Source: an optimization exercise on an open RTL-to-GDS flow (aim: small area and a short achievable clock period). Production flows keep margins and buffers that such runs may drop. Not every run is shown, and edits may drop behaviour that the tests do not exercise. Function was not checked in any run shown here: the RTL went through the layout flow alone.

## flow/design.v in outline (module list and top-level ports)
// module IIR: 1221 lines
// module IIR_fa: 4 lines
module IIR
          (clk,
           reset,
           clk_enable,
           In1,
           ce_out,
           Out1);
  // ...
==> flow/run.sh <==
#!/bin/bash
# synth_recipe.tcl (not shown) runs the flow's synth.tcl, then flattens the netlist and writes it again
# the make line also repeats each setting of config.mk as NAME=value (left out here)
make -C /OpenROAD-flow-scripts/flow DESIGN_CONFIG=/design/flow/config.mk WORK_HOME=/design/flow/orfs CLKGATE_MAP_FILE= SYNTH_SCRIPT=/design/flow/synth_recipe.tcl finish
==> flow/config.mk <==
export PLATFORM = sky130hd
export DESIGN_NAME = IIR
export DESIGN_NICKNAME = IIR
export VERILOG_FILES = /design/flow/design.v
export SDC_FILE = /design/flow/constraint.sdc
export NUM_CORES = 4
export LEC_CHECK = 0
export CAP_MARGIN = 20
export CORE_MARGIN = 2
export CORE_UTILIZATION = 40
export SETUP_SLACK_MARGIN = 5
export SLEW_MARGIN = 20
export SYNTH_HIERARCHICAL = 1
export SYNTH_MINIMUM_KEEP_SIZE = 0
==> flow/constraint.sdc <==
create_clock -name core_clock -period 10.0 [get_ports {clk}]
set_input_delay 2.0000 -clock core_clock [delete_from_list [all_inputs] [get_ports {clk}]]
set_output_delay 2.0000 -clock core_clock [all_outputs]
set_load 0.01 [all_outputs]
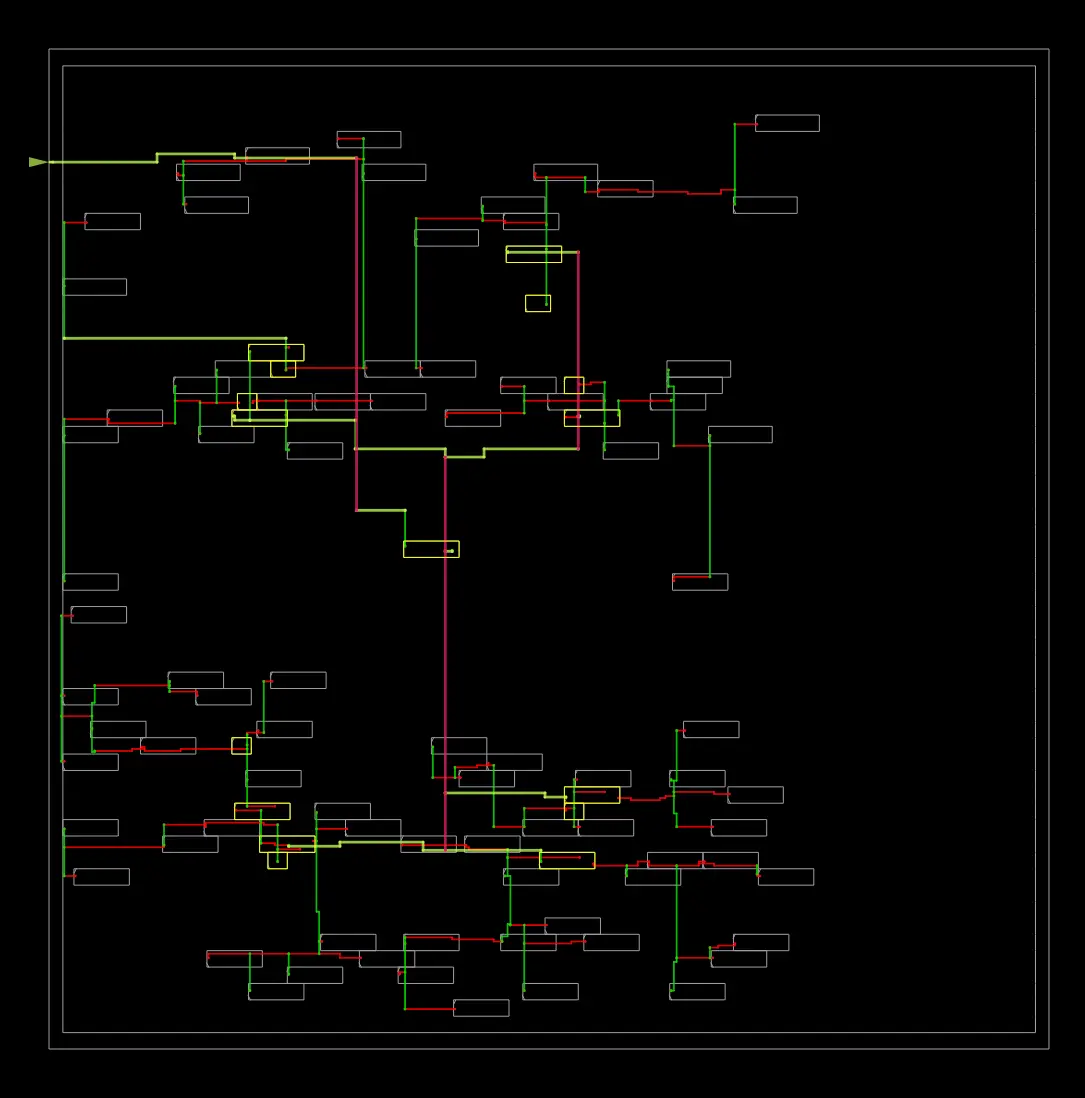
Run 1: clock nets
Final Skew: 8.847 ps
worst skew pair latency: 360 ps
Seq cells: 83

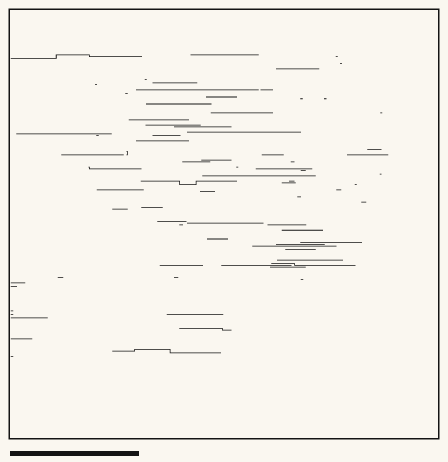
Run 1: metal 3
Bar = 50 um.
- longest straight run: 47.4 um
- nets with wire on the layer: 52
- main direction: horizontal

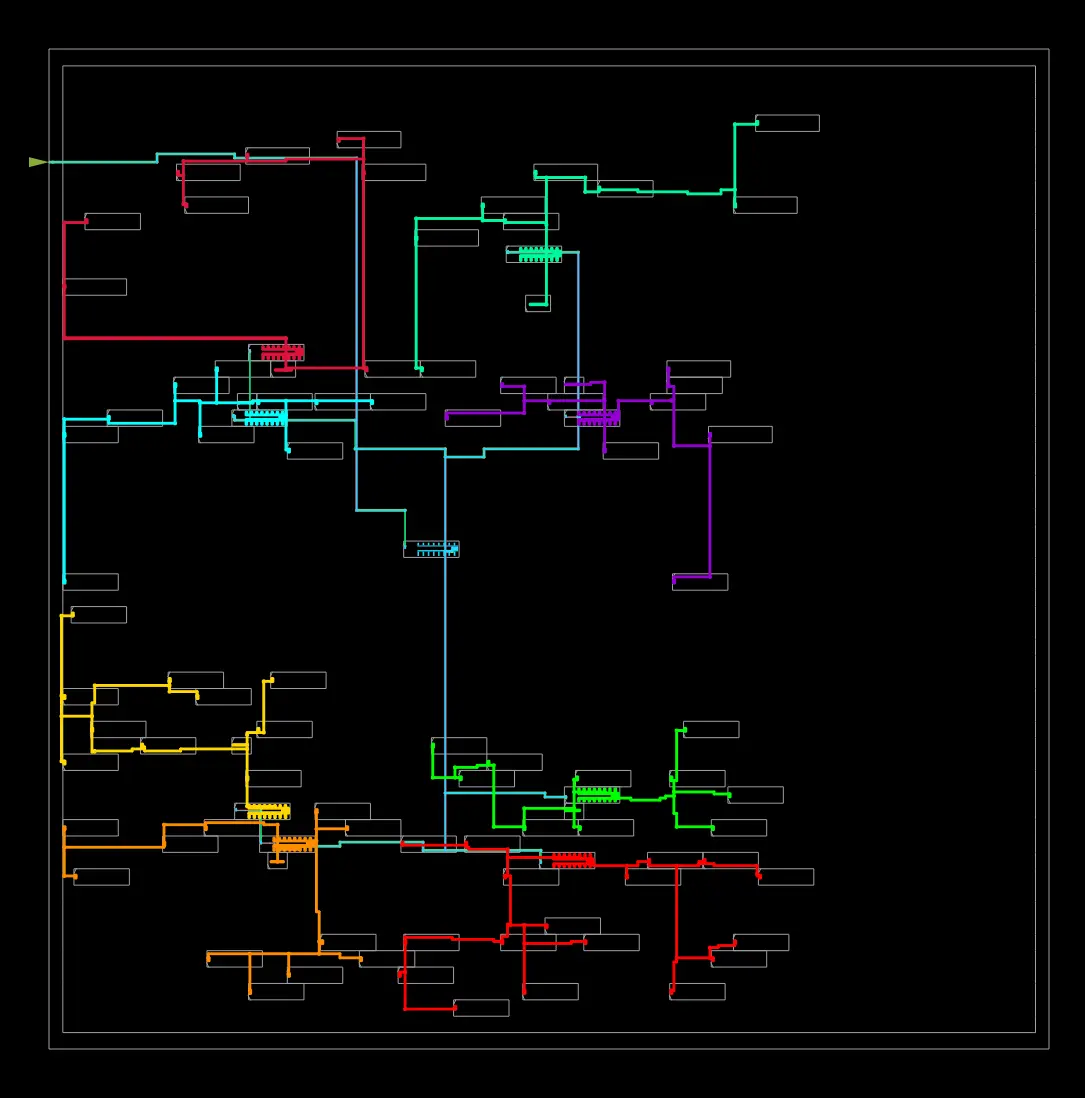
Run 1: CTS result over the die
# clock sinks: 83
H-tree lvl count: 3
Num CTS Buffers: 9
Clock Tree Root: clkbuf_16

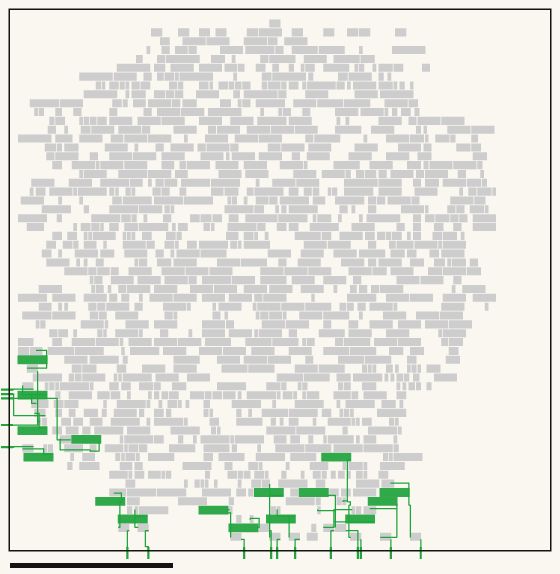
Run 1: nets reached from selected ports
Bar = 50 um.
- green: Out1 (bits 16; direction output; end cells 16; buffers 16; wire 404 um)

==> flow_summary.toml, run 1 <==
[outcome]
status = "timing/DRC/antenna clean"

[timing]
fmax_mhz = 175.3
tightest_slew_ps = 848.0
finalCritPeriodShare_pct = 57.04
slew_viol_final = 0
max-slew-margin-rel_pct = 43.41
fin_tns_setup_ps = 0
rsz0062_at_grt = "true"
finalHoldViolCount = 0
min_period_ps = 5704
setup_viol = 0
setup_ws_ps = 4296

[floorplanning]
floorplan.rows = 59
die_y_um = 166
io_pins = 36
die_w_um = 166
start_util_pct = 40.51
die_area_mm2 = 0.02756
core_area_mm2 = 0.02591

[critical_path]
startpoint_type = "flip-flop"
cp-end-kind = "flip-flop"
crit_fanout = 2
required_ps = 10250
reg2reg_depth = 17
arrival_ps = 5950
path_class = "flip-flop to flip-flop"
r2r_slack_ps = 4300

[placement]
dp_cells = 1232
dp_hpwl_um = 16650
gp_congestion = 0.7931
post-place-ws_ps = 3311
port_buffers = 30

[synth]
synth_edf_count = 0
synth_area_mm2 = 0.01050
ys.flop_type = "dfrtp_1"
yosysSeqAreaShare_pct = 19.79
ys_async_sr_fraction_pct = 100.0
syn-instance-count = 836
synth_cell_types = 64
ys_warn_count = 7
synth_seq_cells = 83
syn_area_per_cell_um2 = 12.56

[route]
drt-initial-drc-count = 370
wl_met2_um = 13220
vias_per_cell = 5.197
drc_errors = 0
wl_met3_um = 1064
vias = 6954
routed_wl_um = 26110
wire_per_inst_um = 19.52
ant_nets = 0
top_layer = "met4"
first_pass_iters = 7
met1_length_um = 11210

[layout]
post-route-util_pct = 49.63
areaGrowthSynthToFinish_pct = 22.50
final_common_cell = "fa_1"
nets = 1323
layout_common_cells = "fa_1, buf_4, dfrtp_1, nand2_1, nor2_1"
drive_above_1_share_pct = 26.02
antenna_cells = 0
largest_reg_flops = 17
fin_cells = 1338

[global_routing]
grt_max_degree = 82
grt_pass1_vias = 7762
grt_overflow = 0
grt_use_total_pct = 20.33
grt_first_pass_wirelength_um = 42640
antenna_found_initial = 0

[hold_path]
whs_path_depth = 2
hold_class = "flip-flop to flip-flop"

[cts]
clockBufferDepth = 2
path_clk_slew_ps = 80
cts_tree = "done"

[run]
maxCapViolCount = 0
run 1: kinds of logic after synthesis:
group	after synthesis	share of synthesized area (%)
AO/OA/AOI/OAI	138	8.808
XOR/XNOR	53	4.553
adder cells (fa/ha/maj)	306	54.92
buffers and inverters	72	2.622
flip-flops	83	19.79
multiplexers	21	2.241
other	1	0.03572
AND/OR/NAND/NOR	162	7.032
run 1: final cells by class:
| class | count | area, um^2 |
|---|---|---|
| Tap cell | 335 | 419.2 |
| Timing Repair Buffer | 127 | 1132 |
| Inverter | 54 | 249.0 |
| Clock inverter | 7 | 66.31 |
| Sequential cell | 83 | 2126 |
| Fill cell | 2271 | 13050 |
| Multi-Input combinational cell | 723 | 8642 |
| Clock buffer | 9 | 225.2 |
run 1: per-stage QoR:
step           hold WS [ps]  area (um^2)
2_1_floorplan         446.7        10820
3_3_place_gp          456.9        11520
3_5_place_dp          469.5        11520
4_1_cts               491.0        12590
5_1_grt               514.5        12860
6_report              485.5        12860
run 1: metal layers:
| metal | vias up | global-route usage (%) |
|---|---|---|
| met2 | 122 | 33.88 |
| met3 | 36 | 3.074 |
| li1 | 3064 | - |
| met4 | 0 | 6.163 |
| met5 | - | 0 |
| met1 | 3732 | 27.72 |
run 1: worst max-delay path, stage by stage (launching register included):
cell and delay, ps:
dfrtp_4 510, fa_1 580, fa_2 460, fa_2 360, fa_2 360, fa_2 370, fa_2 350, fa_2 350
fa_2 340, fa_2 360, ha_4 280, nand4_1 80, a21oi_2 210, a41oi_2 160, o21ai_2 180, xor2_1 170
xnor3_1 220, mux2_2 260
run 1: cells in the mapped netlist (2+ instances only):
| cell | n | area (um^2) |
|---|---|---|
| dfrtp_1 | 83 | 2077 |
| fa_1 | 258 | 5165 |
| o211ai_2 | 2 | 25.02 |
| xnor2_1 | 22 | 192.7 |
| a21oi_2 | 6 | 52.55 |
| o41ai_1 | 2 | 17.52 |
| nor2_1 | 52 | 195.2 |
| a21o_1 | 5 | 37.54 |
| inv_1 | 54 | 202.7 |
| o211a_1 | 2 | 20.02 |
| nor4_1 | 6 | 37.54 |
| o21ai_0 | 29 | 145.1 |
| ha_1 | 48 | 600.6 |
| a211oi_1 | 4 | 30.03 |
| a21oi_1 | 50 | 250.2 |
| o22ai_1 | 2 | 12.51 |
| and4_1 | 2 | 17.52 |
| o211ai_1 | 2 | 15.01 |
| o21ai_1 | 3 | 15.01 |
| clkbuf_1 | 16 | 60.06 |
| nor3_1 | 6 | 30.03 |
| xor2_1 | 30 | 262.8 |
| a31o_2 | 4 | 35.03 |
| nand4_1 | 12 | 75.07 |
| and3_1 | 3 | 18.77 |
| nand2b_1 | 2 | 12.51 |
| nand2_1 | 58 | 217.7 |
| nor2b_1 | 2 | 12.51 |
| o31ai_1 | 3 | 22.52 |
| a41oi_1 | 2 | 17.52 |
| o21ai_2 | 2 | 17.52 |
| mux2i_1 | 4 | 40.04 |
| nand3_1 | 9 | 45.04 |
| or3_1 | 3 | 18.77 |
| mux2_2 | 16 | 180.2 |
| a31oi_1 | 4 | 25.02 |
run 1: what timing repair did:
action	in CTS	in global routing
hold buffers	0	0
pin swaps	26	23
endpoints found under the setup margin	45	29
setup buffers	74	16
resized for setup	59	35
--- run 2: outline of the changes from run 1 ---
flow/design.v: 1226 -> 1345 lines; modules unchanged: 1
  IIR: edited, 1221 -> 1340 lines
==> run 2 against run 1 <==
Still clean on timing, DRC and antenna. Worst setup slack improved by 280 ps. Clock skew grew 5.3 ps. Area after synthesis increased by 9.3%. Highest routed layer unchanged.
==> flow_summary.toml, run 2 <==
[outcome]
status = "timing/DRC/antenna clean"

[layout]
fill_cells = 2491
register_area_mm2 = 0.002131
largest_reg_flops = 17
multiInputGateArea_mm2 = 0.009289
drive_above_1_share_pct = 26.83
final_common_cell = "fa_1"
fin_area_mm2 = 0.01444
layout_common_cells = "fa_1, ha_1, inv_1, buf_4, dfrtp_1"
nets = 1569
antenna_cells = 0
fin_cells = 1547
areaGrowthSynthToFinish_pct = 25.76

[synth]
syn_area_per_cell_um2 = 11.57
yosysMostFrequentCell = "fa_1"
synth_seq_cells = 83
yosysSeqAreaShare_pct = 18.09
netlist.area_leader.share_pct = 38.37
synth_area_mm2 = 0.01148
ys_warn_count = 7
netlist_top_cells_area = "fa_1, ha_1, dfrtp_1"
synth_common_cells = "fa_1, ha_1, inv_1"
ys_async_sr_fraction_pct = 100.0
synth_largest_area_cell = "fa_1"
synth_edf_count = 0
ys.flop_type = "dfrtp_1"
syn-instance-count = 992
synth_cell_types = 49

[timing]
min_period_ps = 5419
fin_tns_setup_ps = 0
max-slew-margin-rel_pct = 35.87
slew_viol_final = 0
tightest_slew_ps = 962.0
finalHoldViolCount = 0
holdWs_ps = 488.5
rsz0062_at_grt = "true"
finalCritPeriodShare_pct = 54.19
fmax_mhz = 184.5
setup_viol = 0

[placement]
gp_congestion = 0.8016
dpl_cell_area_mm2 = 0.01229
port_buffers = 30
dp_cells = 1393
dp_hpwl_um = 18140

[critical_path]
worst_path_max_delay_cell = "fa_2"
reg2reg_depth = 17
crit_family = "adder cells"
crit_path_max_incr_delay_ps = 630
r2r_slack_ps = 4580
crit_top_cell = "fa_1"
cp-end-kind = "flip-flop"
path_depth = 17
startpoint_type = "flip-flop"
crit_buf_inv = 4
crit_chain = "buf_12 > clkinvlp_4 > buf_4 > fa_1 > fa_1 > fa_2 > buf_6 > fa_1 > ha_4 > and2_4 > or4_4 > o21a_1 > nor2_2 > o21a_1 > o21bai_2 > fa_2 > mux2_4"
crit_fanout = 5
required_ps = 10230
path_class = "flip-flop to flip-flop"
arrival_ps = 5650

[floorplanning]
io_pins = 36
die_y_um = 173.4
die_w_um = 173.4
start_util_pct = 40.32
core_area_mm2 = 0.02847
die_area_mm2 = 0.03007
floorplan.rows = 62

[global_routing]
grt_max_degree = 81
grt_first_pass_wirelength_um = 44900
grt_pass1_vias = 8433
antenna_found_initial = 0
grt_use_total_pct = 19.46
grt_overflow = 0

[cts]
cts_tree = "done"
clockBufferDepth = 2
tritoncts.num_buffers = 9
clock_sinks = 83
path_clk_slew_ps = 60
clock-root-buffer = "clkbuf_16"
clock_latency_ps = 350
htreeDepth = 3

[route]
drc_errors = 0
routed_wl_um = 28240
first_pass_iters = 5
vias = 7764
ant_nets = 0
vias_per_cell = 5.019
wire_per_inst_um = 18.26
drt-initial-drc-count = 335

[hold_path]
whs_path_depth = 2
hold_class = "flip-flop to flip-flop"

[run]
maxCapViolCount = 0
run 2: changes by cell type in the layout (fill, tap and decap cells not counted), moves of 13 or more:
cell / before / now
nand2_1: 58 / 36
buf_4: 82 / 109
inv_1: 40 / 135
a21o_1: 5 / 27
xor2_1: 30 / 2
xnor2_1: 20 / 33
ha_1: 41 / 153
fa_1: 216 / 182
conb_1: 43 / 0
run 2: per-stage QoR:
stage	setup WS, ps	utilization (%)
2_1_floorplan	4580	-
3_3_place_gp	3736	43.18
3_5_place_dp	3701	43.18
4_1_cts	4549	47.93
5_1_grt	4369	50.70
6_report	4581	50.70
run 2: routing by layer:
| metal | GRT usage (%) | up-vias | wire length [um] |
|---|---|---|---|
| met5 | 0 | - | 0 |
| met3 | 3.706 | 57 | 1299 |
| li1 | - | 3589 | - |
| met4 | 6.391 | 0 | 969 |
| met1 | 24.51 | 3971 | 11550 |
| met2 | 33.78 | 147 | 14420 |
run 2: layout make-up:
cell class / count / share of cell area [%]
multi-input combinational: 739 / 64.35
clock inverter: 3 / 0.1474
inverter: 154 / 4.429
timing repair buffer: 171 / 11.11
clock buffer: 13 / 1.872
tap: 384 / 3.328
sequential: 83 / 14.76
run 2: tightest hold or removal path: cells and delay by family (launching register included):
| family | cells | cell delay, ps |
|---|---|---|
| flops | 1 | 350 |
| compound gates | 1 | 60 |
| simple gates | 1 | 50 |
run 2: cells by family (layout without fill, tap and decap cells):
logic type | Yosys count | after routing | share of synthesized area [%]
flops | 83 | 83 | 18.09
compound gates | 152 | 152 | 8.164
mux | 30 | 30 | 2.900
simple gates | 123 | 123 | 4.927
xor+xnor | 42 | 42 | 3.205
buf+inv | 170 | 341 | 5.592
fa+ha+maj | 392 | 392 | 57.12
run 2: what timing repair did:
action,4_1_cts,5_1_grt
hold buffers,0,0
hold endpoints to repair,0,0
gates resized for setup,74,94
buffers inserted,92,46
pin swaps,40,63
setup endpoints to repair,53,36
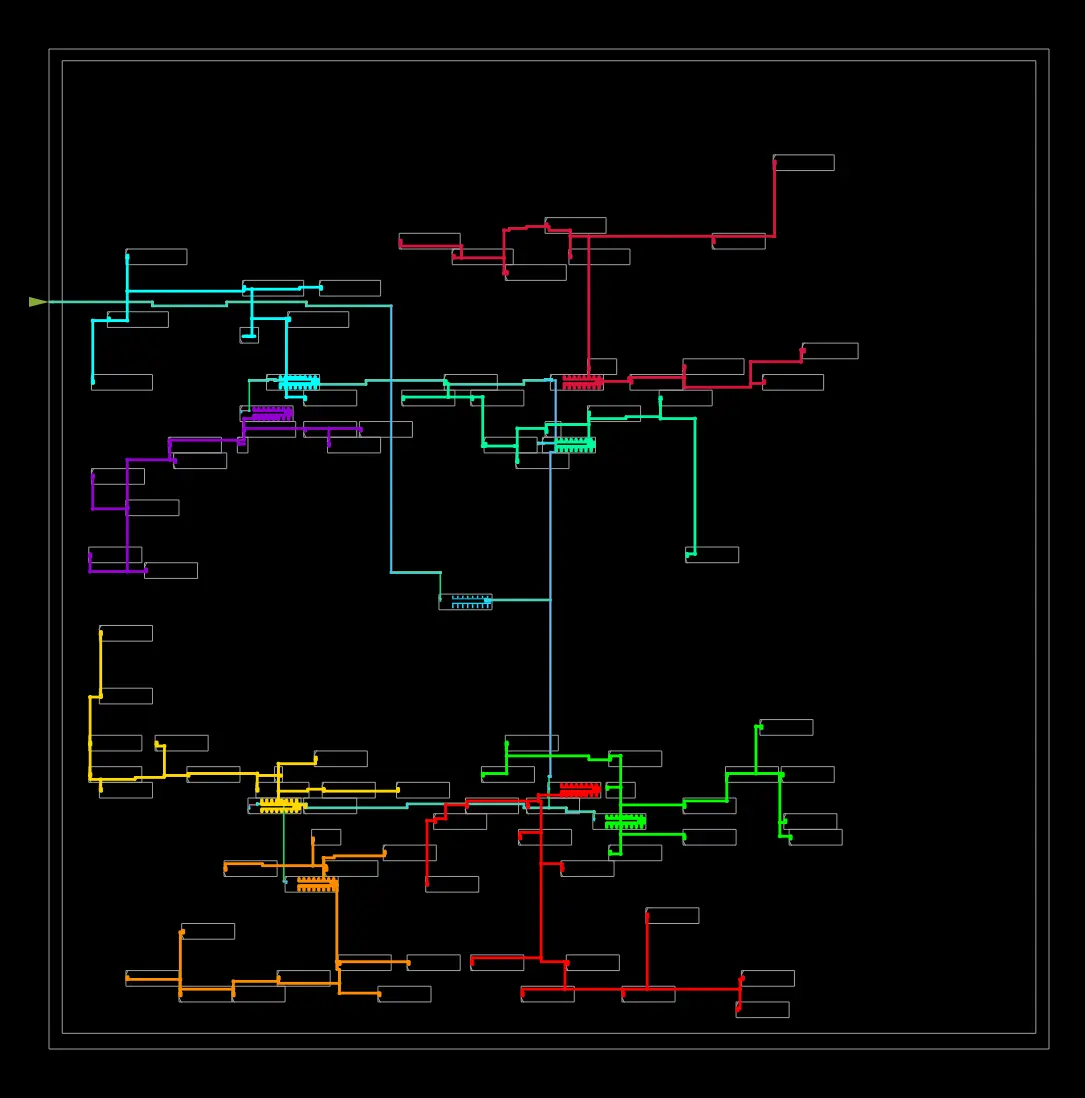
Run 2: CTS result over the die

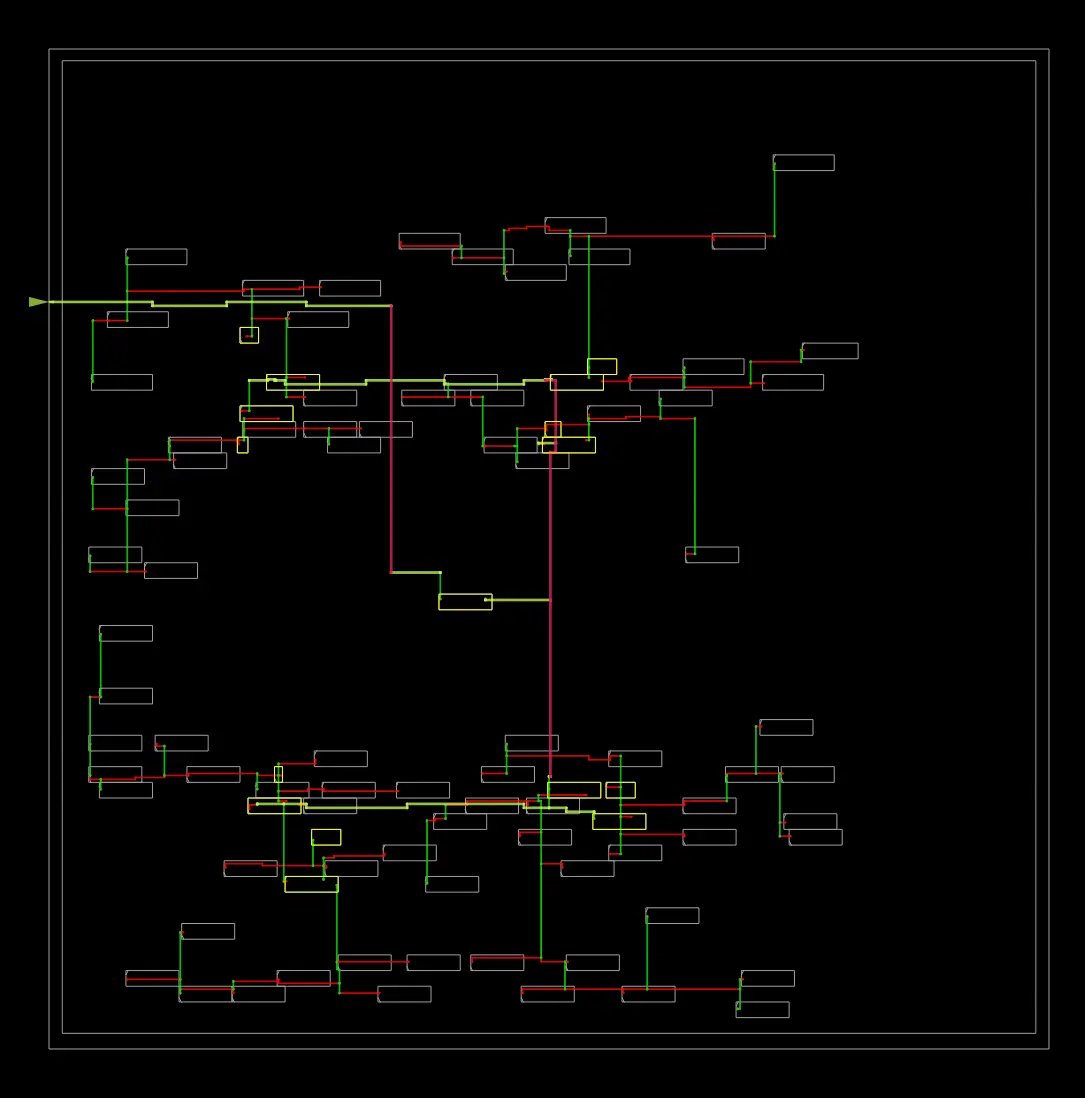
Run 2: clock nets
Final Skew: 14.18 ps

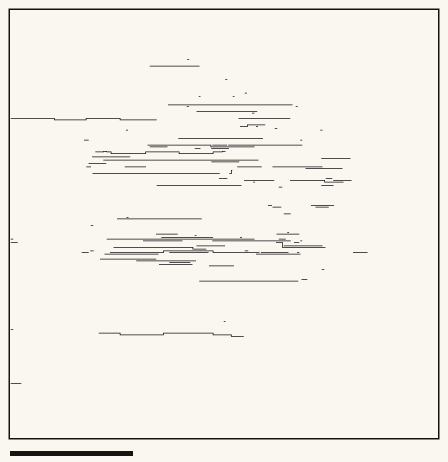
Run 2: metal 3
Bar = 50 um.
- share of all routed wire: 4.6%
- wire length on this layer: 1300 um
- main direction: horizontal
- longest straight run: 62.6 um
- nets with wire on the layer: 54

==> run 3: too many edits to list; what changed since run 2 <==
flow/design.v: 1345 -> 1344 lines; modules unchanged: 1
  IIR: edited, 1340 -> 1335 lines
  IIR_ha: new, 4 lines
==> module IIR_ha as of run 3 <==
module IIR_ha(input a, input b, output s, output co);
  assign s = a ^ b;
  assign co = a & b;
endmodule
--- a/flow/config.mk
+++ b/flow/config.mk
@@ -9,5 +9,4 @@
 export CORE_MARGIN = 2
 export CORE_UTILIZATION = 40
-export SETUP_SLACK_MARGIN = 5
 export SLEW_MARGIN = 20
 export SYNTH_HIERARCHICAL = 1
==> run 3 against run 2 <==
Sequential cell count did not move. Register-to-register slack worse by 720 ps. Die area decreased by 1.9%.
==> flow_summary.toml, run 3 <==
[outcome]
status = "timing/DRC/antenna clean"

[synth]
synth_largest_area_cell = "fa_1"
yosysMostFrequentCell = "fa_1"
yosysSeqAreaShare_pct = 18.45
ys_warn_count = 7
synth_common_cells = "fa_1, ha_1, inv_1"
ys_async_sr_fraction_pct = 100.0
synth_cell_types = 62
synth_seq_cells = 83
syn-instance-count = 978
syn_area_per_cell_um2 = 11.51
netlist.area_leader.share_pct = 33.80
synth_edf_count = 0

[critical_path]
crit_top_cell = "fa_1"
path_class = "flip-flop to flip-flop"
crit_family = "adder cells"
crit_chain = "inv_1 > fa_1 > fa_1 > fa_1 > fa_1 > fa_1 > ha_1 > nand4_1 > or4b_2 > nor3_1 > nor3_1 > a21oi_1 > xnor2_1 > xnor2_1 > a21oi_1"
r2r_slack_ps = 3860
worst_path_max_delay_cell = "dfrtp_1"
crit_fanout = 12
path_depth = 15
required_ps = 10190
reg2reg_depth = 15
crit_path_max_incr_delay_ps = 810
crit_buf_inv = 1
arrival_ps = 6320
startpoint_type = "flip-flop"

[floorplanning]
die_w_um = 171.7
die_y_um = 171.7
io_pins = 36
die_area_mm2 = 0.02949
core_area_mm2 = 0.02778
start_util_pct = 40.51
floorplan.rows = 61

[timing]
fmax_mhz = 163.0
finalHoldViolCount = 0
fin_tns_setup_ps = 0
tightest_slew_ps = 1040
rsz0062_at_grt = "false"
setup_ws_ps = 3865
setup_viol = 0

[route]
first_pass_iters = 4
drc_errors = 0
routed_wl_um = 23440
vias = 7206
ant_nets = 0
wire_per_inst_um = 16.67
vias_per_cell = 5.125
drt-initial-drc-count = 355

[cts]
clock-root-buffer = "clkbuf_16"
post_cts_buffers = 0
clockBufferDepth = 2
cts_tree = "done"
clock_sinks = 83
tritoncts.num_buffers = 9
path_clk_slew_ps = 70
cts_resized = 0
htreeDepth = 3
ctsHoldBuffers = 0

[hold_path]
whs_path_depth = 2
hold_class = "flip-flop to flip-flop"

[placement]
dpl_cell_area_mm2 = 0.01208
gp_congestion = 0.7952
dp_hpwl_um = 17970
post-place-ws_ps = 3800

[layout]
final_common_cell = "fa_1"
post-route-util_pct = 44.41
largest_reg_flops = 17
layout_common_cells = "fa_1, ha_1, inv_1, dfrtp_1, a21oi_1"
areaGrowthSynthToFinish_pct = 9.628
drive_above_1_share_pct = 8.171
antenna_cells = 0
fin_area_mm2 = 0.01234

[global_routing]
grt_first_pass_wirelength_um = 40300
met1_usage_pct = 24.09
grt_max_degree = 91
grt_pass1_vias = 7860
antenna_found_initial = 0
grt_overflow = 0
grtUsageMet2_pct = 30.64
met3_usage_pct = 2.255
grt_use_total_pct = 17.76
top_usage_layer = "met2"

[run]
maxCapViolCount = 0
-- run 3: cell families (layout without fill, tap and decap cells) --
logic type,count (synthesis),after routing,synth area share [%]
buffers and inverters,145,187,4.869
adder cells (fa/ha/maj),350,350,51.58
multiplexers,50,50,4.881
AO/OA/AOI/OAI,149,149,8.961
AND/OR/NAND/NOR,132,132,5.970
flip-flops,83,83,18.45
other,2,10,0.06673
XOR/XNOR,67,67,5.214
-- run 3: metrics by stage --
stage | hold WS [ps] | std cells
6_report | 478.0 | 1406
5_1_grt | 512.8 | 1406
4_1_cts | 485.6 | 1406
3_5_place_dp | 470.8 | 1390
3_3_place_gp | 458.1 | 1390
2_1_floorplan | 446.0 | 986
-- run 3: worst min-delay path, delay by kind of cell, from the launching register on --
| family | cells | cell delay [ps] |
|---|---|---|
| AO/OA/AOI/OAI | 1 | 50 |
| AND/OR/NAND/NOR | 1 | 50 |
| flip-flops | 1 | 340 |
-- run 3: area by class of cell --
class | instances | area, um^2
fill | 2660 | 15440
multi-input combinational | 758 | 8660
sequential | 83 | 2077
inverter | 131 | 493.0
tap | 378 | 473.0
timing repair buffer | 40 | 372.9
clock buffer | 11 | 232.7
clock inverter | 5 | 30.03
-- run 3: per-layer routing --
layer | routed length [um] | up-vias
met5 | 0 | -
met4 | 284 | 0
met1 | 10850 | 3734
met2 | 11580 | 72
li1 | - | 3377
met3 | 729 | 23
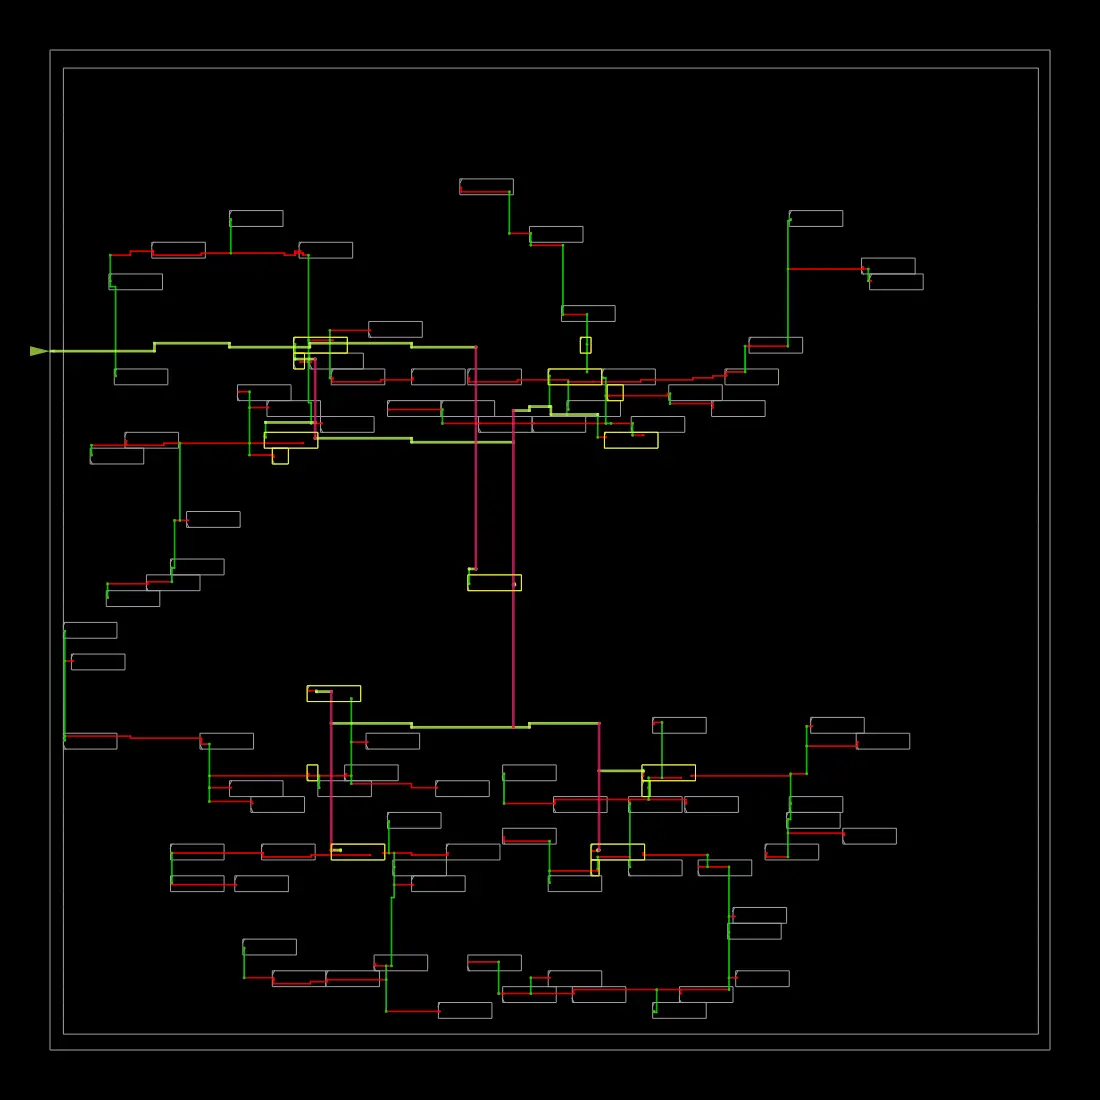
Run 3: clock nets
worst skew pair latency: 350 ps
Clock buffer cells: 11
Final Skew: 9.658 ps

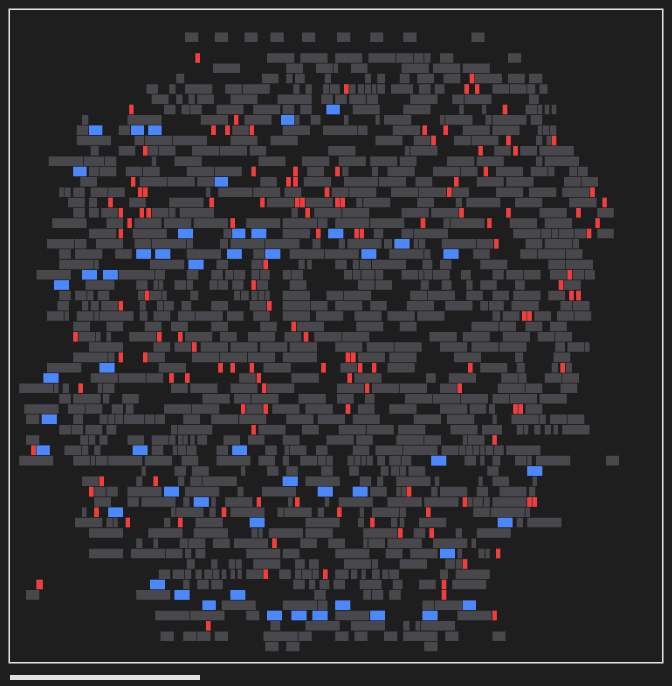
Run 3: gate families picked out
Bar = 50 um.
- red: inverters (cells 131)
- blue: multiplexers (cells 50)

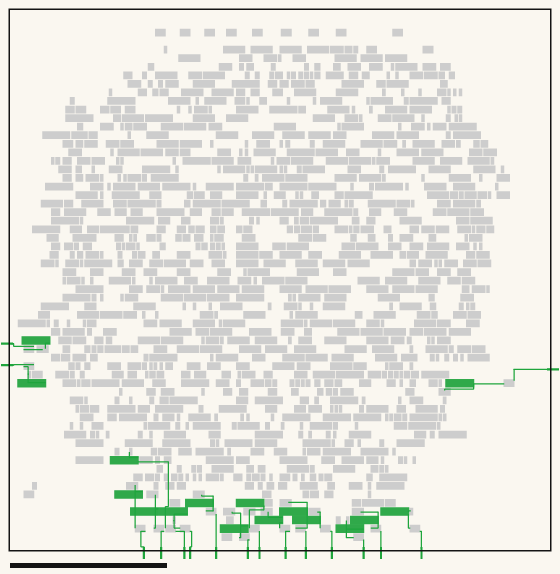
Run 3: nets reached from selected ports
Bar = 50 um.
- green: Out1 (bits 16; direction output; end cells 16; buffers 16; wire 331 um)

==> run 4, diff against run 3 <==
--- a/flow/config.mk
+++ b/flow/config.mk
@@ -10,2 +10,3 @@
 export CORE_UTILIZATION = 40
+export SETUP_SLACK_MARGIN = 5
 export SLEW_MARGIN = 20
==> run 4 against run 3 <==
Fmax is 23% higher. Routed wire length is 10% higher. Non-clock buffer count is 79 higher. Register-to-register slack better by 1100 ps. Critical endpoint unchanged.
==> flow_summary.toml, run 4 <==
[cts]
cts_tree = "done"
clock_latency_ps = 350
clock_sinks = 83
clockBufferDepth = 2
ctsHoldBuffers = 0
clock-root-buffer = "clkbuf_16"
tritoncts.num_buffers = 9
path_clk_slew_ps = 70
htreeDepth = 3

[critical_path]
reg2reg_depth = 16
path_class = "flip-flop to flip-flop"
crit_fanout = 6
path_depth = 16
crit_top_cell = "fa_2"
cp-end-kind = "flip-flop"
startpoint_type = "flip-flop"
r2r_slack_ps = 5000
worst_path_max_delay_cell = "dfrtp_4"
required_ps = 10230
crit_path_max_incr_delay_ps = 570
crit_chain = "buf_12 > fa_2 > fa_2 > fa_1 > fa_2 > fa_1 > ha_4 > nand4_1 > or4b_4 > nor3_4 > nor3_4 > buf_4 > a21oi_4 > xnor2_2 > xnor2_1 > a21oi_1"
arrival_ps = 5230
crit_family = "adder cells"
crit_buf_inv = 2

[timing]
rsz0062_at_grt = "true"
finalHoldViolCount = 0
min_period_ps = 5002
max-slew-margin-rel_pct = 48.21
setup_viol = 0
finalCritPeriodShare_pct = 50.02
fmax_mhz = 199.9
fin_tns_setup_ps = 0
fin_skew_ps = 14.49
tightest_slew_ps = 776.9
slew_viol_final = 0

[floorplanning]
die_y_um = 171.7
die_area_mm2 = 0.02949
die_w_um = 171.7
io_pins = 36
start_util_pct = 40.51
floorplan.rows = 61
core_area_mm2 = 0.02778

[synth]
syn-instance-count = 978
netlist_top_cells_area = "fa_1, dfrtp_1, ha_1"
synth_area_mm2 = 0.01125
syn_area_per_cell_um2 = 11.51
synth_largest_area_cell = "fa_1"
ys.flop_type = "dfrtp_1"
synth_edf_count = 0
synth_common_cells = "fa_1, ha_1, inv_1"
synth_seq_cells = 83
netlist.area_leader.share_pct = 33.80
yosysSeqAreaShare_pct = 18.45
ys_warn_count = 7
ys_async_sr_fraction_pct = 100.0
synth_cell_types = 62
yosysMostFrequentCell = "fa_1"

[route]
vias_per_cell = 5.090
drc_errors = 0
ant_nets = 0
routed_wl_um = 25810
vias = 7559
first_pass_iters = 4
wire_per_inst_um = 17.38
drt-initial-drc-count = 340

[outcome]
status = "timing/DRC/antenna clean"

[layout]
post-route-util_pct = 48.23
areaGrowthSynthToFinish_pct = 19.04
multiInputGateArea_mm2 = 0.008880
layout_common_cells = "fa_1, ha_1, inv_1, buf_4, dfrtp_1"
fin_cells = 1485
nets = 1471
largest_reg_flops = 17
drive_above_1_share_pct = 20.87
register_area_mm2 = 0.002123
final_common_cell = "fa_1"
fill_cells = 2566
antenna_cells = 0

[placement]
gp_congestion = 0.7935
port_buffers = 30
dp_cells = 1383
dp_hpwl_um = 17990

[global_routing]
grt_max_degree = 68
grt_pass1_vias = 8210
grt_use_total_pct = 19.13
grt_overflow = 0
grt_first_pass_wirelength_um = 42860
antenna_found_initial = 0

[run]
maxCapViolCount = 0

[hold_path]
whs_path_depth = 2
hold_class = "flip-flop to flip-flop"
-- run 4: area by class of cell --
class	count	area share [%]
tap	378	3.530
multi-input combinational	758	66.28
timing repair buffer	119	8.003
clock buffer	10	1.709
inverter	131	4.100
clock inverter	6	0.5323
sequential	83	15.85
-- run 4: per-stage QoR --
step	setup slack [ps]	cell area, um^2	hold WS [ps]
2_1_floorplan	4988	11370	446.0
3_3_place_gp	4193	12100	456.6
3_5_place_dp	4158	12100	468.1
4_1_cts	5011	13180	483.3
5_1_grt	4844	13400	506.2
6_report	4998	13400	475.1
-- run 4: logic make-up after synthesis --
group | share of synthesized area [%]
adders and majority gates | 51.58
and+or+nand+nor | 5.970
AOI/OAI and AO/OA | 8.961
buffers and inverters | 4.869
other | 0.06673
muxes | 4.881
DFF | 18.45
xor gates and xnor gates | 5.214
-- run 4: worst min-delay path, delay by kind of cell (launching register included) --
family          cells  cell delay (ps)
compound gates      1               50
flops               1              340
simple gates        1               50
-- run 4: repair_timing --
item                       CTS  global route
cloned                       0             0
buffers inserted            74            11
setup endpoints to repair   43            17
pin swaps                    9            14
resized for setup           41            25
-- run 4: metal layers --
metal / routed length, um / up-vias / global-route usage, %
li1: - / 3541 / -
met1: 11270 / 3885 / 25.05
met2: 12970 / 102 / 32.83
met3: 1024 / 31 / 3.520
met4: 554 / 0 / 4.750
met5: 0 / - / 0
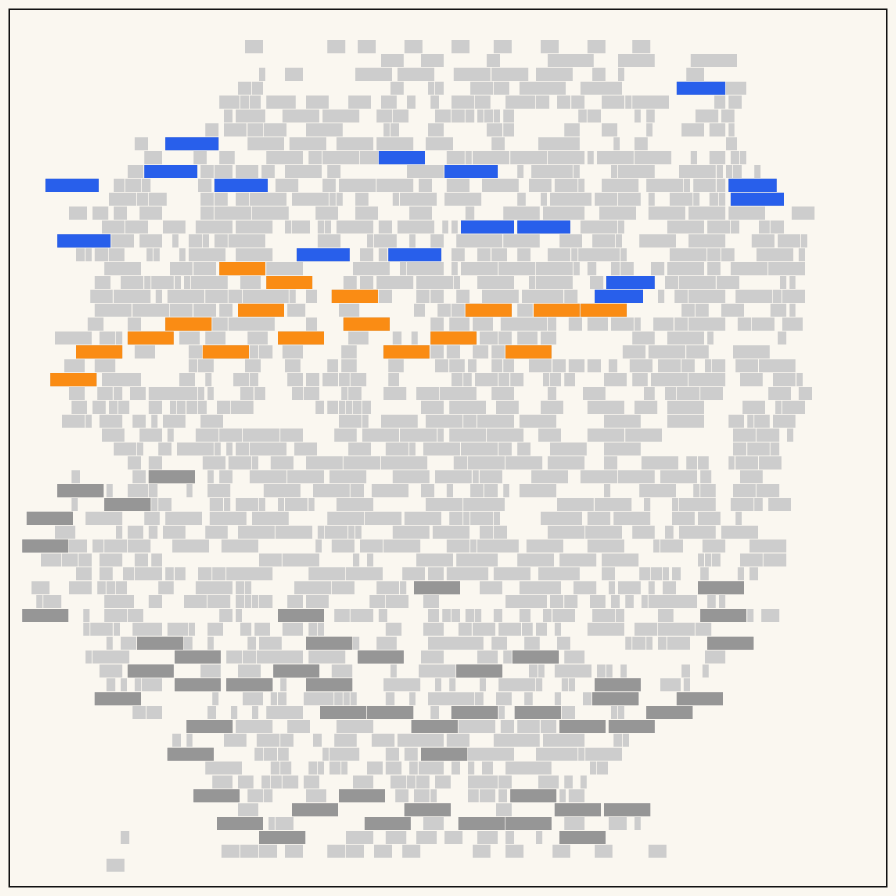
Run 4: sequential cells coloured by netlist name
Other sequential cells in the stronger grey, the rest of the logic in the fainter grey.
- blue: s (flops 16)
- orange: t (flops 17)
- not coloured: 50

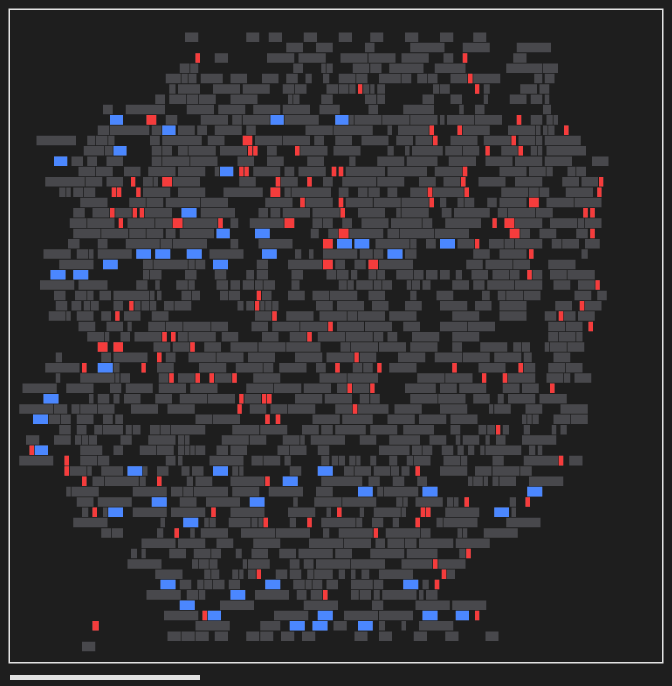
Run 4: gate families picked out
Bar = 50 um.
- red: inverters (cells 131)
- blue: multiplexers (cells 50)

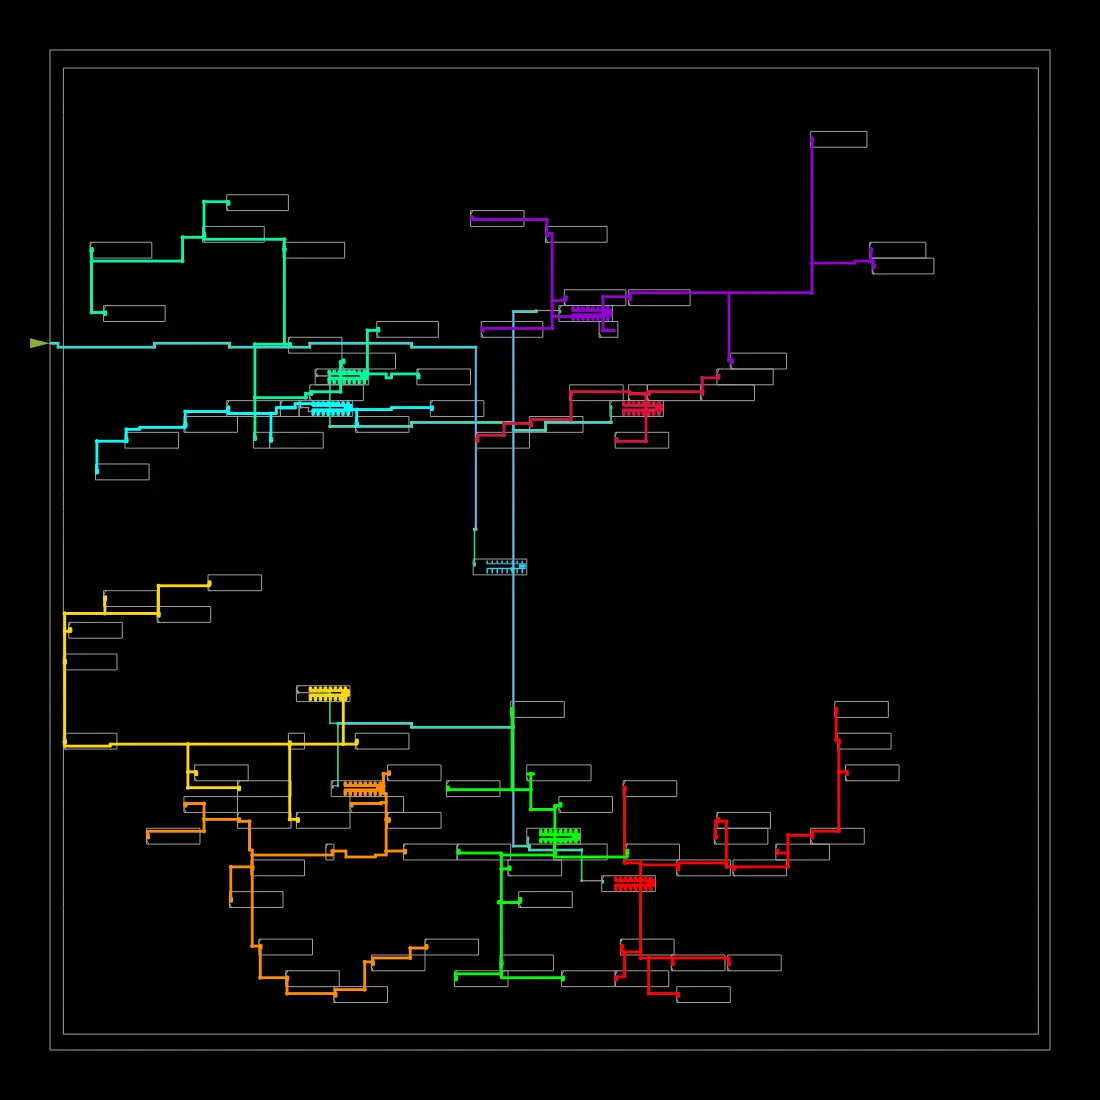
Run 4: CTS result over the die

==> run 5: too many edits to list; what changed since run 4 <==
flow/design.v: 1344 -> 796 lines; modules unchanged: 2
  IIR: edited, 1335 -> 787 lines
==> flow/flow/run.sh (new file) <==
#!/bin/bash
# Standard ORFS layout, with port buffers of a plain buffer cell and timing
# repair aimed below the clock period (the SDC is unchanged).
set -euo pipefail
bash standard.sh SETUP_SLACK_MARGIN=5.3 "BUFFER_PORTS_ARGS=-buffer_cell sky130_fd_sc_hd__buf_2"  finish > flow_make.log 2>&1
==> flow/standard.sh (new file) <==
#!/bin/bash
# synth_recipe.tcl (not shown) runs the flow's synth.tcl, then flattens the netlist and writes it again
# the make line also repeats each setting of config.mk as NAME=value (left out here)
make -C /OpenROAD-flow-scripts/flow DESIGN_CONFIG=/design/flow/config.mk WORK_HOME=/design/flow/orfs CLKGATE_MAP_FILE= SYNTH_SCRIPT=/design/flow/synth_recipe.tcl "${@:-finish}"
--- a/flow/config.mk
+++ b/flow/config.mk
@@ -9,6 +9,6 @@
 export CORE_MARGIN = 2
 export CORE_UTILIZATION = 40
-export SETUP_SLACK_MARGIN = 5
 export SLEW_MARGIN = 20
 export SYNTH_HIERARCHICAL = 1
 export SYNTH_MINIMUM_KEEP_SIZE = 0
+export TNS_END_PERCENT = 0
removed: flow/run.sh
==> run 5 against run 4 <==
Worst setup slack gained 85 ps. Clock-buffer cell count grew 1. Global-route usage grew 0.68 points. Critical path type unchanged. Area after synthesis shrank 1.2%. Sequential share of layout area grew 0.28 points. Via count grew 4.1%. Critical endpoint unchanged. Core utilization shrank 0.29 points.
==> flow_summary.toml, run 5 <==
[global_routing]
grt_use_total_pct = 19.82
grt_max_degree = 73
antenna_found_initial = 0
grt_pass1_vias = 8529

[timing]
tightest_slew_ps = 979.5
min_period_ps = 4917
finalHoldViolCount = 0
setup_viol = 0
fin_tns_setup_ps = 0
rsz0062_at_grt = "true"
max-slew-margin-rel_pct = 34.70
slew_viol_final = 0

[route]
vias_per_cell = 5.215
first_pass_iters = 5
routed_wl_um = 26690
wire_per_inst_um = 17.68
drt-initial-drc-count = 483

[hold_path]
whs_path_depth = 2
hold_class = "flip-flop to flip-flop"

[critical_path]
crit_fanout = 4
worst_path_max_delay_cell = "fa_1"
crit_top_cell = "fa_1"
r2r_slack_ps = 5080
crit_buf_inv = 2
reg2reg_depth = 15
crit_path_max_incr_delay_ps = 530
path_depth = 15
crit_chain = "buf_12 > buf_4 > fa_1 > fa_1 > fa_1 > fa_1 > fa_1 > ha_1 > nand4_1 > a221o_2 > nor2_2 > a2111oi_4 > xnor2_1 > xnor2_1 > mux2_2"
startpoint_type = "flip-flop"
arrival_ps = 5170

[synth]
netlist.area_leader.share_pct = 33.48
ys_async_sr_fraction_pct = 100.0
yosysMostFrequentCell = "fa_1"
synth_common_cells = "fa_1, ha_1, inv_1"
ys.flop_type = "dfrtp_1"
ys_warn_count = 7
synth_seq_cells = 83
synth_area_mm2 = 0.01112
netlist_top_cells_area = "fa_1, dfrtp_1, ha_1"
yosysSeqAreaShare_pct = 18.67
syn_area_per_cell_um2 = 11.17

[floorplanning]
core_area_mm2 = 0.02755
die_area_mm2 = 0.02916
floorplan.rows = 61
die_y_um = 170.8
io_pins = 36

[layout]
nets = 1482
areaGrowthSynthToFinish_pct = 18.74
layout_common_cells = "fa_1, ha_1, inv_1, buf_4, dfrtp_1"
fin_area_mm2 = 0.01321
largest_reg_flops = 17
register_area_mm2 = 0.002130
drive_above_1_share_pct = 23.87

[outcome]
status = "timing/DRC/antenna clean"

[cts]
clock_sinks = 83
cts_tree = "done"
htreeDepth = 3
clockBufferDepth = 2
clock-root-buffer = "clkbuf_16"

[run]
maxCapViolCount = 0

[placement]
port_buffers = 30
gp_congestion = 0.8190
dpl_cell_area_mm2 = 0.01188
==> run 5: cell types whose count changed in the layout (fill, tap and decap cells not counted), moves of 10 or more <==
cell / change
ha_1: -15
clkdlybuf4s50_1: -29
xnor2_1: -13
nand2_1: +13
buf_4: +18
buf_2: +29
inv_1: -10
==> run 5: cell families after synthesis <==
family / Yosys count / synth area share (%)
fa+ha+maj: 337 / 50.46
compound gates: 188 / 10.87
simple gates: 149 / 6.479
buf+inv: 137 / 4.657
flops: 83 / 18.67
xor+xnor: 59 / 4.646
mux: 42 / 4.185
other cells: 1 / 0.03371
==> run 5: tightest hold or removal path, stage by stage (launching register included) <==
cell	delay [ps]
dfrtp_1	340
nand2_1	50
o21ai_0	60
==> run 5: area by class of cell <==
type                       count  share of cell area (%)
tap                          378                   3.581
inverter                     122                   3.931
clock inverter                 5                  0.4547
timing repair buffer         134                   7.626
multi-input combinational    776                   66.52
sequential                    83                   16.12
clock buffer                  11                   1.762
==> run 5: repair_timing <==
item	in CTS	in global routing
setup endpoints to repair	50	41
gates resized for setup	41	16
buffers inserted	91	11
hold buffers	0	0
pin swaps	27	22
==> run 5: stage by stage <==
stage               setup WS [ps]  hold slack (ps)  utilization [%]  instances
floorplan                    5186            445.5                -        996
global placement             4382            462.0            43.12       1391
detailed placement           4327            471.3            43.12       1391
CTS                          5113            487.6            47.35       1498
global route                 4905            502.8            47.94       1509
finish                       5083            486.6            47.94       1509
==> run 5: per-layer routing <==
layer	GRT usage, %	routed length (um)
met2	33.99	13510
met1	26.19	11640
met5	0	0
met4	6.280	412
met3	2.429	1118
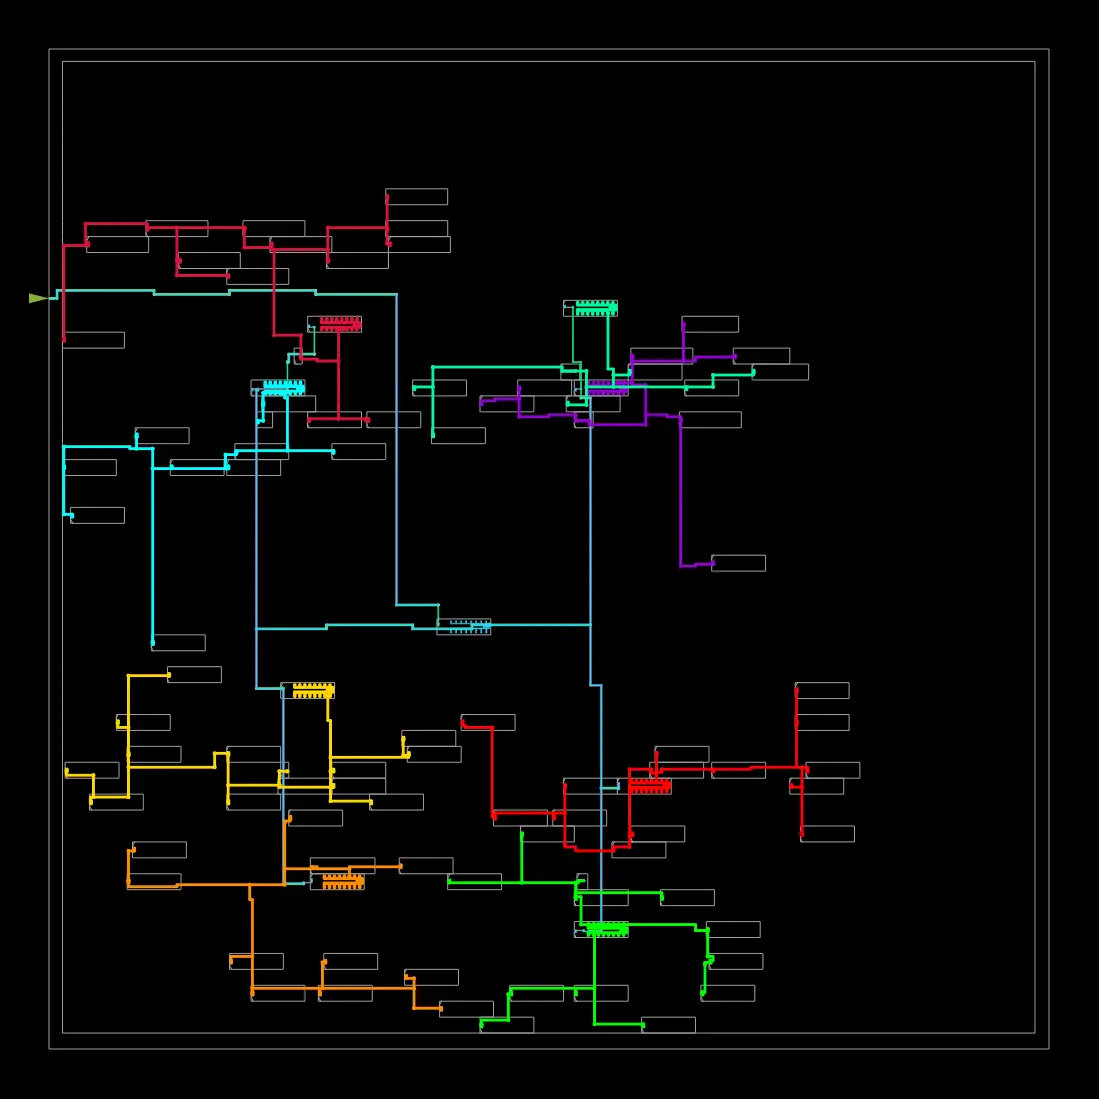
Run 5: CTS result over the die

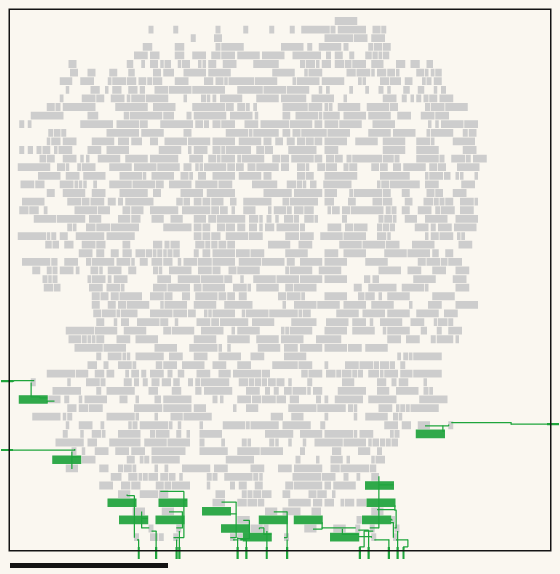
Run 5: nets reached from selected ports
Bar = 50 um.
- green: Out1 (bits 16; direction output; end cells 16; buffers 16; wire 350 um)

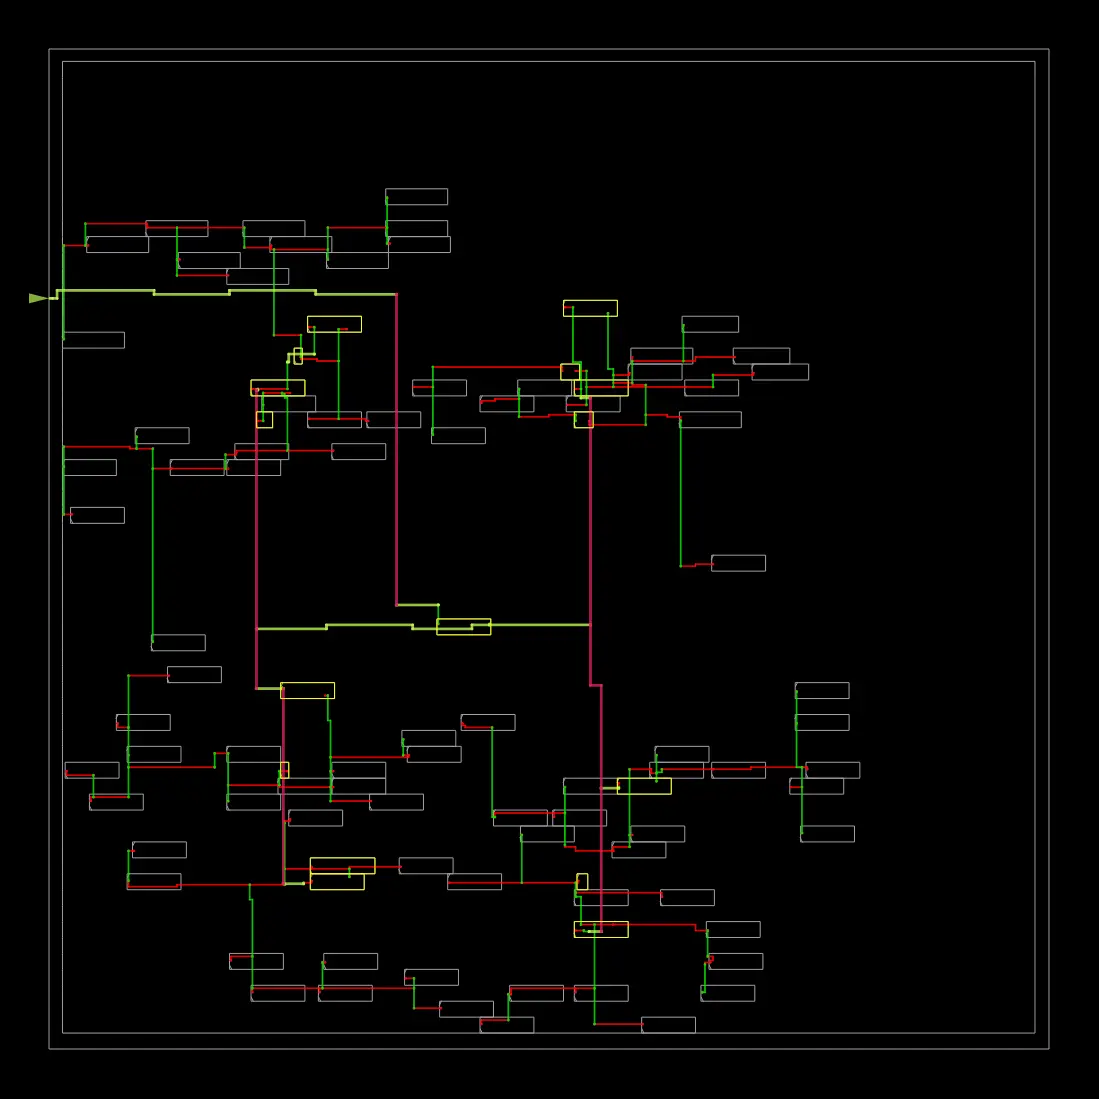
Run 5: clock nets
worst skew pair latency: 360 ps
Final Skew: 9.465 ps

## Run 6: large edit since run 5, in outline
flow/design.v: 796 -> 1359 lines; modules unchanged: 2
  IIR: edited, 787 -> 1350 lines
==> flow/flow/run.sh (replaced) <==
#!/bin/bash
# Standard ORFS layout, with port buffers of a plain buffer cell and timing
# repair aimed below the clock period (the SDC is unchanged).
set -euo pipefail
bash standard.sh SETUP_SLACK_MARGIN=5.3 "BUFFER_PORTS_ARGS=-buffer_cell sky130_fd_sc_hd__buf_2" ABC_AREA=1 finish > flow_make.log 2>&1
==> run 6 against run 5 <==
Non-clock buffer count is the same. Largest cell class unchanged. Die area rose by 9.8%. Worst hold slack got worse by 13 ps. Clock-buffer cell count down 1. Critical path type unchanged. Still clean on timing, DRC and antenna. Routed wire length up 13%. Critical endpoint is now s[10]$_DFFE_PP0P_. Register-to-register slack gained 390 ps.
==> flow_summary.toml, run 6 <==
[timing]
max-slew-margin-rel_pct = 35.04
rsz0062_at_grt = "true"
setup_viol = 0
finalCritPeriodShare_pct = 45.31
fin_skew_ps = 13.71
finalHoldViolCount = 0
tightest_slew_ps = 974.4
slew_viol_final = 0
holdWs_ps = 473.2
fin_tns_setup_ps = 0
min_period_ps = 4531
fmax_mhz = 220.7
setup_ws_ps = 5469

[synth]
synth_largest_area_cell = "fa_1"
synth_area_mm2 = 0.01224
synth_edf_count = 0
syn_area_per_cell_um2 = 8.556
synth_common_cells = "nand2_1, inv_1, fa_1"
ys_warn_count = 7
netlist_top_cells_area = "fa_1, ha_1, dfrtp_1"
synth_cell_types = 49
syn-instance-count = 1431
yosysSeqAreaShare_pct = 17.08
synth_seq_cells = 83
netlist.area_leader.share_pct = 31.07
ys.flop_type = "dfrtp_1"
yosysMostFrequentCell = "nand2_1"
ys_async_sr_fraction_pct = 100.0

[global_routing]
grt_use_total_pct = 20.02
grt_overflow = 0
antenna_found_initial = 0
grt_pass1_vias = 9915
grt_first_pass_wirelength_um = 49420
grt_max_degree = 93

[layout]
fin_area_mm2 = 0.01428
antenna_cells = 0
largest_reg_flops = 17
drive_above_1_share_pct = 16.03
final_common_cell = "nand2_1"
fill_cells = 2898
layout_common_cells = "nand2_1, inv_1, fa_1, ha_1, nand3_1"
fin_cells = 1956
areaGrowthSynthToFinish_pct = 16.62
nets = 1909

[placement]
gp_congestion = 0.8118
post-place-ws_ps = 4670
dpl_cell_area_mm2 = 0.01292
dp_hpwl_um = 21190
dp_cells = 1853
port_buffers = 30

[cts]
cts_tree = "done"
clock_sinks = 83
clockBufferDepth = 2
clock_latency_ps = 360
clock-root-buffer = "clkbuf_16"
tritoncts.num_buffers = 9
htreeDepth = 3
path_clk_slew_ps = 70
ctsHoldBuffers = 0

[critical_path]
startpoint_type = "flip-flop"
arrival_ps = 4730
required_ps = 10200
r2r_slack_ps = 5470
reg2reg_depth = 16
crit_buf_inv = 3
crit_family = "adder cells"
crit_chain = "buf_4 > fa_1 > fa_1 > fa_1 > fa_1 > fa_1 > ha_4 > inv_1 > nor3_4 > nand2_2 > inv_2 > nand2_1 > nand2_1 > nand2_1 > nand3_1 > o21ai_0"
crit_fanout = 5
path_class = "flip-flop to flip-flop"
crit_top_cell = "fa_1"
crit_path_max_incr_delay_ps = 520
cp-end-kind = "flip-flop"
path_depth = 16
worst_path_max_delay_cell = "dfrtp_4"

[floorplanning]
floorplan.rows = 64
start_util_pct = 40.34
die_area_mm2 = 0.03202
core_area_mm2 = 0.03035
die_y_um = 179.0
die_w_um = 179.0
io_pins = 36

[route]
drc_errors = 0
wire_per_inst_um = 15.38
routed_wl_um = 30080
ant_nets = 0
first_pass_iters = 5
vias_per_cell = 5.042
vias = 9862
drt-initial-drc-count = 504

[hold_path]
hold_class = "flip-flop to flip-flop"
whs_path_depth = 2

[run]
maxCapViolCount = 0

[outcome]
status = "timing/DRC/antenna clean"
run 6: cell count changes after synthesis, sizes merged, moves of 7 or more:
cell	change
nand2	+320
dfstp	+11
nand3	+116
inv	+100
mux2	-36
dfrtp	-11
a21o	-16
nor2	+48
xnor2	-24
xor2	-23
nor2b	-7
and3	-7
run 6: logic make-up (layout without fill, tap and decap cells):
family,Yosys count,in the layout,synth area share (%)
and+or+nand+nor,607,607,21.47
adders and majority gates,335,335,45.89
buffers and inverters,243,372,7.644
AOI/OAI and AO/OA,151,151,7.062
DFF,83,83,17.08
xor gates and xnor gates,12,12,0.8585
run 6: layer usage:
metal  track usage [%]  vias to the layer above  routed length (um)
met2             34.70                      174               15240
met3             3.350                       25                1147
met5                 0                        -                   0
met4             4.438                        0                 385
li1                  -                     4809                   -
met1             26.25                     4854               13300
run 6: timing repair:
action / 4_1_cts / 5_1_grt
pin swaps: 0 / 17
gates resized for setup: 23 / 59
setup buffers: 42 / 45
endpoints found under the setup margin: 29 / 24
cloned: 0 / 0
run 6: per-stage QoR:
step / util [%]
after floorplan: -
after global placement: 42.57
after detailed placement: 42.57
after CTS: 45.07
after global routing: 47.04
final: 47.04
run 6: worst register-to-register path: stages (launching register included):
cell	delay (ps)
dfrtp_4	520
buf_4	170
fa_1	490
fa_1	400
fa_1	510
fa_1	460
fa_1	520
ha_4	320
inv_1	80
nor3_4	330
nand2_2	140
inv_2	110
nand2_1	70
nand2_1	60
nand2_1	40
nand3_1	60
o21ai_0	100
run 6: cell type report:
| type | count | area, um^2 | share of cell area, % |
|---|---|---|---|
| clock buffer | 10 | 239.0 | 1.674 |
| tap | 396 | 495.5 | 3.470 |
| clock inverter | 6 | 96.34 | 0.6748 |
| sequential | 83 | 2106 | 14.75 |
| timing repair buffer | 134 | 1070 | 7.493 |
| multi-input combinational | 1105 | 9380 | 65.70 |
| inverter | 222 | 890.9 | 6.240 |
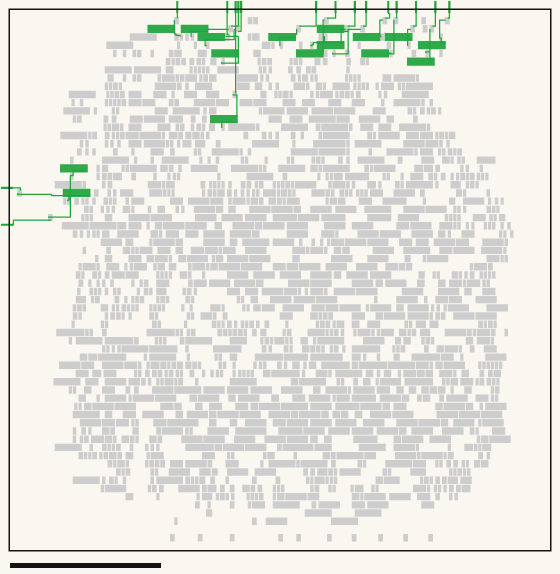
Run 6: nets reached from selected ports
Bar = 50 um.
- green: Out1 (bits 16; direction output; end cells 16; buffers 16; wire 359 um)

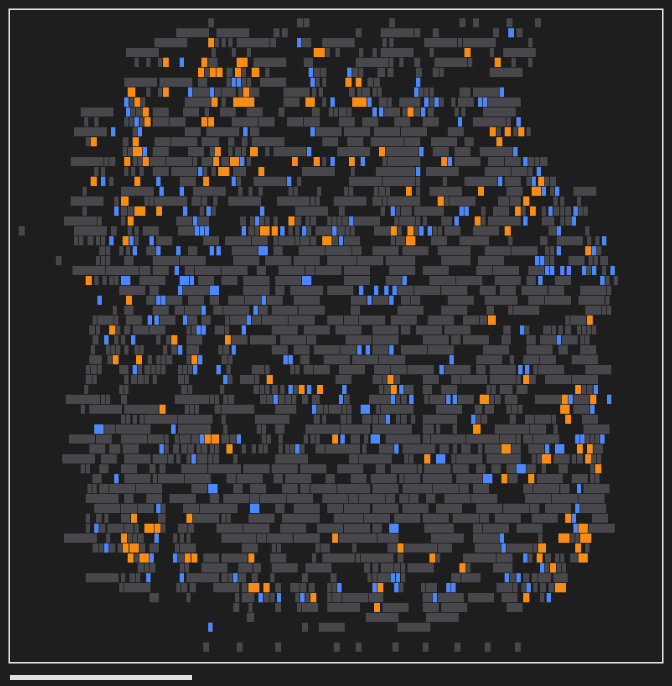
Run 6: gate families picked out
Bar = 50 um.
- orange: inverting AOI/OAI gates (cells 142; where widely spread)
- blue: inverters (cells 222; where widely spread)

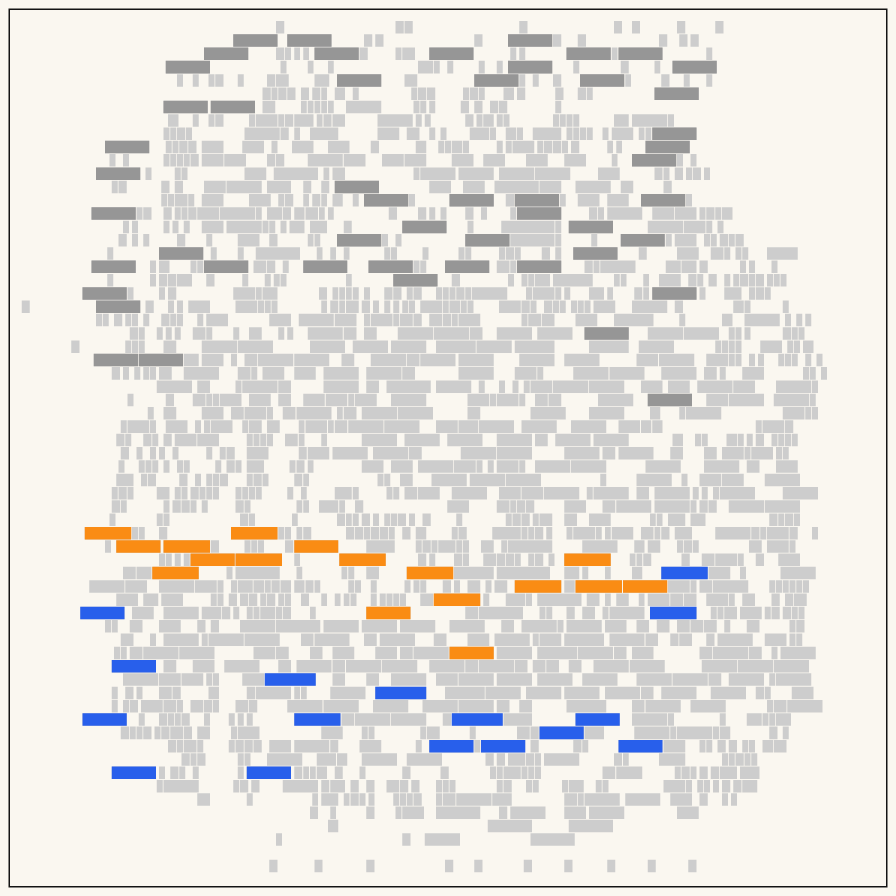
Run 6: sequential cells coloured by netlist name
Other sequential cells in the stronger grey, the rest of the logic in the fainter grey.
- blue: s (flops 16)
- orange: t (flops 17)
- not coloured: 50

==> run 7: too many edits to list; what changed since run 6 <==
flow/design.v: 1359 -> 1238 lines; modules unchanged: 2
  IIR: edited, 1350 -> 1229 lines
==> flow/flow/run.sh (replaced) <==
#!/bin/bash
# Standard ORFS layout, with port buffers of a plain buffer cell and timing
# repair aimed below the clock period (the SDC is unchanged).
set -euo pipefail
bash standard.sh SETUP_SLACK_MARGIN=5.5 "BUFFER_PORTS_ARGS=-buffer_cell sky130_fd_sc_hd__buf_2" ABC_AREA=1 finish > flow_make.log 2>&1
==> run 7 against run 6 <==
Register-to-register slack improved by 70 ps. First-iteration DRC count rose by 10%. Routed wire length decreased by 5.4%. Worst setup slack worse by 55 ps. Still clean on timing, DRC and antenna.
==> flow_summary.toml, run 7 <==
[critical_path]
worst_path_max_delay_cell = "fa_1"
crit_family = "adder cells"
startpoint_type = "flip-flop"
path_depth = 10
crit_fanout = 4
required_ps = 8000
arrival_ps = 2590
path_class = "flip-flop to output port"
crit_buf_inv = 2
crit_chain = "ha_1 > inv_1 > fa_2 > o21ai_2 > nand3_2 > nand2_2 > nand3_2 > nand2_4 > fa_1 > buf_2"
reg2reg_depth = 18
crit_top_cell = "nand3_2"
cp-end-kind = "output port"
r2r_slack_ps = 5540
crit_path_max_incr_delay_ps = 410

[timing]
rsz0062_at_grt = "true"
slew_viol_final = 0
fmax_mhz = 218.1
fin_skew_ps = 17.22
min_period_ps = 4586
fin_tns_setup_ps = 0
setup_viol = 0
max-slew-margin-rel_pct = 49.82
finalHoldViolCount = 0
finalCritPeriodShare_pct = 45.86
tightest_slew_ps = 752.6

[layout]
antenna_cells = 0
final_common_cell = "nand2_1"
largest_reg_flops = 17
nets = 1785
drive_above_1_share_pct = 14.07
fin_area_mm2 = 0.01336
layout_common_cells = "nand2_1, inv_1, fa_1, ha_1, nand3_1"
fill_cells = 2867
areaGrowthSynthToFinish_pct = 12.57

[synth]
synth_common_cells = "nand2_1, inv_1, fa_1"
netlist.area_leader.share_pct = 29.85
syn-instance-count = 1376
synth_largest_area_cell = "fa_1"
syn_area_per_cell_um2 = 8.627
yosysMostFrequentCell = "nand2_1"
netlist_top_cells_area = "fa_1, dfrtp_1, ha_1"
synth_cell_types = 47
ys_async_sr_fraction_pct = 100.0
yosysSeqAreaShare_pct = 17.82
synth_area_mm2 = 0.01187
ys.flop_type = "dfrtp_1"
synth_edf_count = 0
ys_warn_count = 7
synth_seq_cells = 84

[floorplanning]
die_y_um = 176.3
floorplan.rows = 63
die_area_mm2 = 0.03107
core_area_mm2 = 0.02940
die_w_um = 176.3
start_util_pct = 40.38
io_pins = 36

[outcome]
status = "timing/DRC/antenna clean"

[route]
drt-initial-drc-count = 555
vias_per_cell = 5.018
ant_nets = 0
first_pass_iters = 5
drc_errors = 0
vias = 9233
wire_per_inst_um = 15.46
routed_wl_um = 28440

[hold_path]
whs_path_depth = 2
hold_class = "flip-flop to flip-flop"

[global_routing]
grt_max_degree = 53
antenna_found_initial = 0
grt_overflow = 0
grt_use_total_pct = 19.63
grt_first_pass_wirelength_um = 47440
grt_pass1_vias = 9329

[cts]
clock_latency_ps = 360
htreeDepth = 3
clockBufferDepth = 2
path_clk_slew_ps = 70
tritoncts.num_buffers = 9
clock-root-buffer = "clkbuf_16"
ctsHoldBuffers = 0
cts_tree = "done"

[placement]
port_buffers = 30
gp_congestion = 0.8041
dp_hpwl_um = 19490
dpl_cell_area_mm2 = 0.01240

[run]
maxCapViolCount = 0
[run 7: cell types whose count changed in the layout (fill, tap and decap cells not counted), moves of 6 or more]
cell / previous run / this run
nand3_1: 121 / 85
buf_4: 90 / 55
inv_1: 199 / 179
nand2_2: 10 / 25
nand2_1: 361 / 347
fa_2: 10 / 1
xnor2_1: 4 / 11
nor2_1: 69 / 75
[run 7: final cells by class]
| cell class | instances | area, um^2 | area share [%] |
|---|---|---|---|
| Sequential cell | 84 | 2140 | 16.01 |
| Multi-Input combinational cell | 1057 | 8875 | 66.41 |
| Tap cell | 390 | 488.0 | 3.651 |
| Inverter | 198 | 793.3 | 5.936 |
| Clock inverter | 6 | 72.57 | 0.5430 |
| Timing Repair Buffer | 95 | 757.0 | 5.664 |
| Clock buffer | 10 | 239.0 | 1.788 |
[run 7: cells by family (layout without fill, tap and decap cells)]
family / Yosys count / after routing / synth area share (%)
buffers and inverters: 235 / 309 / 8.221
adders and majority gates: 322 / 322 / 45.11
AOI/OAI and AO/OA: 140 / 140 / 6.703
and+or+nand+nor: 575 / 575 / 20.67
xor gates and xnor gates: 20 / 20 / 1.476
DFF: 84 / 84 / 17.82
[run 7: stage by stage]
step                      instances  hold slack [ps]  setup WS, ps  util (%)
final                          1840            470.8          5414     45.45
after global routing           1840            492.2          5306     45.45
after CTS                      1821            474.2          5343     44.64
after detailed placement       1775            458.5          4781     42.18
after global placement         1775            454.0          4855     42.18
after floorplan                1376            442.2          5510         -
[run 7: repair_timing]
item	in CTS	in global routing
endpoints found under the setup margin	51	26
cloned	1	0
pin swaps	7	8
gates resized for setup	34	21
setup buffers	29	19
[run 7: tightest hold or removal path: stages, from the launching register on]
cell and delay (ps):
dfrtp_1 340, nand2_1 50, nand2_1 50
[run 7: routing by layer]
metal	track usage [%]	share of wire, %
met2	33.64	49
met5	0	0
met4	5.510	1.5
met1	25.97	45
met3	2.821	4.2
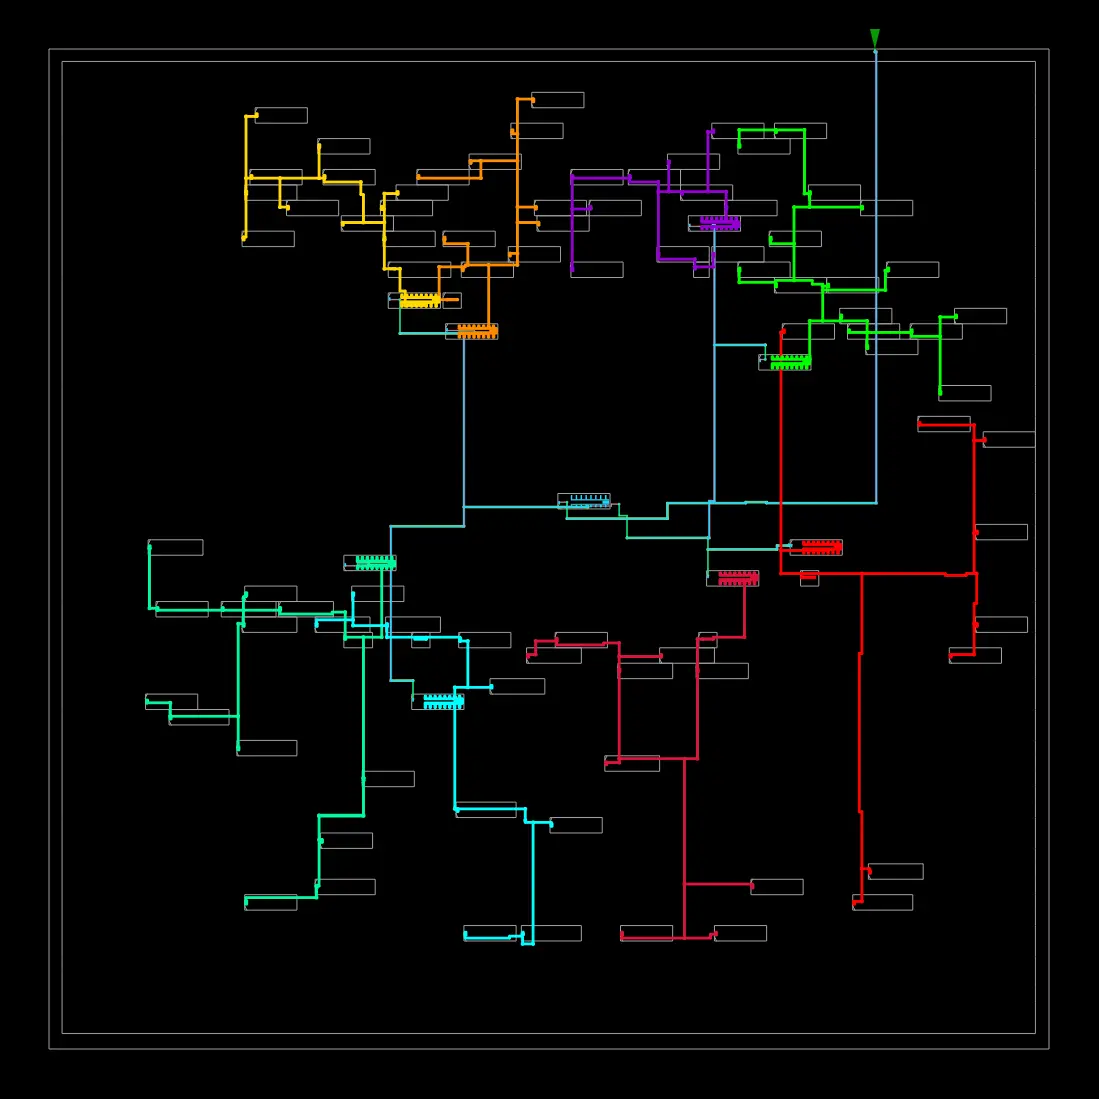
Run 7: CTS result over the die
# clock sinks: 84
Seq cells: 84

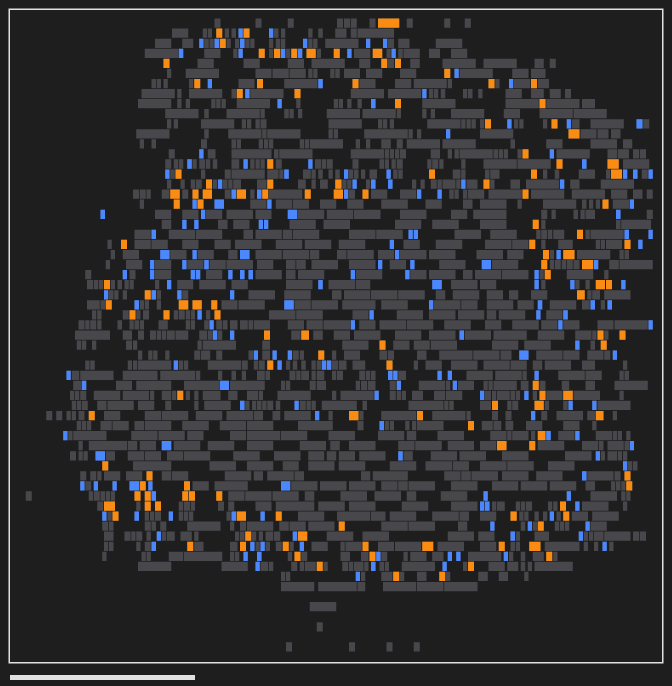
Run 7: gate families picked out
Bar = 50 um.
- orange: inverting AOI/OAI gates (cells 133; where widely spread)
- blue: inverters (cells 198; where widely spread)

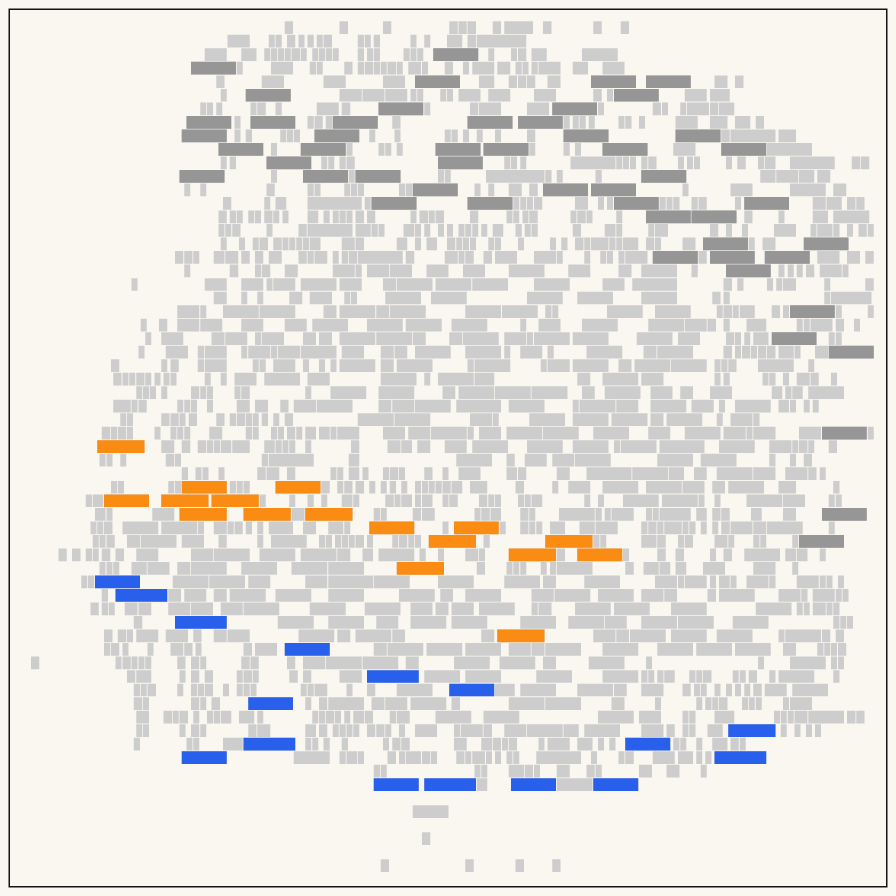
Run 7: sequential cells coloured by netlist name
Other sequential cells in the stronger grey, the rest of the logic in the fainter grey.
- orange: t (flops 17)
- blue: s (flops 16)
- not coloured: 51

==> run 8: too many edits to list; what changed since run 7 <==
flow/design.v: 1238 -> 1327 lines; modules unchanged: 2
  IIR: edited, 1229 -> 558 lines
  IIR_cpa_m: new, 192 lines
  IIR_cpa_n: new, 197 lines
  IIR_cpa_q: new, 180 lines
  IIR_cpa_x: new, 191 lines
==> module IIR_cpa_x as of run 8 <==
module IIR_cpa_x(input [54:0] i, output [15:0] o);
  wire kg1060 = i[2] & i[3];
  wire kp1061 = i[2] | i[3];
  wire kg1062 = i[4] & i[5];
  wire kp1063 = i[4] | i[5];
  wire kg1064 = i[6] & i[7];
  wire kp1065 = i[6] | i[7];
  wire kg1066 = i[8] & i[9];
  wire kp1067 = i[8] | i[9];
  wire kg1068 = i[10] & i[11];
  wire kp1069 = i[10] | i[11];
  wire kg1070 = i[12] & i[13];
  wire kp1071 = i[12] | i[13];
  wire kg1072 = i[14] & i[15];
  wire kp1073 = i[14] | i[15];
  wire kg1074 = i[16] & i[17];
  wire kp1075 = i[16] | i[17];
  wire kg1076 = i[18] & i[19];
  wire kp1077 = i[18] | i[19];
  wire kg1078 = i[20] & i[21];
  wire kp1079 = i[20] | i[21];
  wire kg1080 = i[22] & i[23];
  wire kp1081 = i[22] | i[23];
  wire kg1082 = i[24] & i[25];
  wire kp1083 = i[24] ^ i[25];
  wire kg1084 = i[26] & i[27];
  wire kp1085 = i[26] ^ i[27];
  wire kg1086 = i[29] & i[30];
  wire kp1087 = i[29] ^ i[30];
  wire kg1088 = i[31] & i[32];
  wire kp1089 = i[31] ^ i[32];
  wire kg1090 = i[33] & i[34];
  wire kp1091 = i[33] ^ i[34];
  wire kg1092 = i[35] & i[36];
  wire kp1093 = i[35] ^ i[36];
  wire kg1094 = i[37] & i[38];
  wire kp1095 = i[37] ^ i[38];
  wire kg1096 = i[39] & i[40];
  wire kp1097 = i[39] ^ i[40];
  wire kg1098 = i[41] & i[42];
  wire kp1099 = i[41] ^ i[42];
  wire kg1100 = i[43] & i[44];
  wire kp1101 = i[43] ^ i[44];
  wire kg1102 = i[45] & i[46];
  wire kp1103 = i[45] ^ i[46];
  wire kg1104 = i[47] & i[48];
  wire kp1105 = i[47] ^ i[48];
  wire kg1106 = i[49] & i[50];
  wire kp1107 = i[49] ^ i[50];
  wire kg1108 = i[51] & i[52];
  wire kp1109 = i[51] ^ i[52];
  wire kg1110 = i[53] & i[54];
  wire kp1111 = i[53] ^ i[54];
  wire kG1112 = 1'b0 | (1'b0 & 1'b0);
  wire kG1113 = 1'b0 | (i[1] & 1'b0);
  wire kP1114 = i[1] & i[0];
  wire kG1115 = kg1062 | (kp1063 & kg1060);
  wire kP1116 = kp1063 & kp1061;
  wire kG1117 = kg1066 | (kp1067 & kg1064);
  wire kP1118 = kp1067 & kp1065;
  wire kG1119 = kg1070 | (kp1071 & kg1068);
  wire kP1120 = kp1071 & kp1069;
  wire kG1121 = kg1074 | (kp1075 & kg1072);
  wire kP1122 = kp1075 & kp1073;
  wire kG1123 = kg1078 | (kp1079 & kg1076);
  wire kP1124 = kp1079 & kp1077;
  wire kG1125 = kg1082 | (kp1083 & kg1080);
  wire kP1126 = kp1083 & kp1081;
  wire kG1127 = 1'b0 | (i[28] & kg1084);
  wire kP1128 = i[28] & kp1085;
  wire kG1129 = kg1088 | (kp1089 & kg1086);
  wire kP1130 = kp1089 & kp1087;
  wire kG1131 = kg1092 | (kp1093 & kg1090);
  wire kP1132 = kp1093 & kp1091;
  wire kG1133 = kg1096 | (kp1097 & kg1094);
  wire kP1134 = kp1097 & kp1095;
  wire kG1135 = kg1100 | (kp1101 & kg1098);
  wire kP1136 = kp1101 & kp1099;
  wire kG1137 = kg1104 | (kp1105 & kg1102);
  wire kP1138 = kp1105 & kp1103;
  wire kG1139 = kg1108 | (kp1109 & kg1106);
  wire kP1140 = kp1109 & kp1107;
  wire kG1141 = 1'b0 | (i[0] & kG1112);
  wire kG1142 = kG1113 | (kP1114 & kG1112);
  wire kG1143 = kg1064 | (kp1065 & kG1115);
  wire kP1144 = kp1065 & kP1116;
  wire kG1145 = kG1117 | (kP1118 & kG1115);
  wire kP1146 = kP1118 & kP1116;
  wire kG1147 = kg1072 | (kp1073 & kG1119);
  wire kP1148 = kp1073 & kP1120;
  wire kG1149 = kG1121 | (kP1122 & kG1119);
  wire kP1150 = kP1122 & kP1120;
  wire kG1151 = kg1080 | (kp1081 & kG1123);
  wire kP1152 = kp1081 & kP1124;
  wire kG1153 = kG1125 | (kP1126 & kG1123);
  wire kP1154 = kP1126 & kP1124;
  wire kG1155 = kg1086 | (kp1087 & kG1127);
  wire kP1156 = kp1087 & kP1128;
  wire kG1157 = kG1129 | (kP1130 & kG1127);
  wire kP1158 = kP1130 & kP1128;
  wire kG1159 = kg1094 | (kp1095 & kG1131);
  wire kP1160 = kp1095 & kP1132;
  wire kG1161 = kG1133 | (kP1134 & kG1131);
  wire kP1162 = kP1134 & kP1132;
  wire kG1163 = kg1102 | (kp1103 & kG1135);
  wire kP1164 = kp1103 & kP1136;
  wire kG1165 = kG1137 | (kP1138 & kG1135);
  wire kP1166 = kP1138 & kP1136;
  wire kG1167 = kg1110 | (kp1111 & kG1139);
  wire kP1168 = kp1111 & kP1140;
  wire kG1169 = kg1060 | (kp1061 & kG1142);
  wire kG1170 = kG1115 | (kP1116 & kG1142);
  wire kG1171 = kG1143 | (kP1144 & kG1142);
  wire kG1172 = kG1145 | (kP1146 & kG1142);
  wire kG1173 = kg1076 | (kp1077 & kG1149);
  wire kP1174 = kp1077 & kP1150;
  wire kG1175 = kG1123 | (kP1124 & kG1149);
  wire kP1176 = kP1124 & kP1150;
  wire kG1177 = kG1151 | (kP1152 & kG1149);
  wire kP1178 = kP1152 & kP1150;
  wire kG1179 = kG1153 | (kP1154 & kG1149);
  wire kP1180 = kP1154 & kP1150;
  wire kG1181 = kg1090 | (kp1091 & kG1157);
  wire kP1182 = kp1091 & kP1158;
  wire kG1183 = kG1131 | (kP1132 & kG1157);
  wire kP1184 = kP1132 & kP1158;
  wire kG1185 = kG1159 | (kP1160 & kG1157);
  wire kP1186 = kP1160 & kP1158;
  wire kG1187 = kG1161 | (kP1162 & kG1157);
  wire kP1188 = kP1162 & kP1158;
  wire kG1189 = kg1106 | (kp1107 & kG1165);
  wire kP1190 = kp1107 & kP1166;
  wire kG1191 = kG1139 | (kP1140 & kG1165);
  wire kP1192 = kP1140 & kP1166;
  wire kG1193 = kG1167 | (kP1168 & kG1165);
  wire kP1194 = kP1168 & kP1166;
  wire kG1195 = kg1068 | (kp1069 & kG1172);
  wire kG1196 = kG1119 | (kP1120 & kG1172);
  wire kG1197 = kG1147 | (kP1148 & kG1172);
  wire kG1198 = kG1149 | (kP1150 & kG1172);
  wire kG1199 = kG1173 | (kP1174 & kG1172);
  wire kG1200 = kG1175 | (kP1176 & kG1172);
  wire kG1201 = kG1177 | (kP1178 & kG1172);
  wire kG1202 = kG1179 | (kP1180 & kG1172);
  wire kG1203 = kg1098 | (kp1099 & kG1187);
  wire kP1204 = kp1099 & kP1188;
  wire kG1205 = kG1135 | (kP1136 & kG1187);
  wire kP1206 = kP1136 & kP1188;
  wire kG1207 = kG1163 | (kP1164 & kG1187);
  wire kP1208 = kP1164 & kP1188;
  wire kG1209 = kG1165 | (kP1166 & kG1187);
  wire kP1210 = kP1166 & kP1188;
  wire kG1211 = kG1189 | (kP1190 & kG1187);
  wire kP1212 = kP1190 & kP1188;
  wire kG1213 = kG1191 | (kP1192 & kG1187);
  wire kP1214 = kP1192 & kP1188;
  wire kG1215 = kG1193 | (kP1194 & kG1187);
  wire kP1216 = kP1194 & kP1188;
  wire kG1217 = kg1084 | (kp1085 & kG1202);
  wire kG1218 = kG1127 | (kP1128 & kG1202);
  wire kG1219 = kG1155 | (kP1156 & kG1202);
  wire kG1220 = kG1157 | (kP1158 & kG1202);
  wire kG1221 = kG1181 | (kP1182 & kG1202);
  wire kG1222 = kG1183 | (kP1184 & kG1202);
  wire kG1223 = kG1185 | (kP1186 & kG1202);
  wire kG1224 = kG1187 | (kP1188 & kG1202);
  wire kG1225 = kG1203 | (kP1204 & kG1202);
  wire kG1226 = kG1205 | (kP1206 & kG1202);
  wire kG1227 = kG1207 | (kP1208 & kG1202);
  wire kG1228 = kG1209 | (kP1210 & kG1202);
  wire kG1229 = kG1211 | (kP1212 & kG1202);
  wire kG1230 = kG1213 | (kP1214 & kG1202);
  wire kG1231 = kG1215 | (kP1216 & kG1202);
  wire ko1232 = kp1083 ^ kG1201;
  wire ko1233 = kp1085 ^ kG1202;
  wire ko1234 = i[28] ^ kG1217;
  wire ko1235 = kp1087 ^ kG1218;
  wire ko1236 = kp1089 ^ kG1219;
  wire ko1237 = kp1091 ^ kG1220;
  wire ko1238 = kp1093 ^ kG1221;
  wire ko1239 = kp1095 ^ kG1222;
  wire ko1240 = kp1097 ^ kG1223;
  wire ko1241 = kp1099 ^ kG1224;
  wire ko1242 = kp1101 ^ kG1225;
  wire ko1243 = kp1103 ^ kG1226;
  wire ko1244 = kp1105 ^ kG1227;
  wire ko1245 = kp1107 ^ kG1228;
  wire ko1246 = kp1109 ^ kG1229;
  wire ko1247 = kp1111 ^ kG1230;
  assign o = {ko1247, ko1246, ko1245, ko1244, ko1243, ko1242, ko1241, ko1240, ko1239, ko1238, ko1237, ko1236, ko1235, ko1234, ko1233, ko1232};
endmodule
==> flow/flow/run.sh (replaced) <==
#!/bin/bash
# Standard ORFS layout, with port buffers of a plain buffer cell and timing
# repair aimed below the clock period (the SDC is unchanged).
set -euo pipefail
bash standard.sh SETUP_SLACK_MARGIN=5.3 "BUFFER_PORTS_ARGS=-buffer_cell sky130_fd_sc_hd__buf_2"  finish > flow_make.log 2>&1
==> run 8 against run 7 <==
Largest cell class unchanged. Core utilization decreased by 0.37 points. Still clean on timing, DRC and antenna. Sequential cell count down 1. Routed wire length shrank 7.4%. Worst hold slack better by 6.7 ps. Non-clock buffer count up 10. Via count shrank 14%. Synthesized cell count fell by 22%. Worst setup slack worse by 490 ps.
==> flow_summary.toml, run 8 <==
[outcome]
status = "timing/DRC/antenna clean"

[run]
maxCapViolCount = 0

[floorplanning]
io_pins = 36
start_util_pct = 40.79
die_w_um = 175.3
die_y_um = 175.3
floorplan.rows = 62
die_area_mm2 = 0.03074
core_area_mm2 = 0.02878

[global_routing]
grt_use_total_pct = 18.31
grt_overflow = 0
antenna_found_initial = 0
grt_pass1_vias = 8379
grt_first_pass_wirelength_um = 43770
grt_max_degree = 63

[route]
first_pass_iters = 5
drt-initial-drc-count = 386
routed_wl_um = 26350
vias_per_cell = 5.310
drc_errors = 0
wire_per_inst_um = 17.64
vias = 7933
ant_nets = 0

[critical_path]
crit_chain = "fa_2 > fa_1 > fa_1 > fa_1 > fa_1 > ha_4 > and2_1 > a221o_1 > a21o_4 > inv_6 > o31ai_4 > a221oi_2 > xnor2_1 > xnor2_2 > xnor2_1 > a21oi_1"
r2r_slack_ps = 4930
arrival_ps = 5280
crit_family = "adder cells"
crit_top_cell = "fa_1"
required_ps = 10210
cp-end-kind = "flip-flop"
worst_path_max_delay_cell = "fa_1"
crit_buf_inv = 1
startpoint_type = "flip-flop"
crit_path_max_incr_delay_ps = 570
reg2reg_depth = 16
crit_fanout = 4
path_depth = 16
path_class = "flip-flop to flip-flop"

[synth]
yosysSeqAreaShare_pct = 17.81
ys_warn_count = 7
synth_edf_count = 0
yosysMostFrequentCell = "fa_1"
syn-instance-count = 1068
syn_area_per_cell_um2 = 10.99
netlist_top_cells_area = "fa_1, dfrtp_1, ha_1"
ys.flop_type = "dfrtp_1"
netlist.area_leader.share_pct = 31.72
synth_cell_types = 80
ys_async_sr_fraction_pct = 100.0
synth_seq_cells = 83
synth_area_mm2 = 0.01174
synth_largest_area_cell = "fa_1"
synth_common_cells = "fa_1, ha_1, inv_1"

[timing]
setup_viol = 0
slew_viol_final = 0
finalHoldViolCount = 0
fin_tns_setup_ps = 0
max-slew-margin-rel_pct = 46.81
fin_skew_ps = 9.664
fmax_mhz = 197.1
finalCritPeriodShare_pct = 50.74
rsz0062_at_grt = "true"
tightest_slew_ps = 797.9
min_period_ps = 5074

[hold_path]
whs_path_depth = 2
hold_class = "flip-flop to flip-flop"

[placement]
dp_hpwl_um = 18660
gp_congestion = 0.8444
dpl_cell_area_mm2 = 0.01195
port_buffers = 30

[cts]
clock-root-buffer = "clkbuf_16"
clock_latency_ps = 350
clockBufferDepth = 2
htreeDepth = 3
tritoncts.num_buffers = 9
path_clk_slew_ps = 70
cts_tree = "done"

[layout]
fin_area_mm2 = 0.01297
final_common_cell = "fa_1"
largest_reg_flops = 17
antenna_cells = 0
areaGrowthSynthToFinish_pct = 10.51
drive_above_1_share_pct = 24.05
nets = 1431
layout_common_cells = "fa_1, ha_1, inv_1, buf_4, dfrtp_1"
## run 8: kinds of logic after synthesis
group | Yosys count | synth area share (%)
and+or+nand+nor | 166 | 6.959
muxes | 48 | 4.593
buffers and inverters | 186 | 8.164
other | 1 | 0.03194
AOI/OAI and AO/OA | 216 | 13.25
adders and majority gates | 309 | 44.79
DFF | 83 | 17.81
xor gates and xnor gates | 59 | 4.402
## run 8: metal layers
metal	GRT usage, %	vias up	share of wire [%]
met1	24.69	4083	46
met3	3.333	26	4.0
li1	-	3699	-
met5	0	-	0
met4	4.757	0	1.8
met2	30.46	125	49
## run 8: worst min-delay path: stages (launching register included)
cell	delay, ps
dfrtp_1	340
nand2_1	50
o21ai_0	50
## run 8: layout make-up
cell class	instances	area, um^2
Inverter	107	452.9
Timing Repair Buffer	105	748.2
Fill cell	2615	15810
Sequential cell	83	2142
Tap cell	384	480.5
Clock buffer	10	229.0
Clock inverter	6	88.84
Multi-Input combinational cell	799	8832
## run 8: what timing repair did
| action | in CTS | in global routing |
|---|---|---|
| pin swaps | 14 | 8 |
| hold buffers | 0 | 0 |
| gates resized for setup | 43 | 2 |
| cloned | 0 | 0 |
| endpoints found under the setup margin | 56 | 43 |
| setup buffers | 67 | 1 |
## run 8: through the flow
stage	hold WS [ps]	util, %	worst slack, ps	instances
floorplan	446.0	-	4850	1068
global placement	457.8	41.53	3984	1410
detailed placement	468.6	41.53	3951	1410
CTS	484.3	45.00	4893	1493
global route	499.5	45.08	4726	1494
finish	477.6	45.08	4926	1494
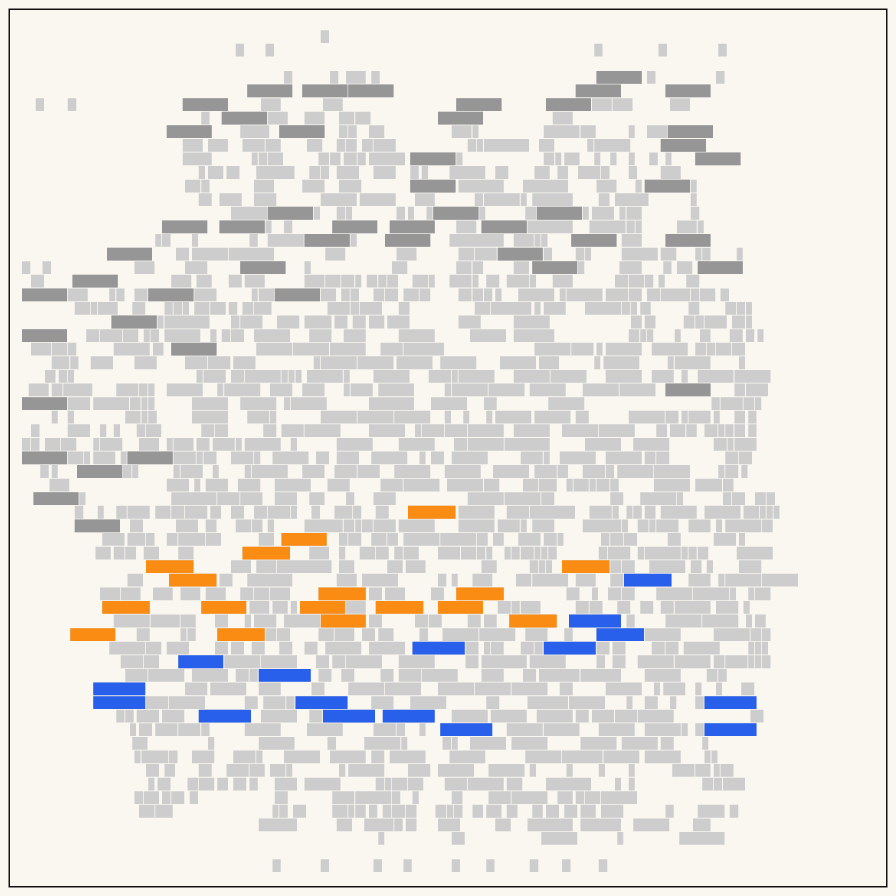
Run 8: sequential cells coloured by netlist name
Other sequential cells in the stronger grey, the rest of the logic in the fainter grey.
- orange: t (flops 17)
- blue: s (flops 16)
- not coloured: 50

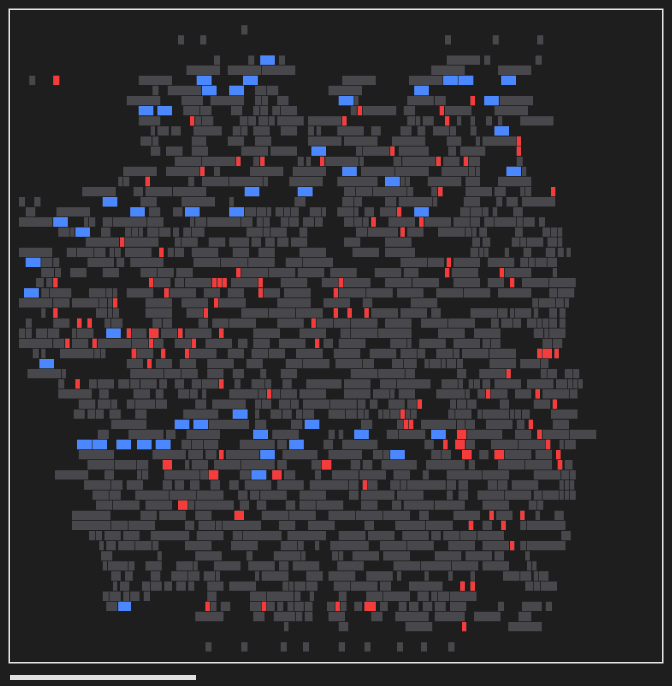
Run 8: gate families picked out
Bar = 50 um.
- red: inverters (cells 107)
- blue: multiplexers (cells 48)

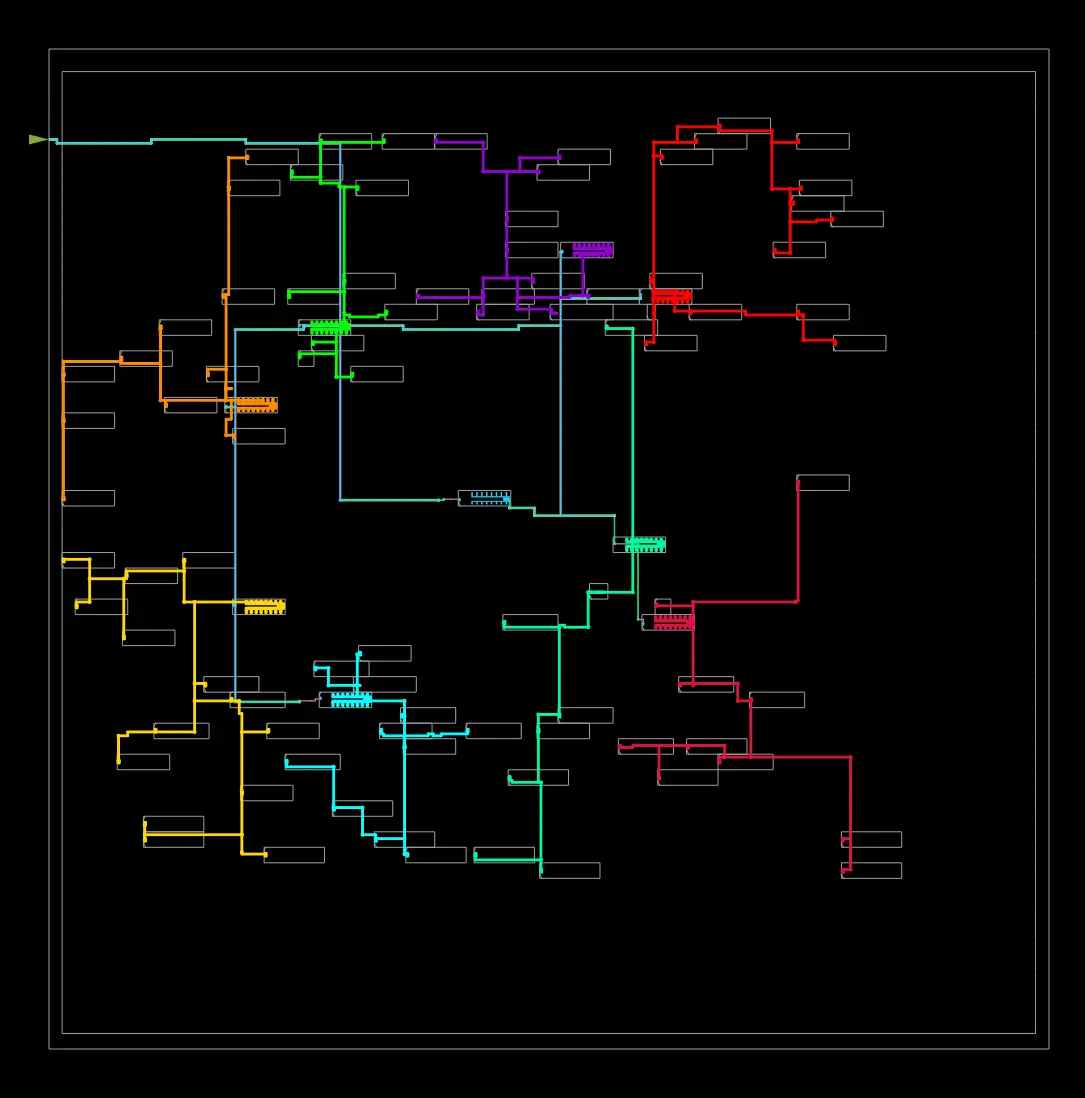
Run 8: CTS result over the die
Seq cells: 83
# clock sinks: 83

--- run 9: outline of the changes from run 8 ---
flow/design.v: 1327 -> 1181 lines; modules unchanged: 2
  IIR: edited, 558 -> 1172 lines
  removed: IIR_cpa_m, IIR_cpa_n, IIR_cpa_q, IIR_cpa_x
==> flow/flow/run.sh (replaced) <==
#!/bin/bash
# Standard ORFS layout, with port buffers of a plain buffer cell and timing
# repair aimed below the clock period (the SDC is unchanged).
set -euo pipefail
bash standard.sh SETUP_SLACK_MARGIN=5.6 "BUFFER_PORTS_ARGS=-buffer_cell sky130_fd_sc_hd__buf_2" ABC_AREA=1 GPL_ROUTABILITY_DRIVEN=0 finish > flow_make.log 2>&1
==> run 9 against run 8 <==
Clock-buffer cell count down 1. Clock skew grew 4.8 ps. Sequential share of layout area grew 1.0 points. Core utilization up 0.87 points. Design area is 4.5% lower. Critical path depth rose by 6. Non-clock buffer count shrank 14. Register-to-register slack improved by 110 ps. Largest cell class unchanged.
==> flow_summary.toml, run 9 <==
[layout]
fill_cells = 2541
register_area_mm2 = 0.002170
antenna_cells = 0
areaGrowthSynthToFinish_pct = 12.82
layout_common_cells = "nand2_1, fa_1, ha_1, inv_1, o21ai_0"
drive_above_1_share_pct = 17.44
largest_reg_flops = 17
nets = 1525
fin_cells = 1522
multiInputGateArea_mm2 = 0.008234
final_common_cell = "nand2_1"

[timing]
fin_tns_setup_ps = 0
rsz0062_at_grt = "true"
slew_viol_final = 0
finalCritPeriodShare_pct = 49.61
max-slew-margin-rel_pct = 45.80
fmax_mhz = 201.6
tightest_slew_ps = 813.0
min_period_ps = 4961
finalHoldViolCount = 0
setup_viol = 0

[synth]
synth_largest_area_cell = "fa_1"
synth_area_mm2 = 0.01098
synth_seq_cells = 84
yosysSeqAreaShare_pct = 19.28
ys_warn_count = 7
synthAdderAreaFrac_pct = 50.88
synth_cell_types = 42
synth_edf_count = 0
yosysMostFrequentCell = "nand2_1"
muxShareOfSynthArea_pct = 0
synth_simple_gate_area_share_pct = 13.12
synth_compound_area_share_pct = 6.794
synth_top_family_by_area = "adder cells"
syn_area_per_cell_um2 = 9.898
synth_common_cells = "nand2_1, fa_1, inv_1"
netlist_top_cells_area = "fa_1, dfrtp_1, ha_1"
ys.flop_type = "dfrtp_1"
ys_async_sr_fraction_pct = 100.0
syn-instance-count = 1109
synthXorXnorAreaFrac_pct = 3.032
netlist.area_leader.share_pct = 35.38

[cts]
htreeDepth = 3
clockBufferDepth = 2
cts_tree = "done"
clock_latency_ps = 360
path_clk_slew_ps = 80
tritoncts.num_buffers = 9
clock-root-buffer = "clkbuf_16"
ctsHoldBuffers = 0

[floorplanning]
start_util_pct = 40.73
die_area_mm2 = 0.02878
die_w_um = 169.7
die_y_um = 169.7
core_area_mm2 = 0.02695
io_pins = 36
floorplan.rows = 60

[global_routing]
grt_max_degree = 81
antenna_found_initial = 0
grt_overflow = 0
grt_use_total_pct = 19.48
grt_first_pass_wirelength_um = 42990
grt_pass1_vias = 8163

[route]
routed_wl_um = 25300
ant_nets = 0
first_pass_iters = 5
drc_errors = 0
vias_per_cell = 4.945
vias = 7527
wire_per_inst_um = 16.62
drt-initial-drc-count = 421

[critical_path]
crit_fanout = 4
worst_path_max_delay_cell = "fa_1"
cp-end-kind = "flip-flop"
r2r_slack_ps = 5040
crit_family = "adder cells"
crit_buf_inv = 1
crit_chain = "fa_1 > fa_1 > fa_1 > fa_1 > fa_1 > ha_4 > nand2_1 > nor2_1 > a211oi_2 > nor2_1 > nor2_1 > nand2_2 > nand2_1 > nand2_2 > fa_2 > xnor2_2 > inv_1 > nand4_1 > nand2_1 > nand2_1 > nand3_1 > nand2_1"
startpoint_type = "flip-flop"
reg2reg_depth = 22
required_ps = 10250
arrival_ps = 5210
crit_path_max_incr_delay_ps = 560
path_class = "flip-flop to flip-flop"
path_depth = 22

[hold_path]
hold_class = "flip-flop to flip-flop"
whs_path_depth = 2

[placement]
port_buffers = 30
dp_hpwl_um = 18010
dp_cells = 1450

[run]
maxCapViolCount = 0

[outcome]
status = "timing/DRC/antenna clean"
run 9: cell types whose count changed after synthesis, sizes merged, moves of 14 or more:
cell   previous run  this run
nand2            47       243
buf              72        22
mux2             47         0
inv             107       148
nand3            12        36
a21o             26         4
a31oi            26         4
xnor2            43        24
o21ai            49        67
ha              121       136
o22ai            15         1
run 9: cell type report:
class	instances	area share [%]
clock buffer	9	1.819
clock inverter	7	0.6163
inverter	148	4.910
multi-input combinational	842	66.49
sequential	84	17.52
tap	341	3.445
timing repair buffer	91	5.203
run 9: routing by layer:
metal	track usage, %	vias up	wire length, um
li1	-	3643	-
met1	26.33	3750	11630
met2	33.22	111	12410
met3	2.868	23	869
met4	4.608	0	393
met5	0	-	0
run 9: cells by family (layout without fill, tap and decap cells):
kind of cell / Yosys count / after routing
AND/OR/NAND/NOR: 344 / 344
adder cells (fa/ha/maj): 330 / 330
buffers and inverters: 183 / 255
AO/OA/AOI/OAI: 130 / 130
flip-flops: 84 / 84
XOR/XNOR: 38 / 38
run 9: metrics by stage:
stage	setup WS, ps	cell area [um^2]	util, %	hold WS [ps]
finish	5039	12380	45.95	473.7
global route	4844	12380	45.95	498.3
CTS	4944	12280	45.55	477.8
detailed placement	4036	11460	42.52	458.2
global placement	4030	11460	42.52	454.3
floorplan	5047	11050	-	441.7
run 9: tightest hold or removal path, stage by stage, from the launching register on:
cell and delay [ps]:
dfrtp_1 340, nand2_1 50, nand2_1 50
run 9: timing repair:
item,in CTS,in global routing
endpoints found under the setup margin,49,47
pin swaps,10,15
setup buffers,48,7
resized for setup,49,6
cloned,0,0
endpoints found under the hold margin,0,0
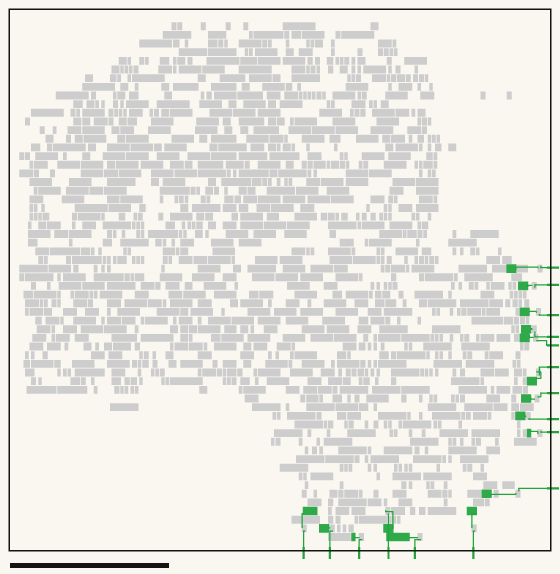
Run 9: nets reached from selected ports
Bar = 50 um.
- green: Out1 (bits 16; direction output; end cells 16; buffers 16; wire 149 um)

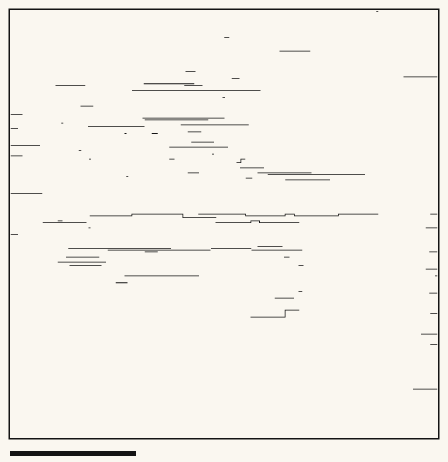
Run 9: metal 3
Bar = 50 um.
- nets with wire on the layer: 52
- wire length on this layer: 870 um
- main direction: horizontal

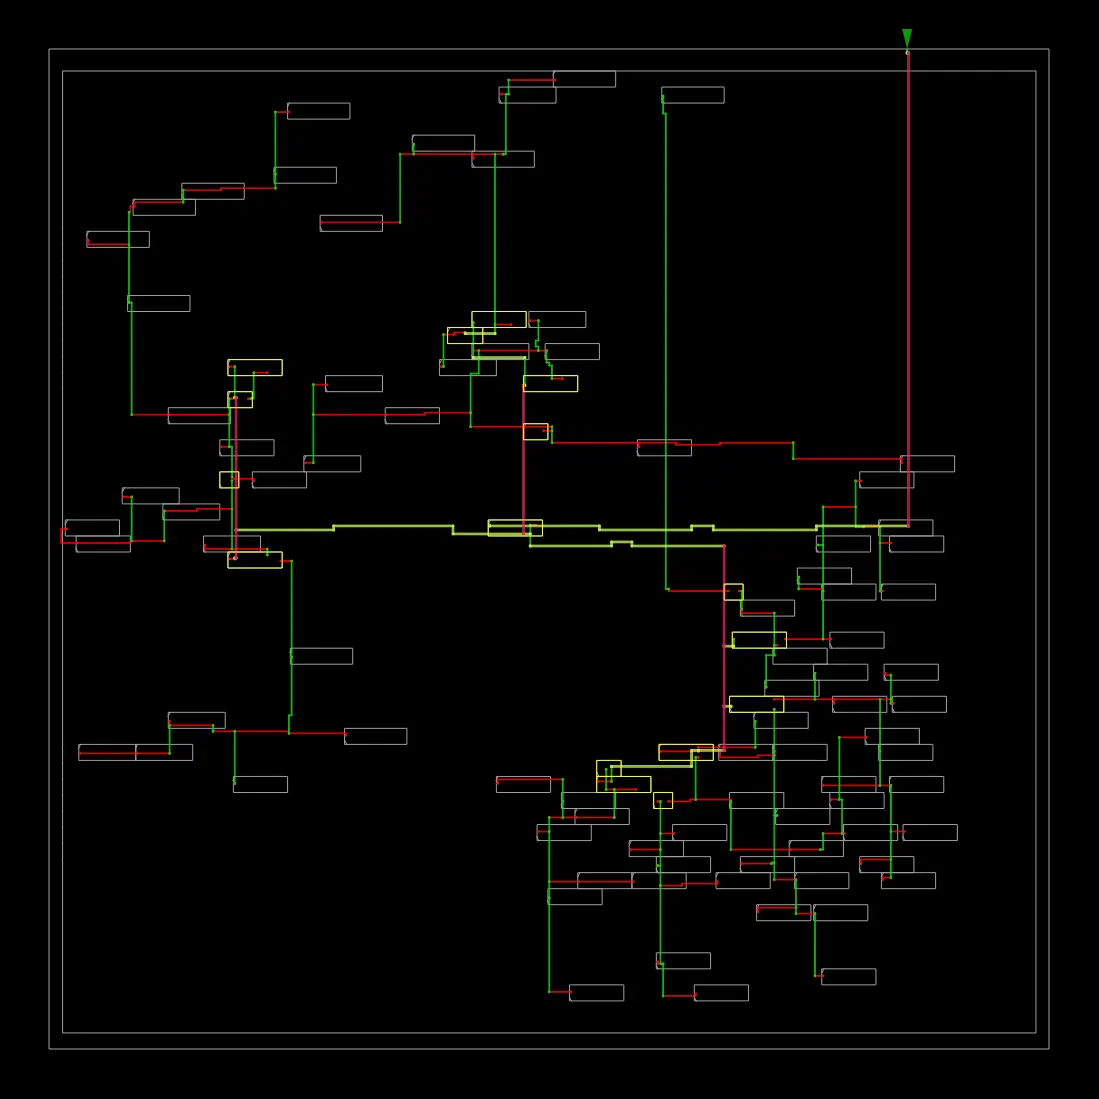
Run 9: clock nets
Seq cells: 84
Clock buffer cells: 9
# clock sinks: 84
Final Skew: 14.50 ps

--- run 10: outline of the changes from run 9 ---
flow/design.v: 1181 -> 1508 lines; modules unchanged: 2
  IIR: edited, 1172 -> 1499 lines
==> run 10 against run 9 <==
Design area rose by 19%. Worst setup slack improved by 460 ps. Critical path depth fell by 11. Routed wire length rose by 45%. Global-route usage rose by 3.2 points. Fmax rose by 10%.
==> flow_summary.toml, run 10 <==
[timing]
setup_viol = 0
finalCritPeriodShare_pct = 44.99
tightest_slew_ps = 735.2
fin_tns_setup_ps = 0
max-slew-margin-rel_pct = 50.99
fmax_mhz = 222.3
rsz0062_at_grt = "true"
slew_viol_final = 0
fin_skew_ps = 14.98
finalHoldViolCount = 0

[global_routing]
antenna_found_initial = 0
grt_first_pass_wirelength_um = 58970
grt_pass1_vias = 11100
grt_use_total_pct = 22.67
grt_overflow = 0

[critical_path]
reg2reg_depth = 16
crit_fanout = 5
startpoint_type = "flip-flop"
r2r_slack_ps = 5520
required_ps = 8000
worst_path_max_delay_cell = "dfrtp_1"
path_class = "flip-flop to output port"
crit_path_max_incr_delay_ps = 390
arrival_ps = 2500
crit_chain = "ha_1 > ha_1 > a21o_1 > a31oi_1 > o21ai_1 > a21oi_4 > buf_6 > o21ai_1 > nand2_1 > nand2_1 > buf_2"

[synth]
synth_area_mm2 = 0.01300
syn_area_per_cell_um2 = 7.827
netlist_top_cells_area = "fa_1, dfrtp_1, ha_1"
synth_edf_count = 0
synth_largest_area_cell = "fa_1"
synth_cell_types = 49
ys_warn_count = 7
ys.flop_type = "dfrtp_1"
netlist.area_leader.share_pct = 26.33
yosysMostFrequentCell = "nand2_1"
syn-instance-count = 1661
synth_seq_cells = 84
yosysSeqAreaShare_pct = 16.28

[route]
drc_errors = 0
met1_length_um = 16420
wl_met3_um = 2516
first_pass_iters = 5
vias = 11400
routed_wl_um = 36610
wire_per_inst_um = 16.73
drt-initial-drc-count = 976
vias_per_cell = 5.209
ant_nets = 0
top_layer = "met4"

[layout]
post-route-util_pct = 45.63
fin_cells = 2188
fill_cells = 3182
largest_reg_flops = 17
areaGrowthSynthToFinish_pct = 13.32
final_common_cell = "nand2_1"
layout_common_cells = "nand2_1, inv_1, fa_1, nor2_1, ha_1"
fin_area_mm2 = 0.01473

[cts]
clockBufferDepth = 2
cts_tree = "done"
ctsHoldBuffers = 0
path_clk_slew_ps = 60
clock_latency_ps = 370
htreeDepth = 3

[floorplanning]
die_w_um = 184.3
core_area_mm2 = 0.03229
die_area_mm2 = 0.03396
io_pins = 36
floorplan.rows = 66
die_y_um = 184.3

[placement]
port_buffers = 30
dpl_cell_area_mm2 = 0.01361

[run]
maxCapViolCount = 0

[outcome]
status = "timing/DRC/antenna clean"

[hold_path]
hold_class = "flip-flop to flip-flop"
-- run 10: cell count changes in the layout (fill, tap and decap cells not counted), sizes merged, moves of 5 or more --
cell and change:
nand2 +181, nor2 +108, nand3 +72, inv +71
a21oi +58, o21ai +35, fa -23, nor3 +19
xnor2 -19, nand4 +18, buf +12, nand3b +10
o21bai +8, or2 +5
-- run 10: kinds of logic after synthesis --
group	after synthesis	synth area share [%]
AOI/OAI and AO/OA	238	10.26
xor gates and xnor gates	17	1.145
adders and majority gates	308	39.52
buffers and inverters	255	8.036
DFF	84	16.28
and+or+nand+nor	759	24.76
-- run 10: worst max-delay path, delay by kind of cell, from the launching register on --
kind / cells / cell delay (ps)
DFF: 1 / 390
AOI/OAI and AO/OA: 5 / 740
buffers and inverters: 2 / 280
and+or+nand+nor: 2 / 110
adders and majority gates: 2 / 610
-- run 10: layer usage --
layer	GRT usage, %	up-vias
met3	4.031	46
met5	0	-
li1	-	5524
met2	36.53	348
met4	6.752	0
met1	31.22	5480
-- run 10: timing repair --
action	4_1_cts	5_1_grt
endpoints found under the setup margin	54	43
pin swaps	11	3
buffers inserted	48	17
gates resized for setup	62	14
-- run 10: cell type report --
class	count	area [um^2]	area share (%)
sequential	84	2157	14.64
inverter	220	872.1	5.920
antenna	1	2.502	0.01699
clock buffer	9	225.2	1.529
multi-input combinational	1322	10080	68.44
timing repair buffer	103	744.5	5.054
tap	442	553.0	3.754
clock inverter	7	95.09	0.6455
-- run 10: per-stage QoR --
stage               setup slack, ps  hold WS (ps)
global placement               4606         453.3
detailed placement             4653         458.2
floorplan                      5605         442.2
CTS                            5502         474.8
finish                         5501         471.7
global route                   5357         493.7
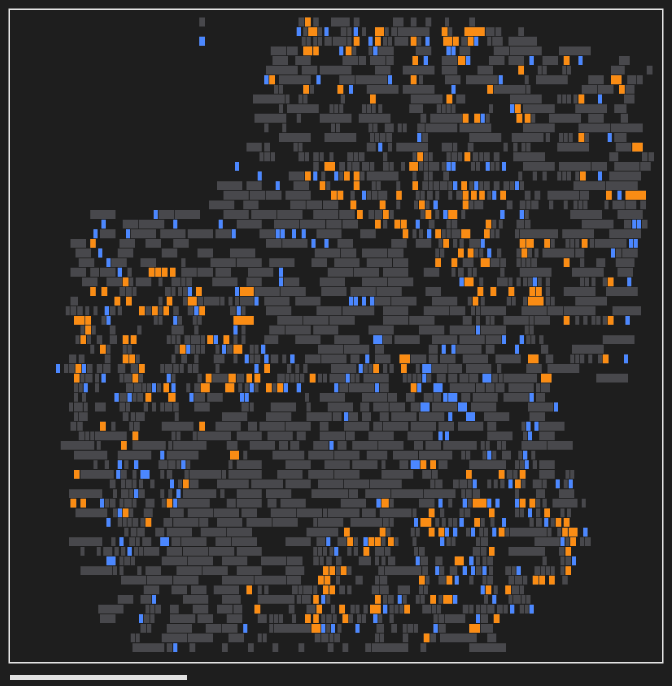
Run 10: gate families picked out
Bar = 50 um.
- blue: inverters (cells 220; where widely spread)
- orange: inverting AOI/OAI gates (cells 228; where widely spread)

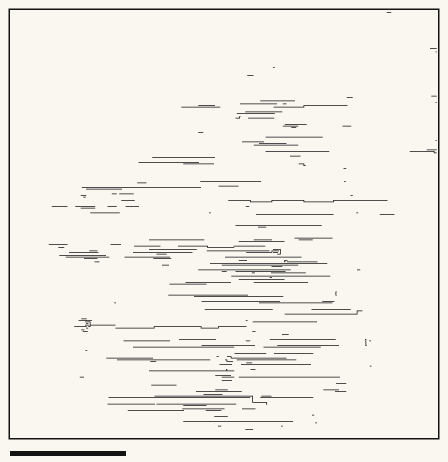
Run 10: metal 3
Bar = 50 um.
- wire length on this layer: 2520 um
- share of all routed wire: 6.9%
- longest straight run: 60.7 um
- nets with wire on the layer: 141

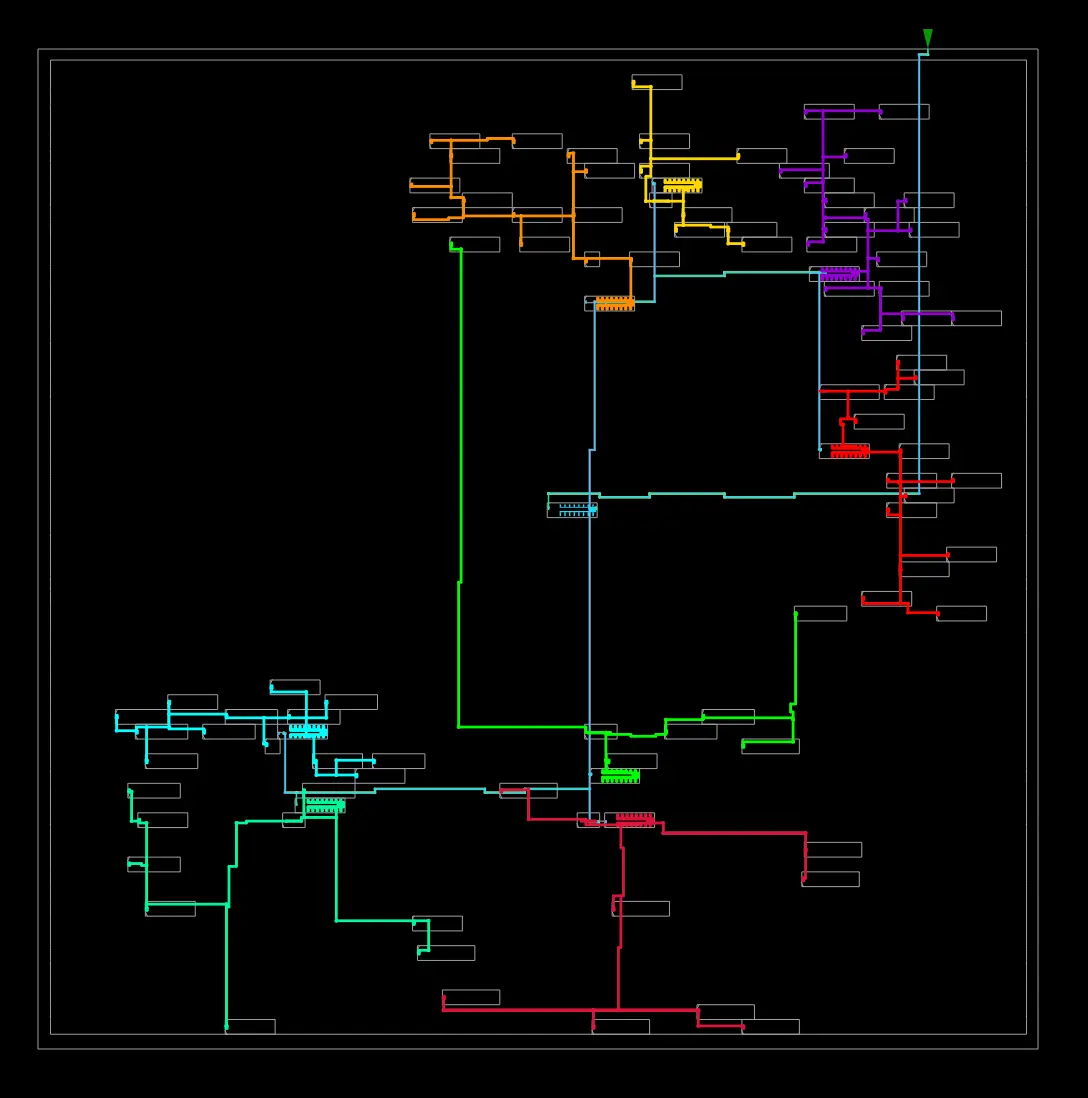
Run 10: CTS result over the die

## re-timing with driven ports
No port has a modelled driver above. Below, the same layouts with a new extraction and two added sets of constraints.
Step 1, drivers: a clkbuf_16 drives clk and a buf_2 each remaining input, both assumed.
Step 2, shift: input delay + t, output delay - t, t = (earliest + latest rising clock arrival at the registers) / 2. This alone moves slack from input paths to output paths.
Three values: ideal ports, drivers, drivers and shift; two values: the first two.
run | t, ns | setup WS [ns] | latest minus earliest clock arrival (ns) | worst slew at a driven data input, ns | cell pins on the clock port's net
run 1 | 0.401 | 4.296 / 4.296 / 4.296 | 0.010 / 0.010 | 0.04 | 1
run 2 | 0.390 | 4.581 / 4.581 / 4.581 | 0.014 / 0.014 | 0.05 | 1
run 3 | 0.392 | 3.865 / 3.865 / 3.865 | 0.009 / 0.010 | 0.03 | 1
run 4 | 0.386 | 4.998 / 4.998 / 4.998 | 0.014 / 0.014 | 0.05 | 1
run 5 | 0.404 | 5.083 / 5.083 / 5.083 | 0.009 / 0.009 | 0.03 | 1
run 6 | 0.398 | 5.469 / 5.469 / 5.469 | 0.013 / 0.014 | 0.03 | 1
run 7 | 0.402 | 5.414 / 5.366 / 5.426 | 0.018 / 0.018 | 0.04 | 1
run 8 | 0.391 | 4.926 / 4.926 / 4.926 | 0.010 / 0.010 | 0.03 | 1
run 9 | 0.403 | 5.039 / 5.039 / 5.039 | 0.016 / 0.016 | 0.04 | 1
run 10 | 0.412 | 5.501 / 5.454 / 5.501 | 0.016 / 0.016 | 0.05 | 1
After both steps every run listed still meets setup and hold.
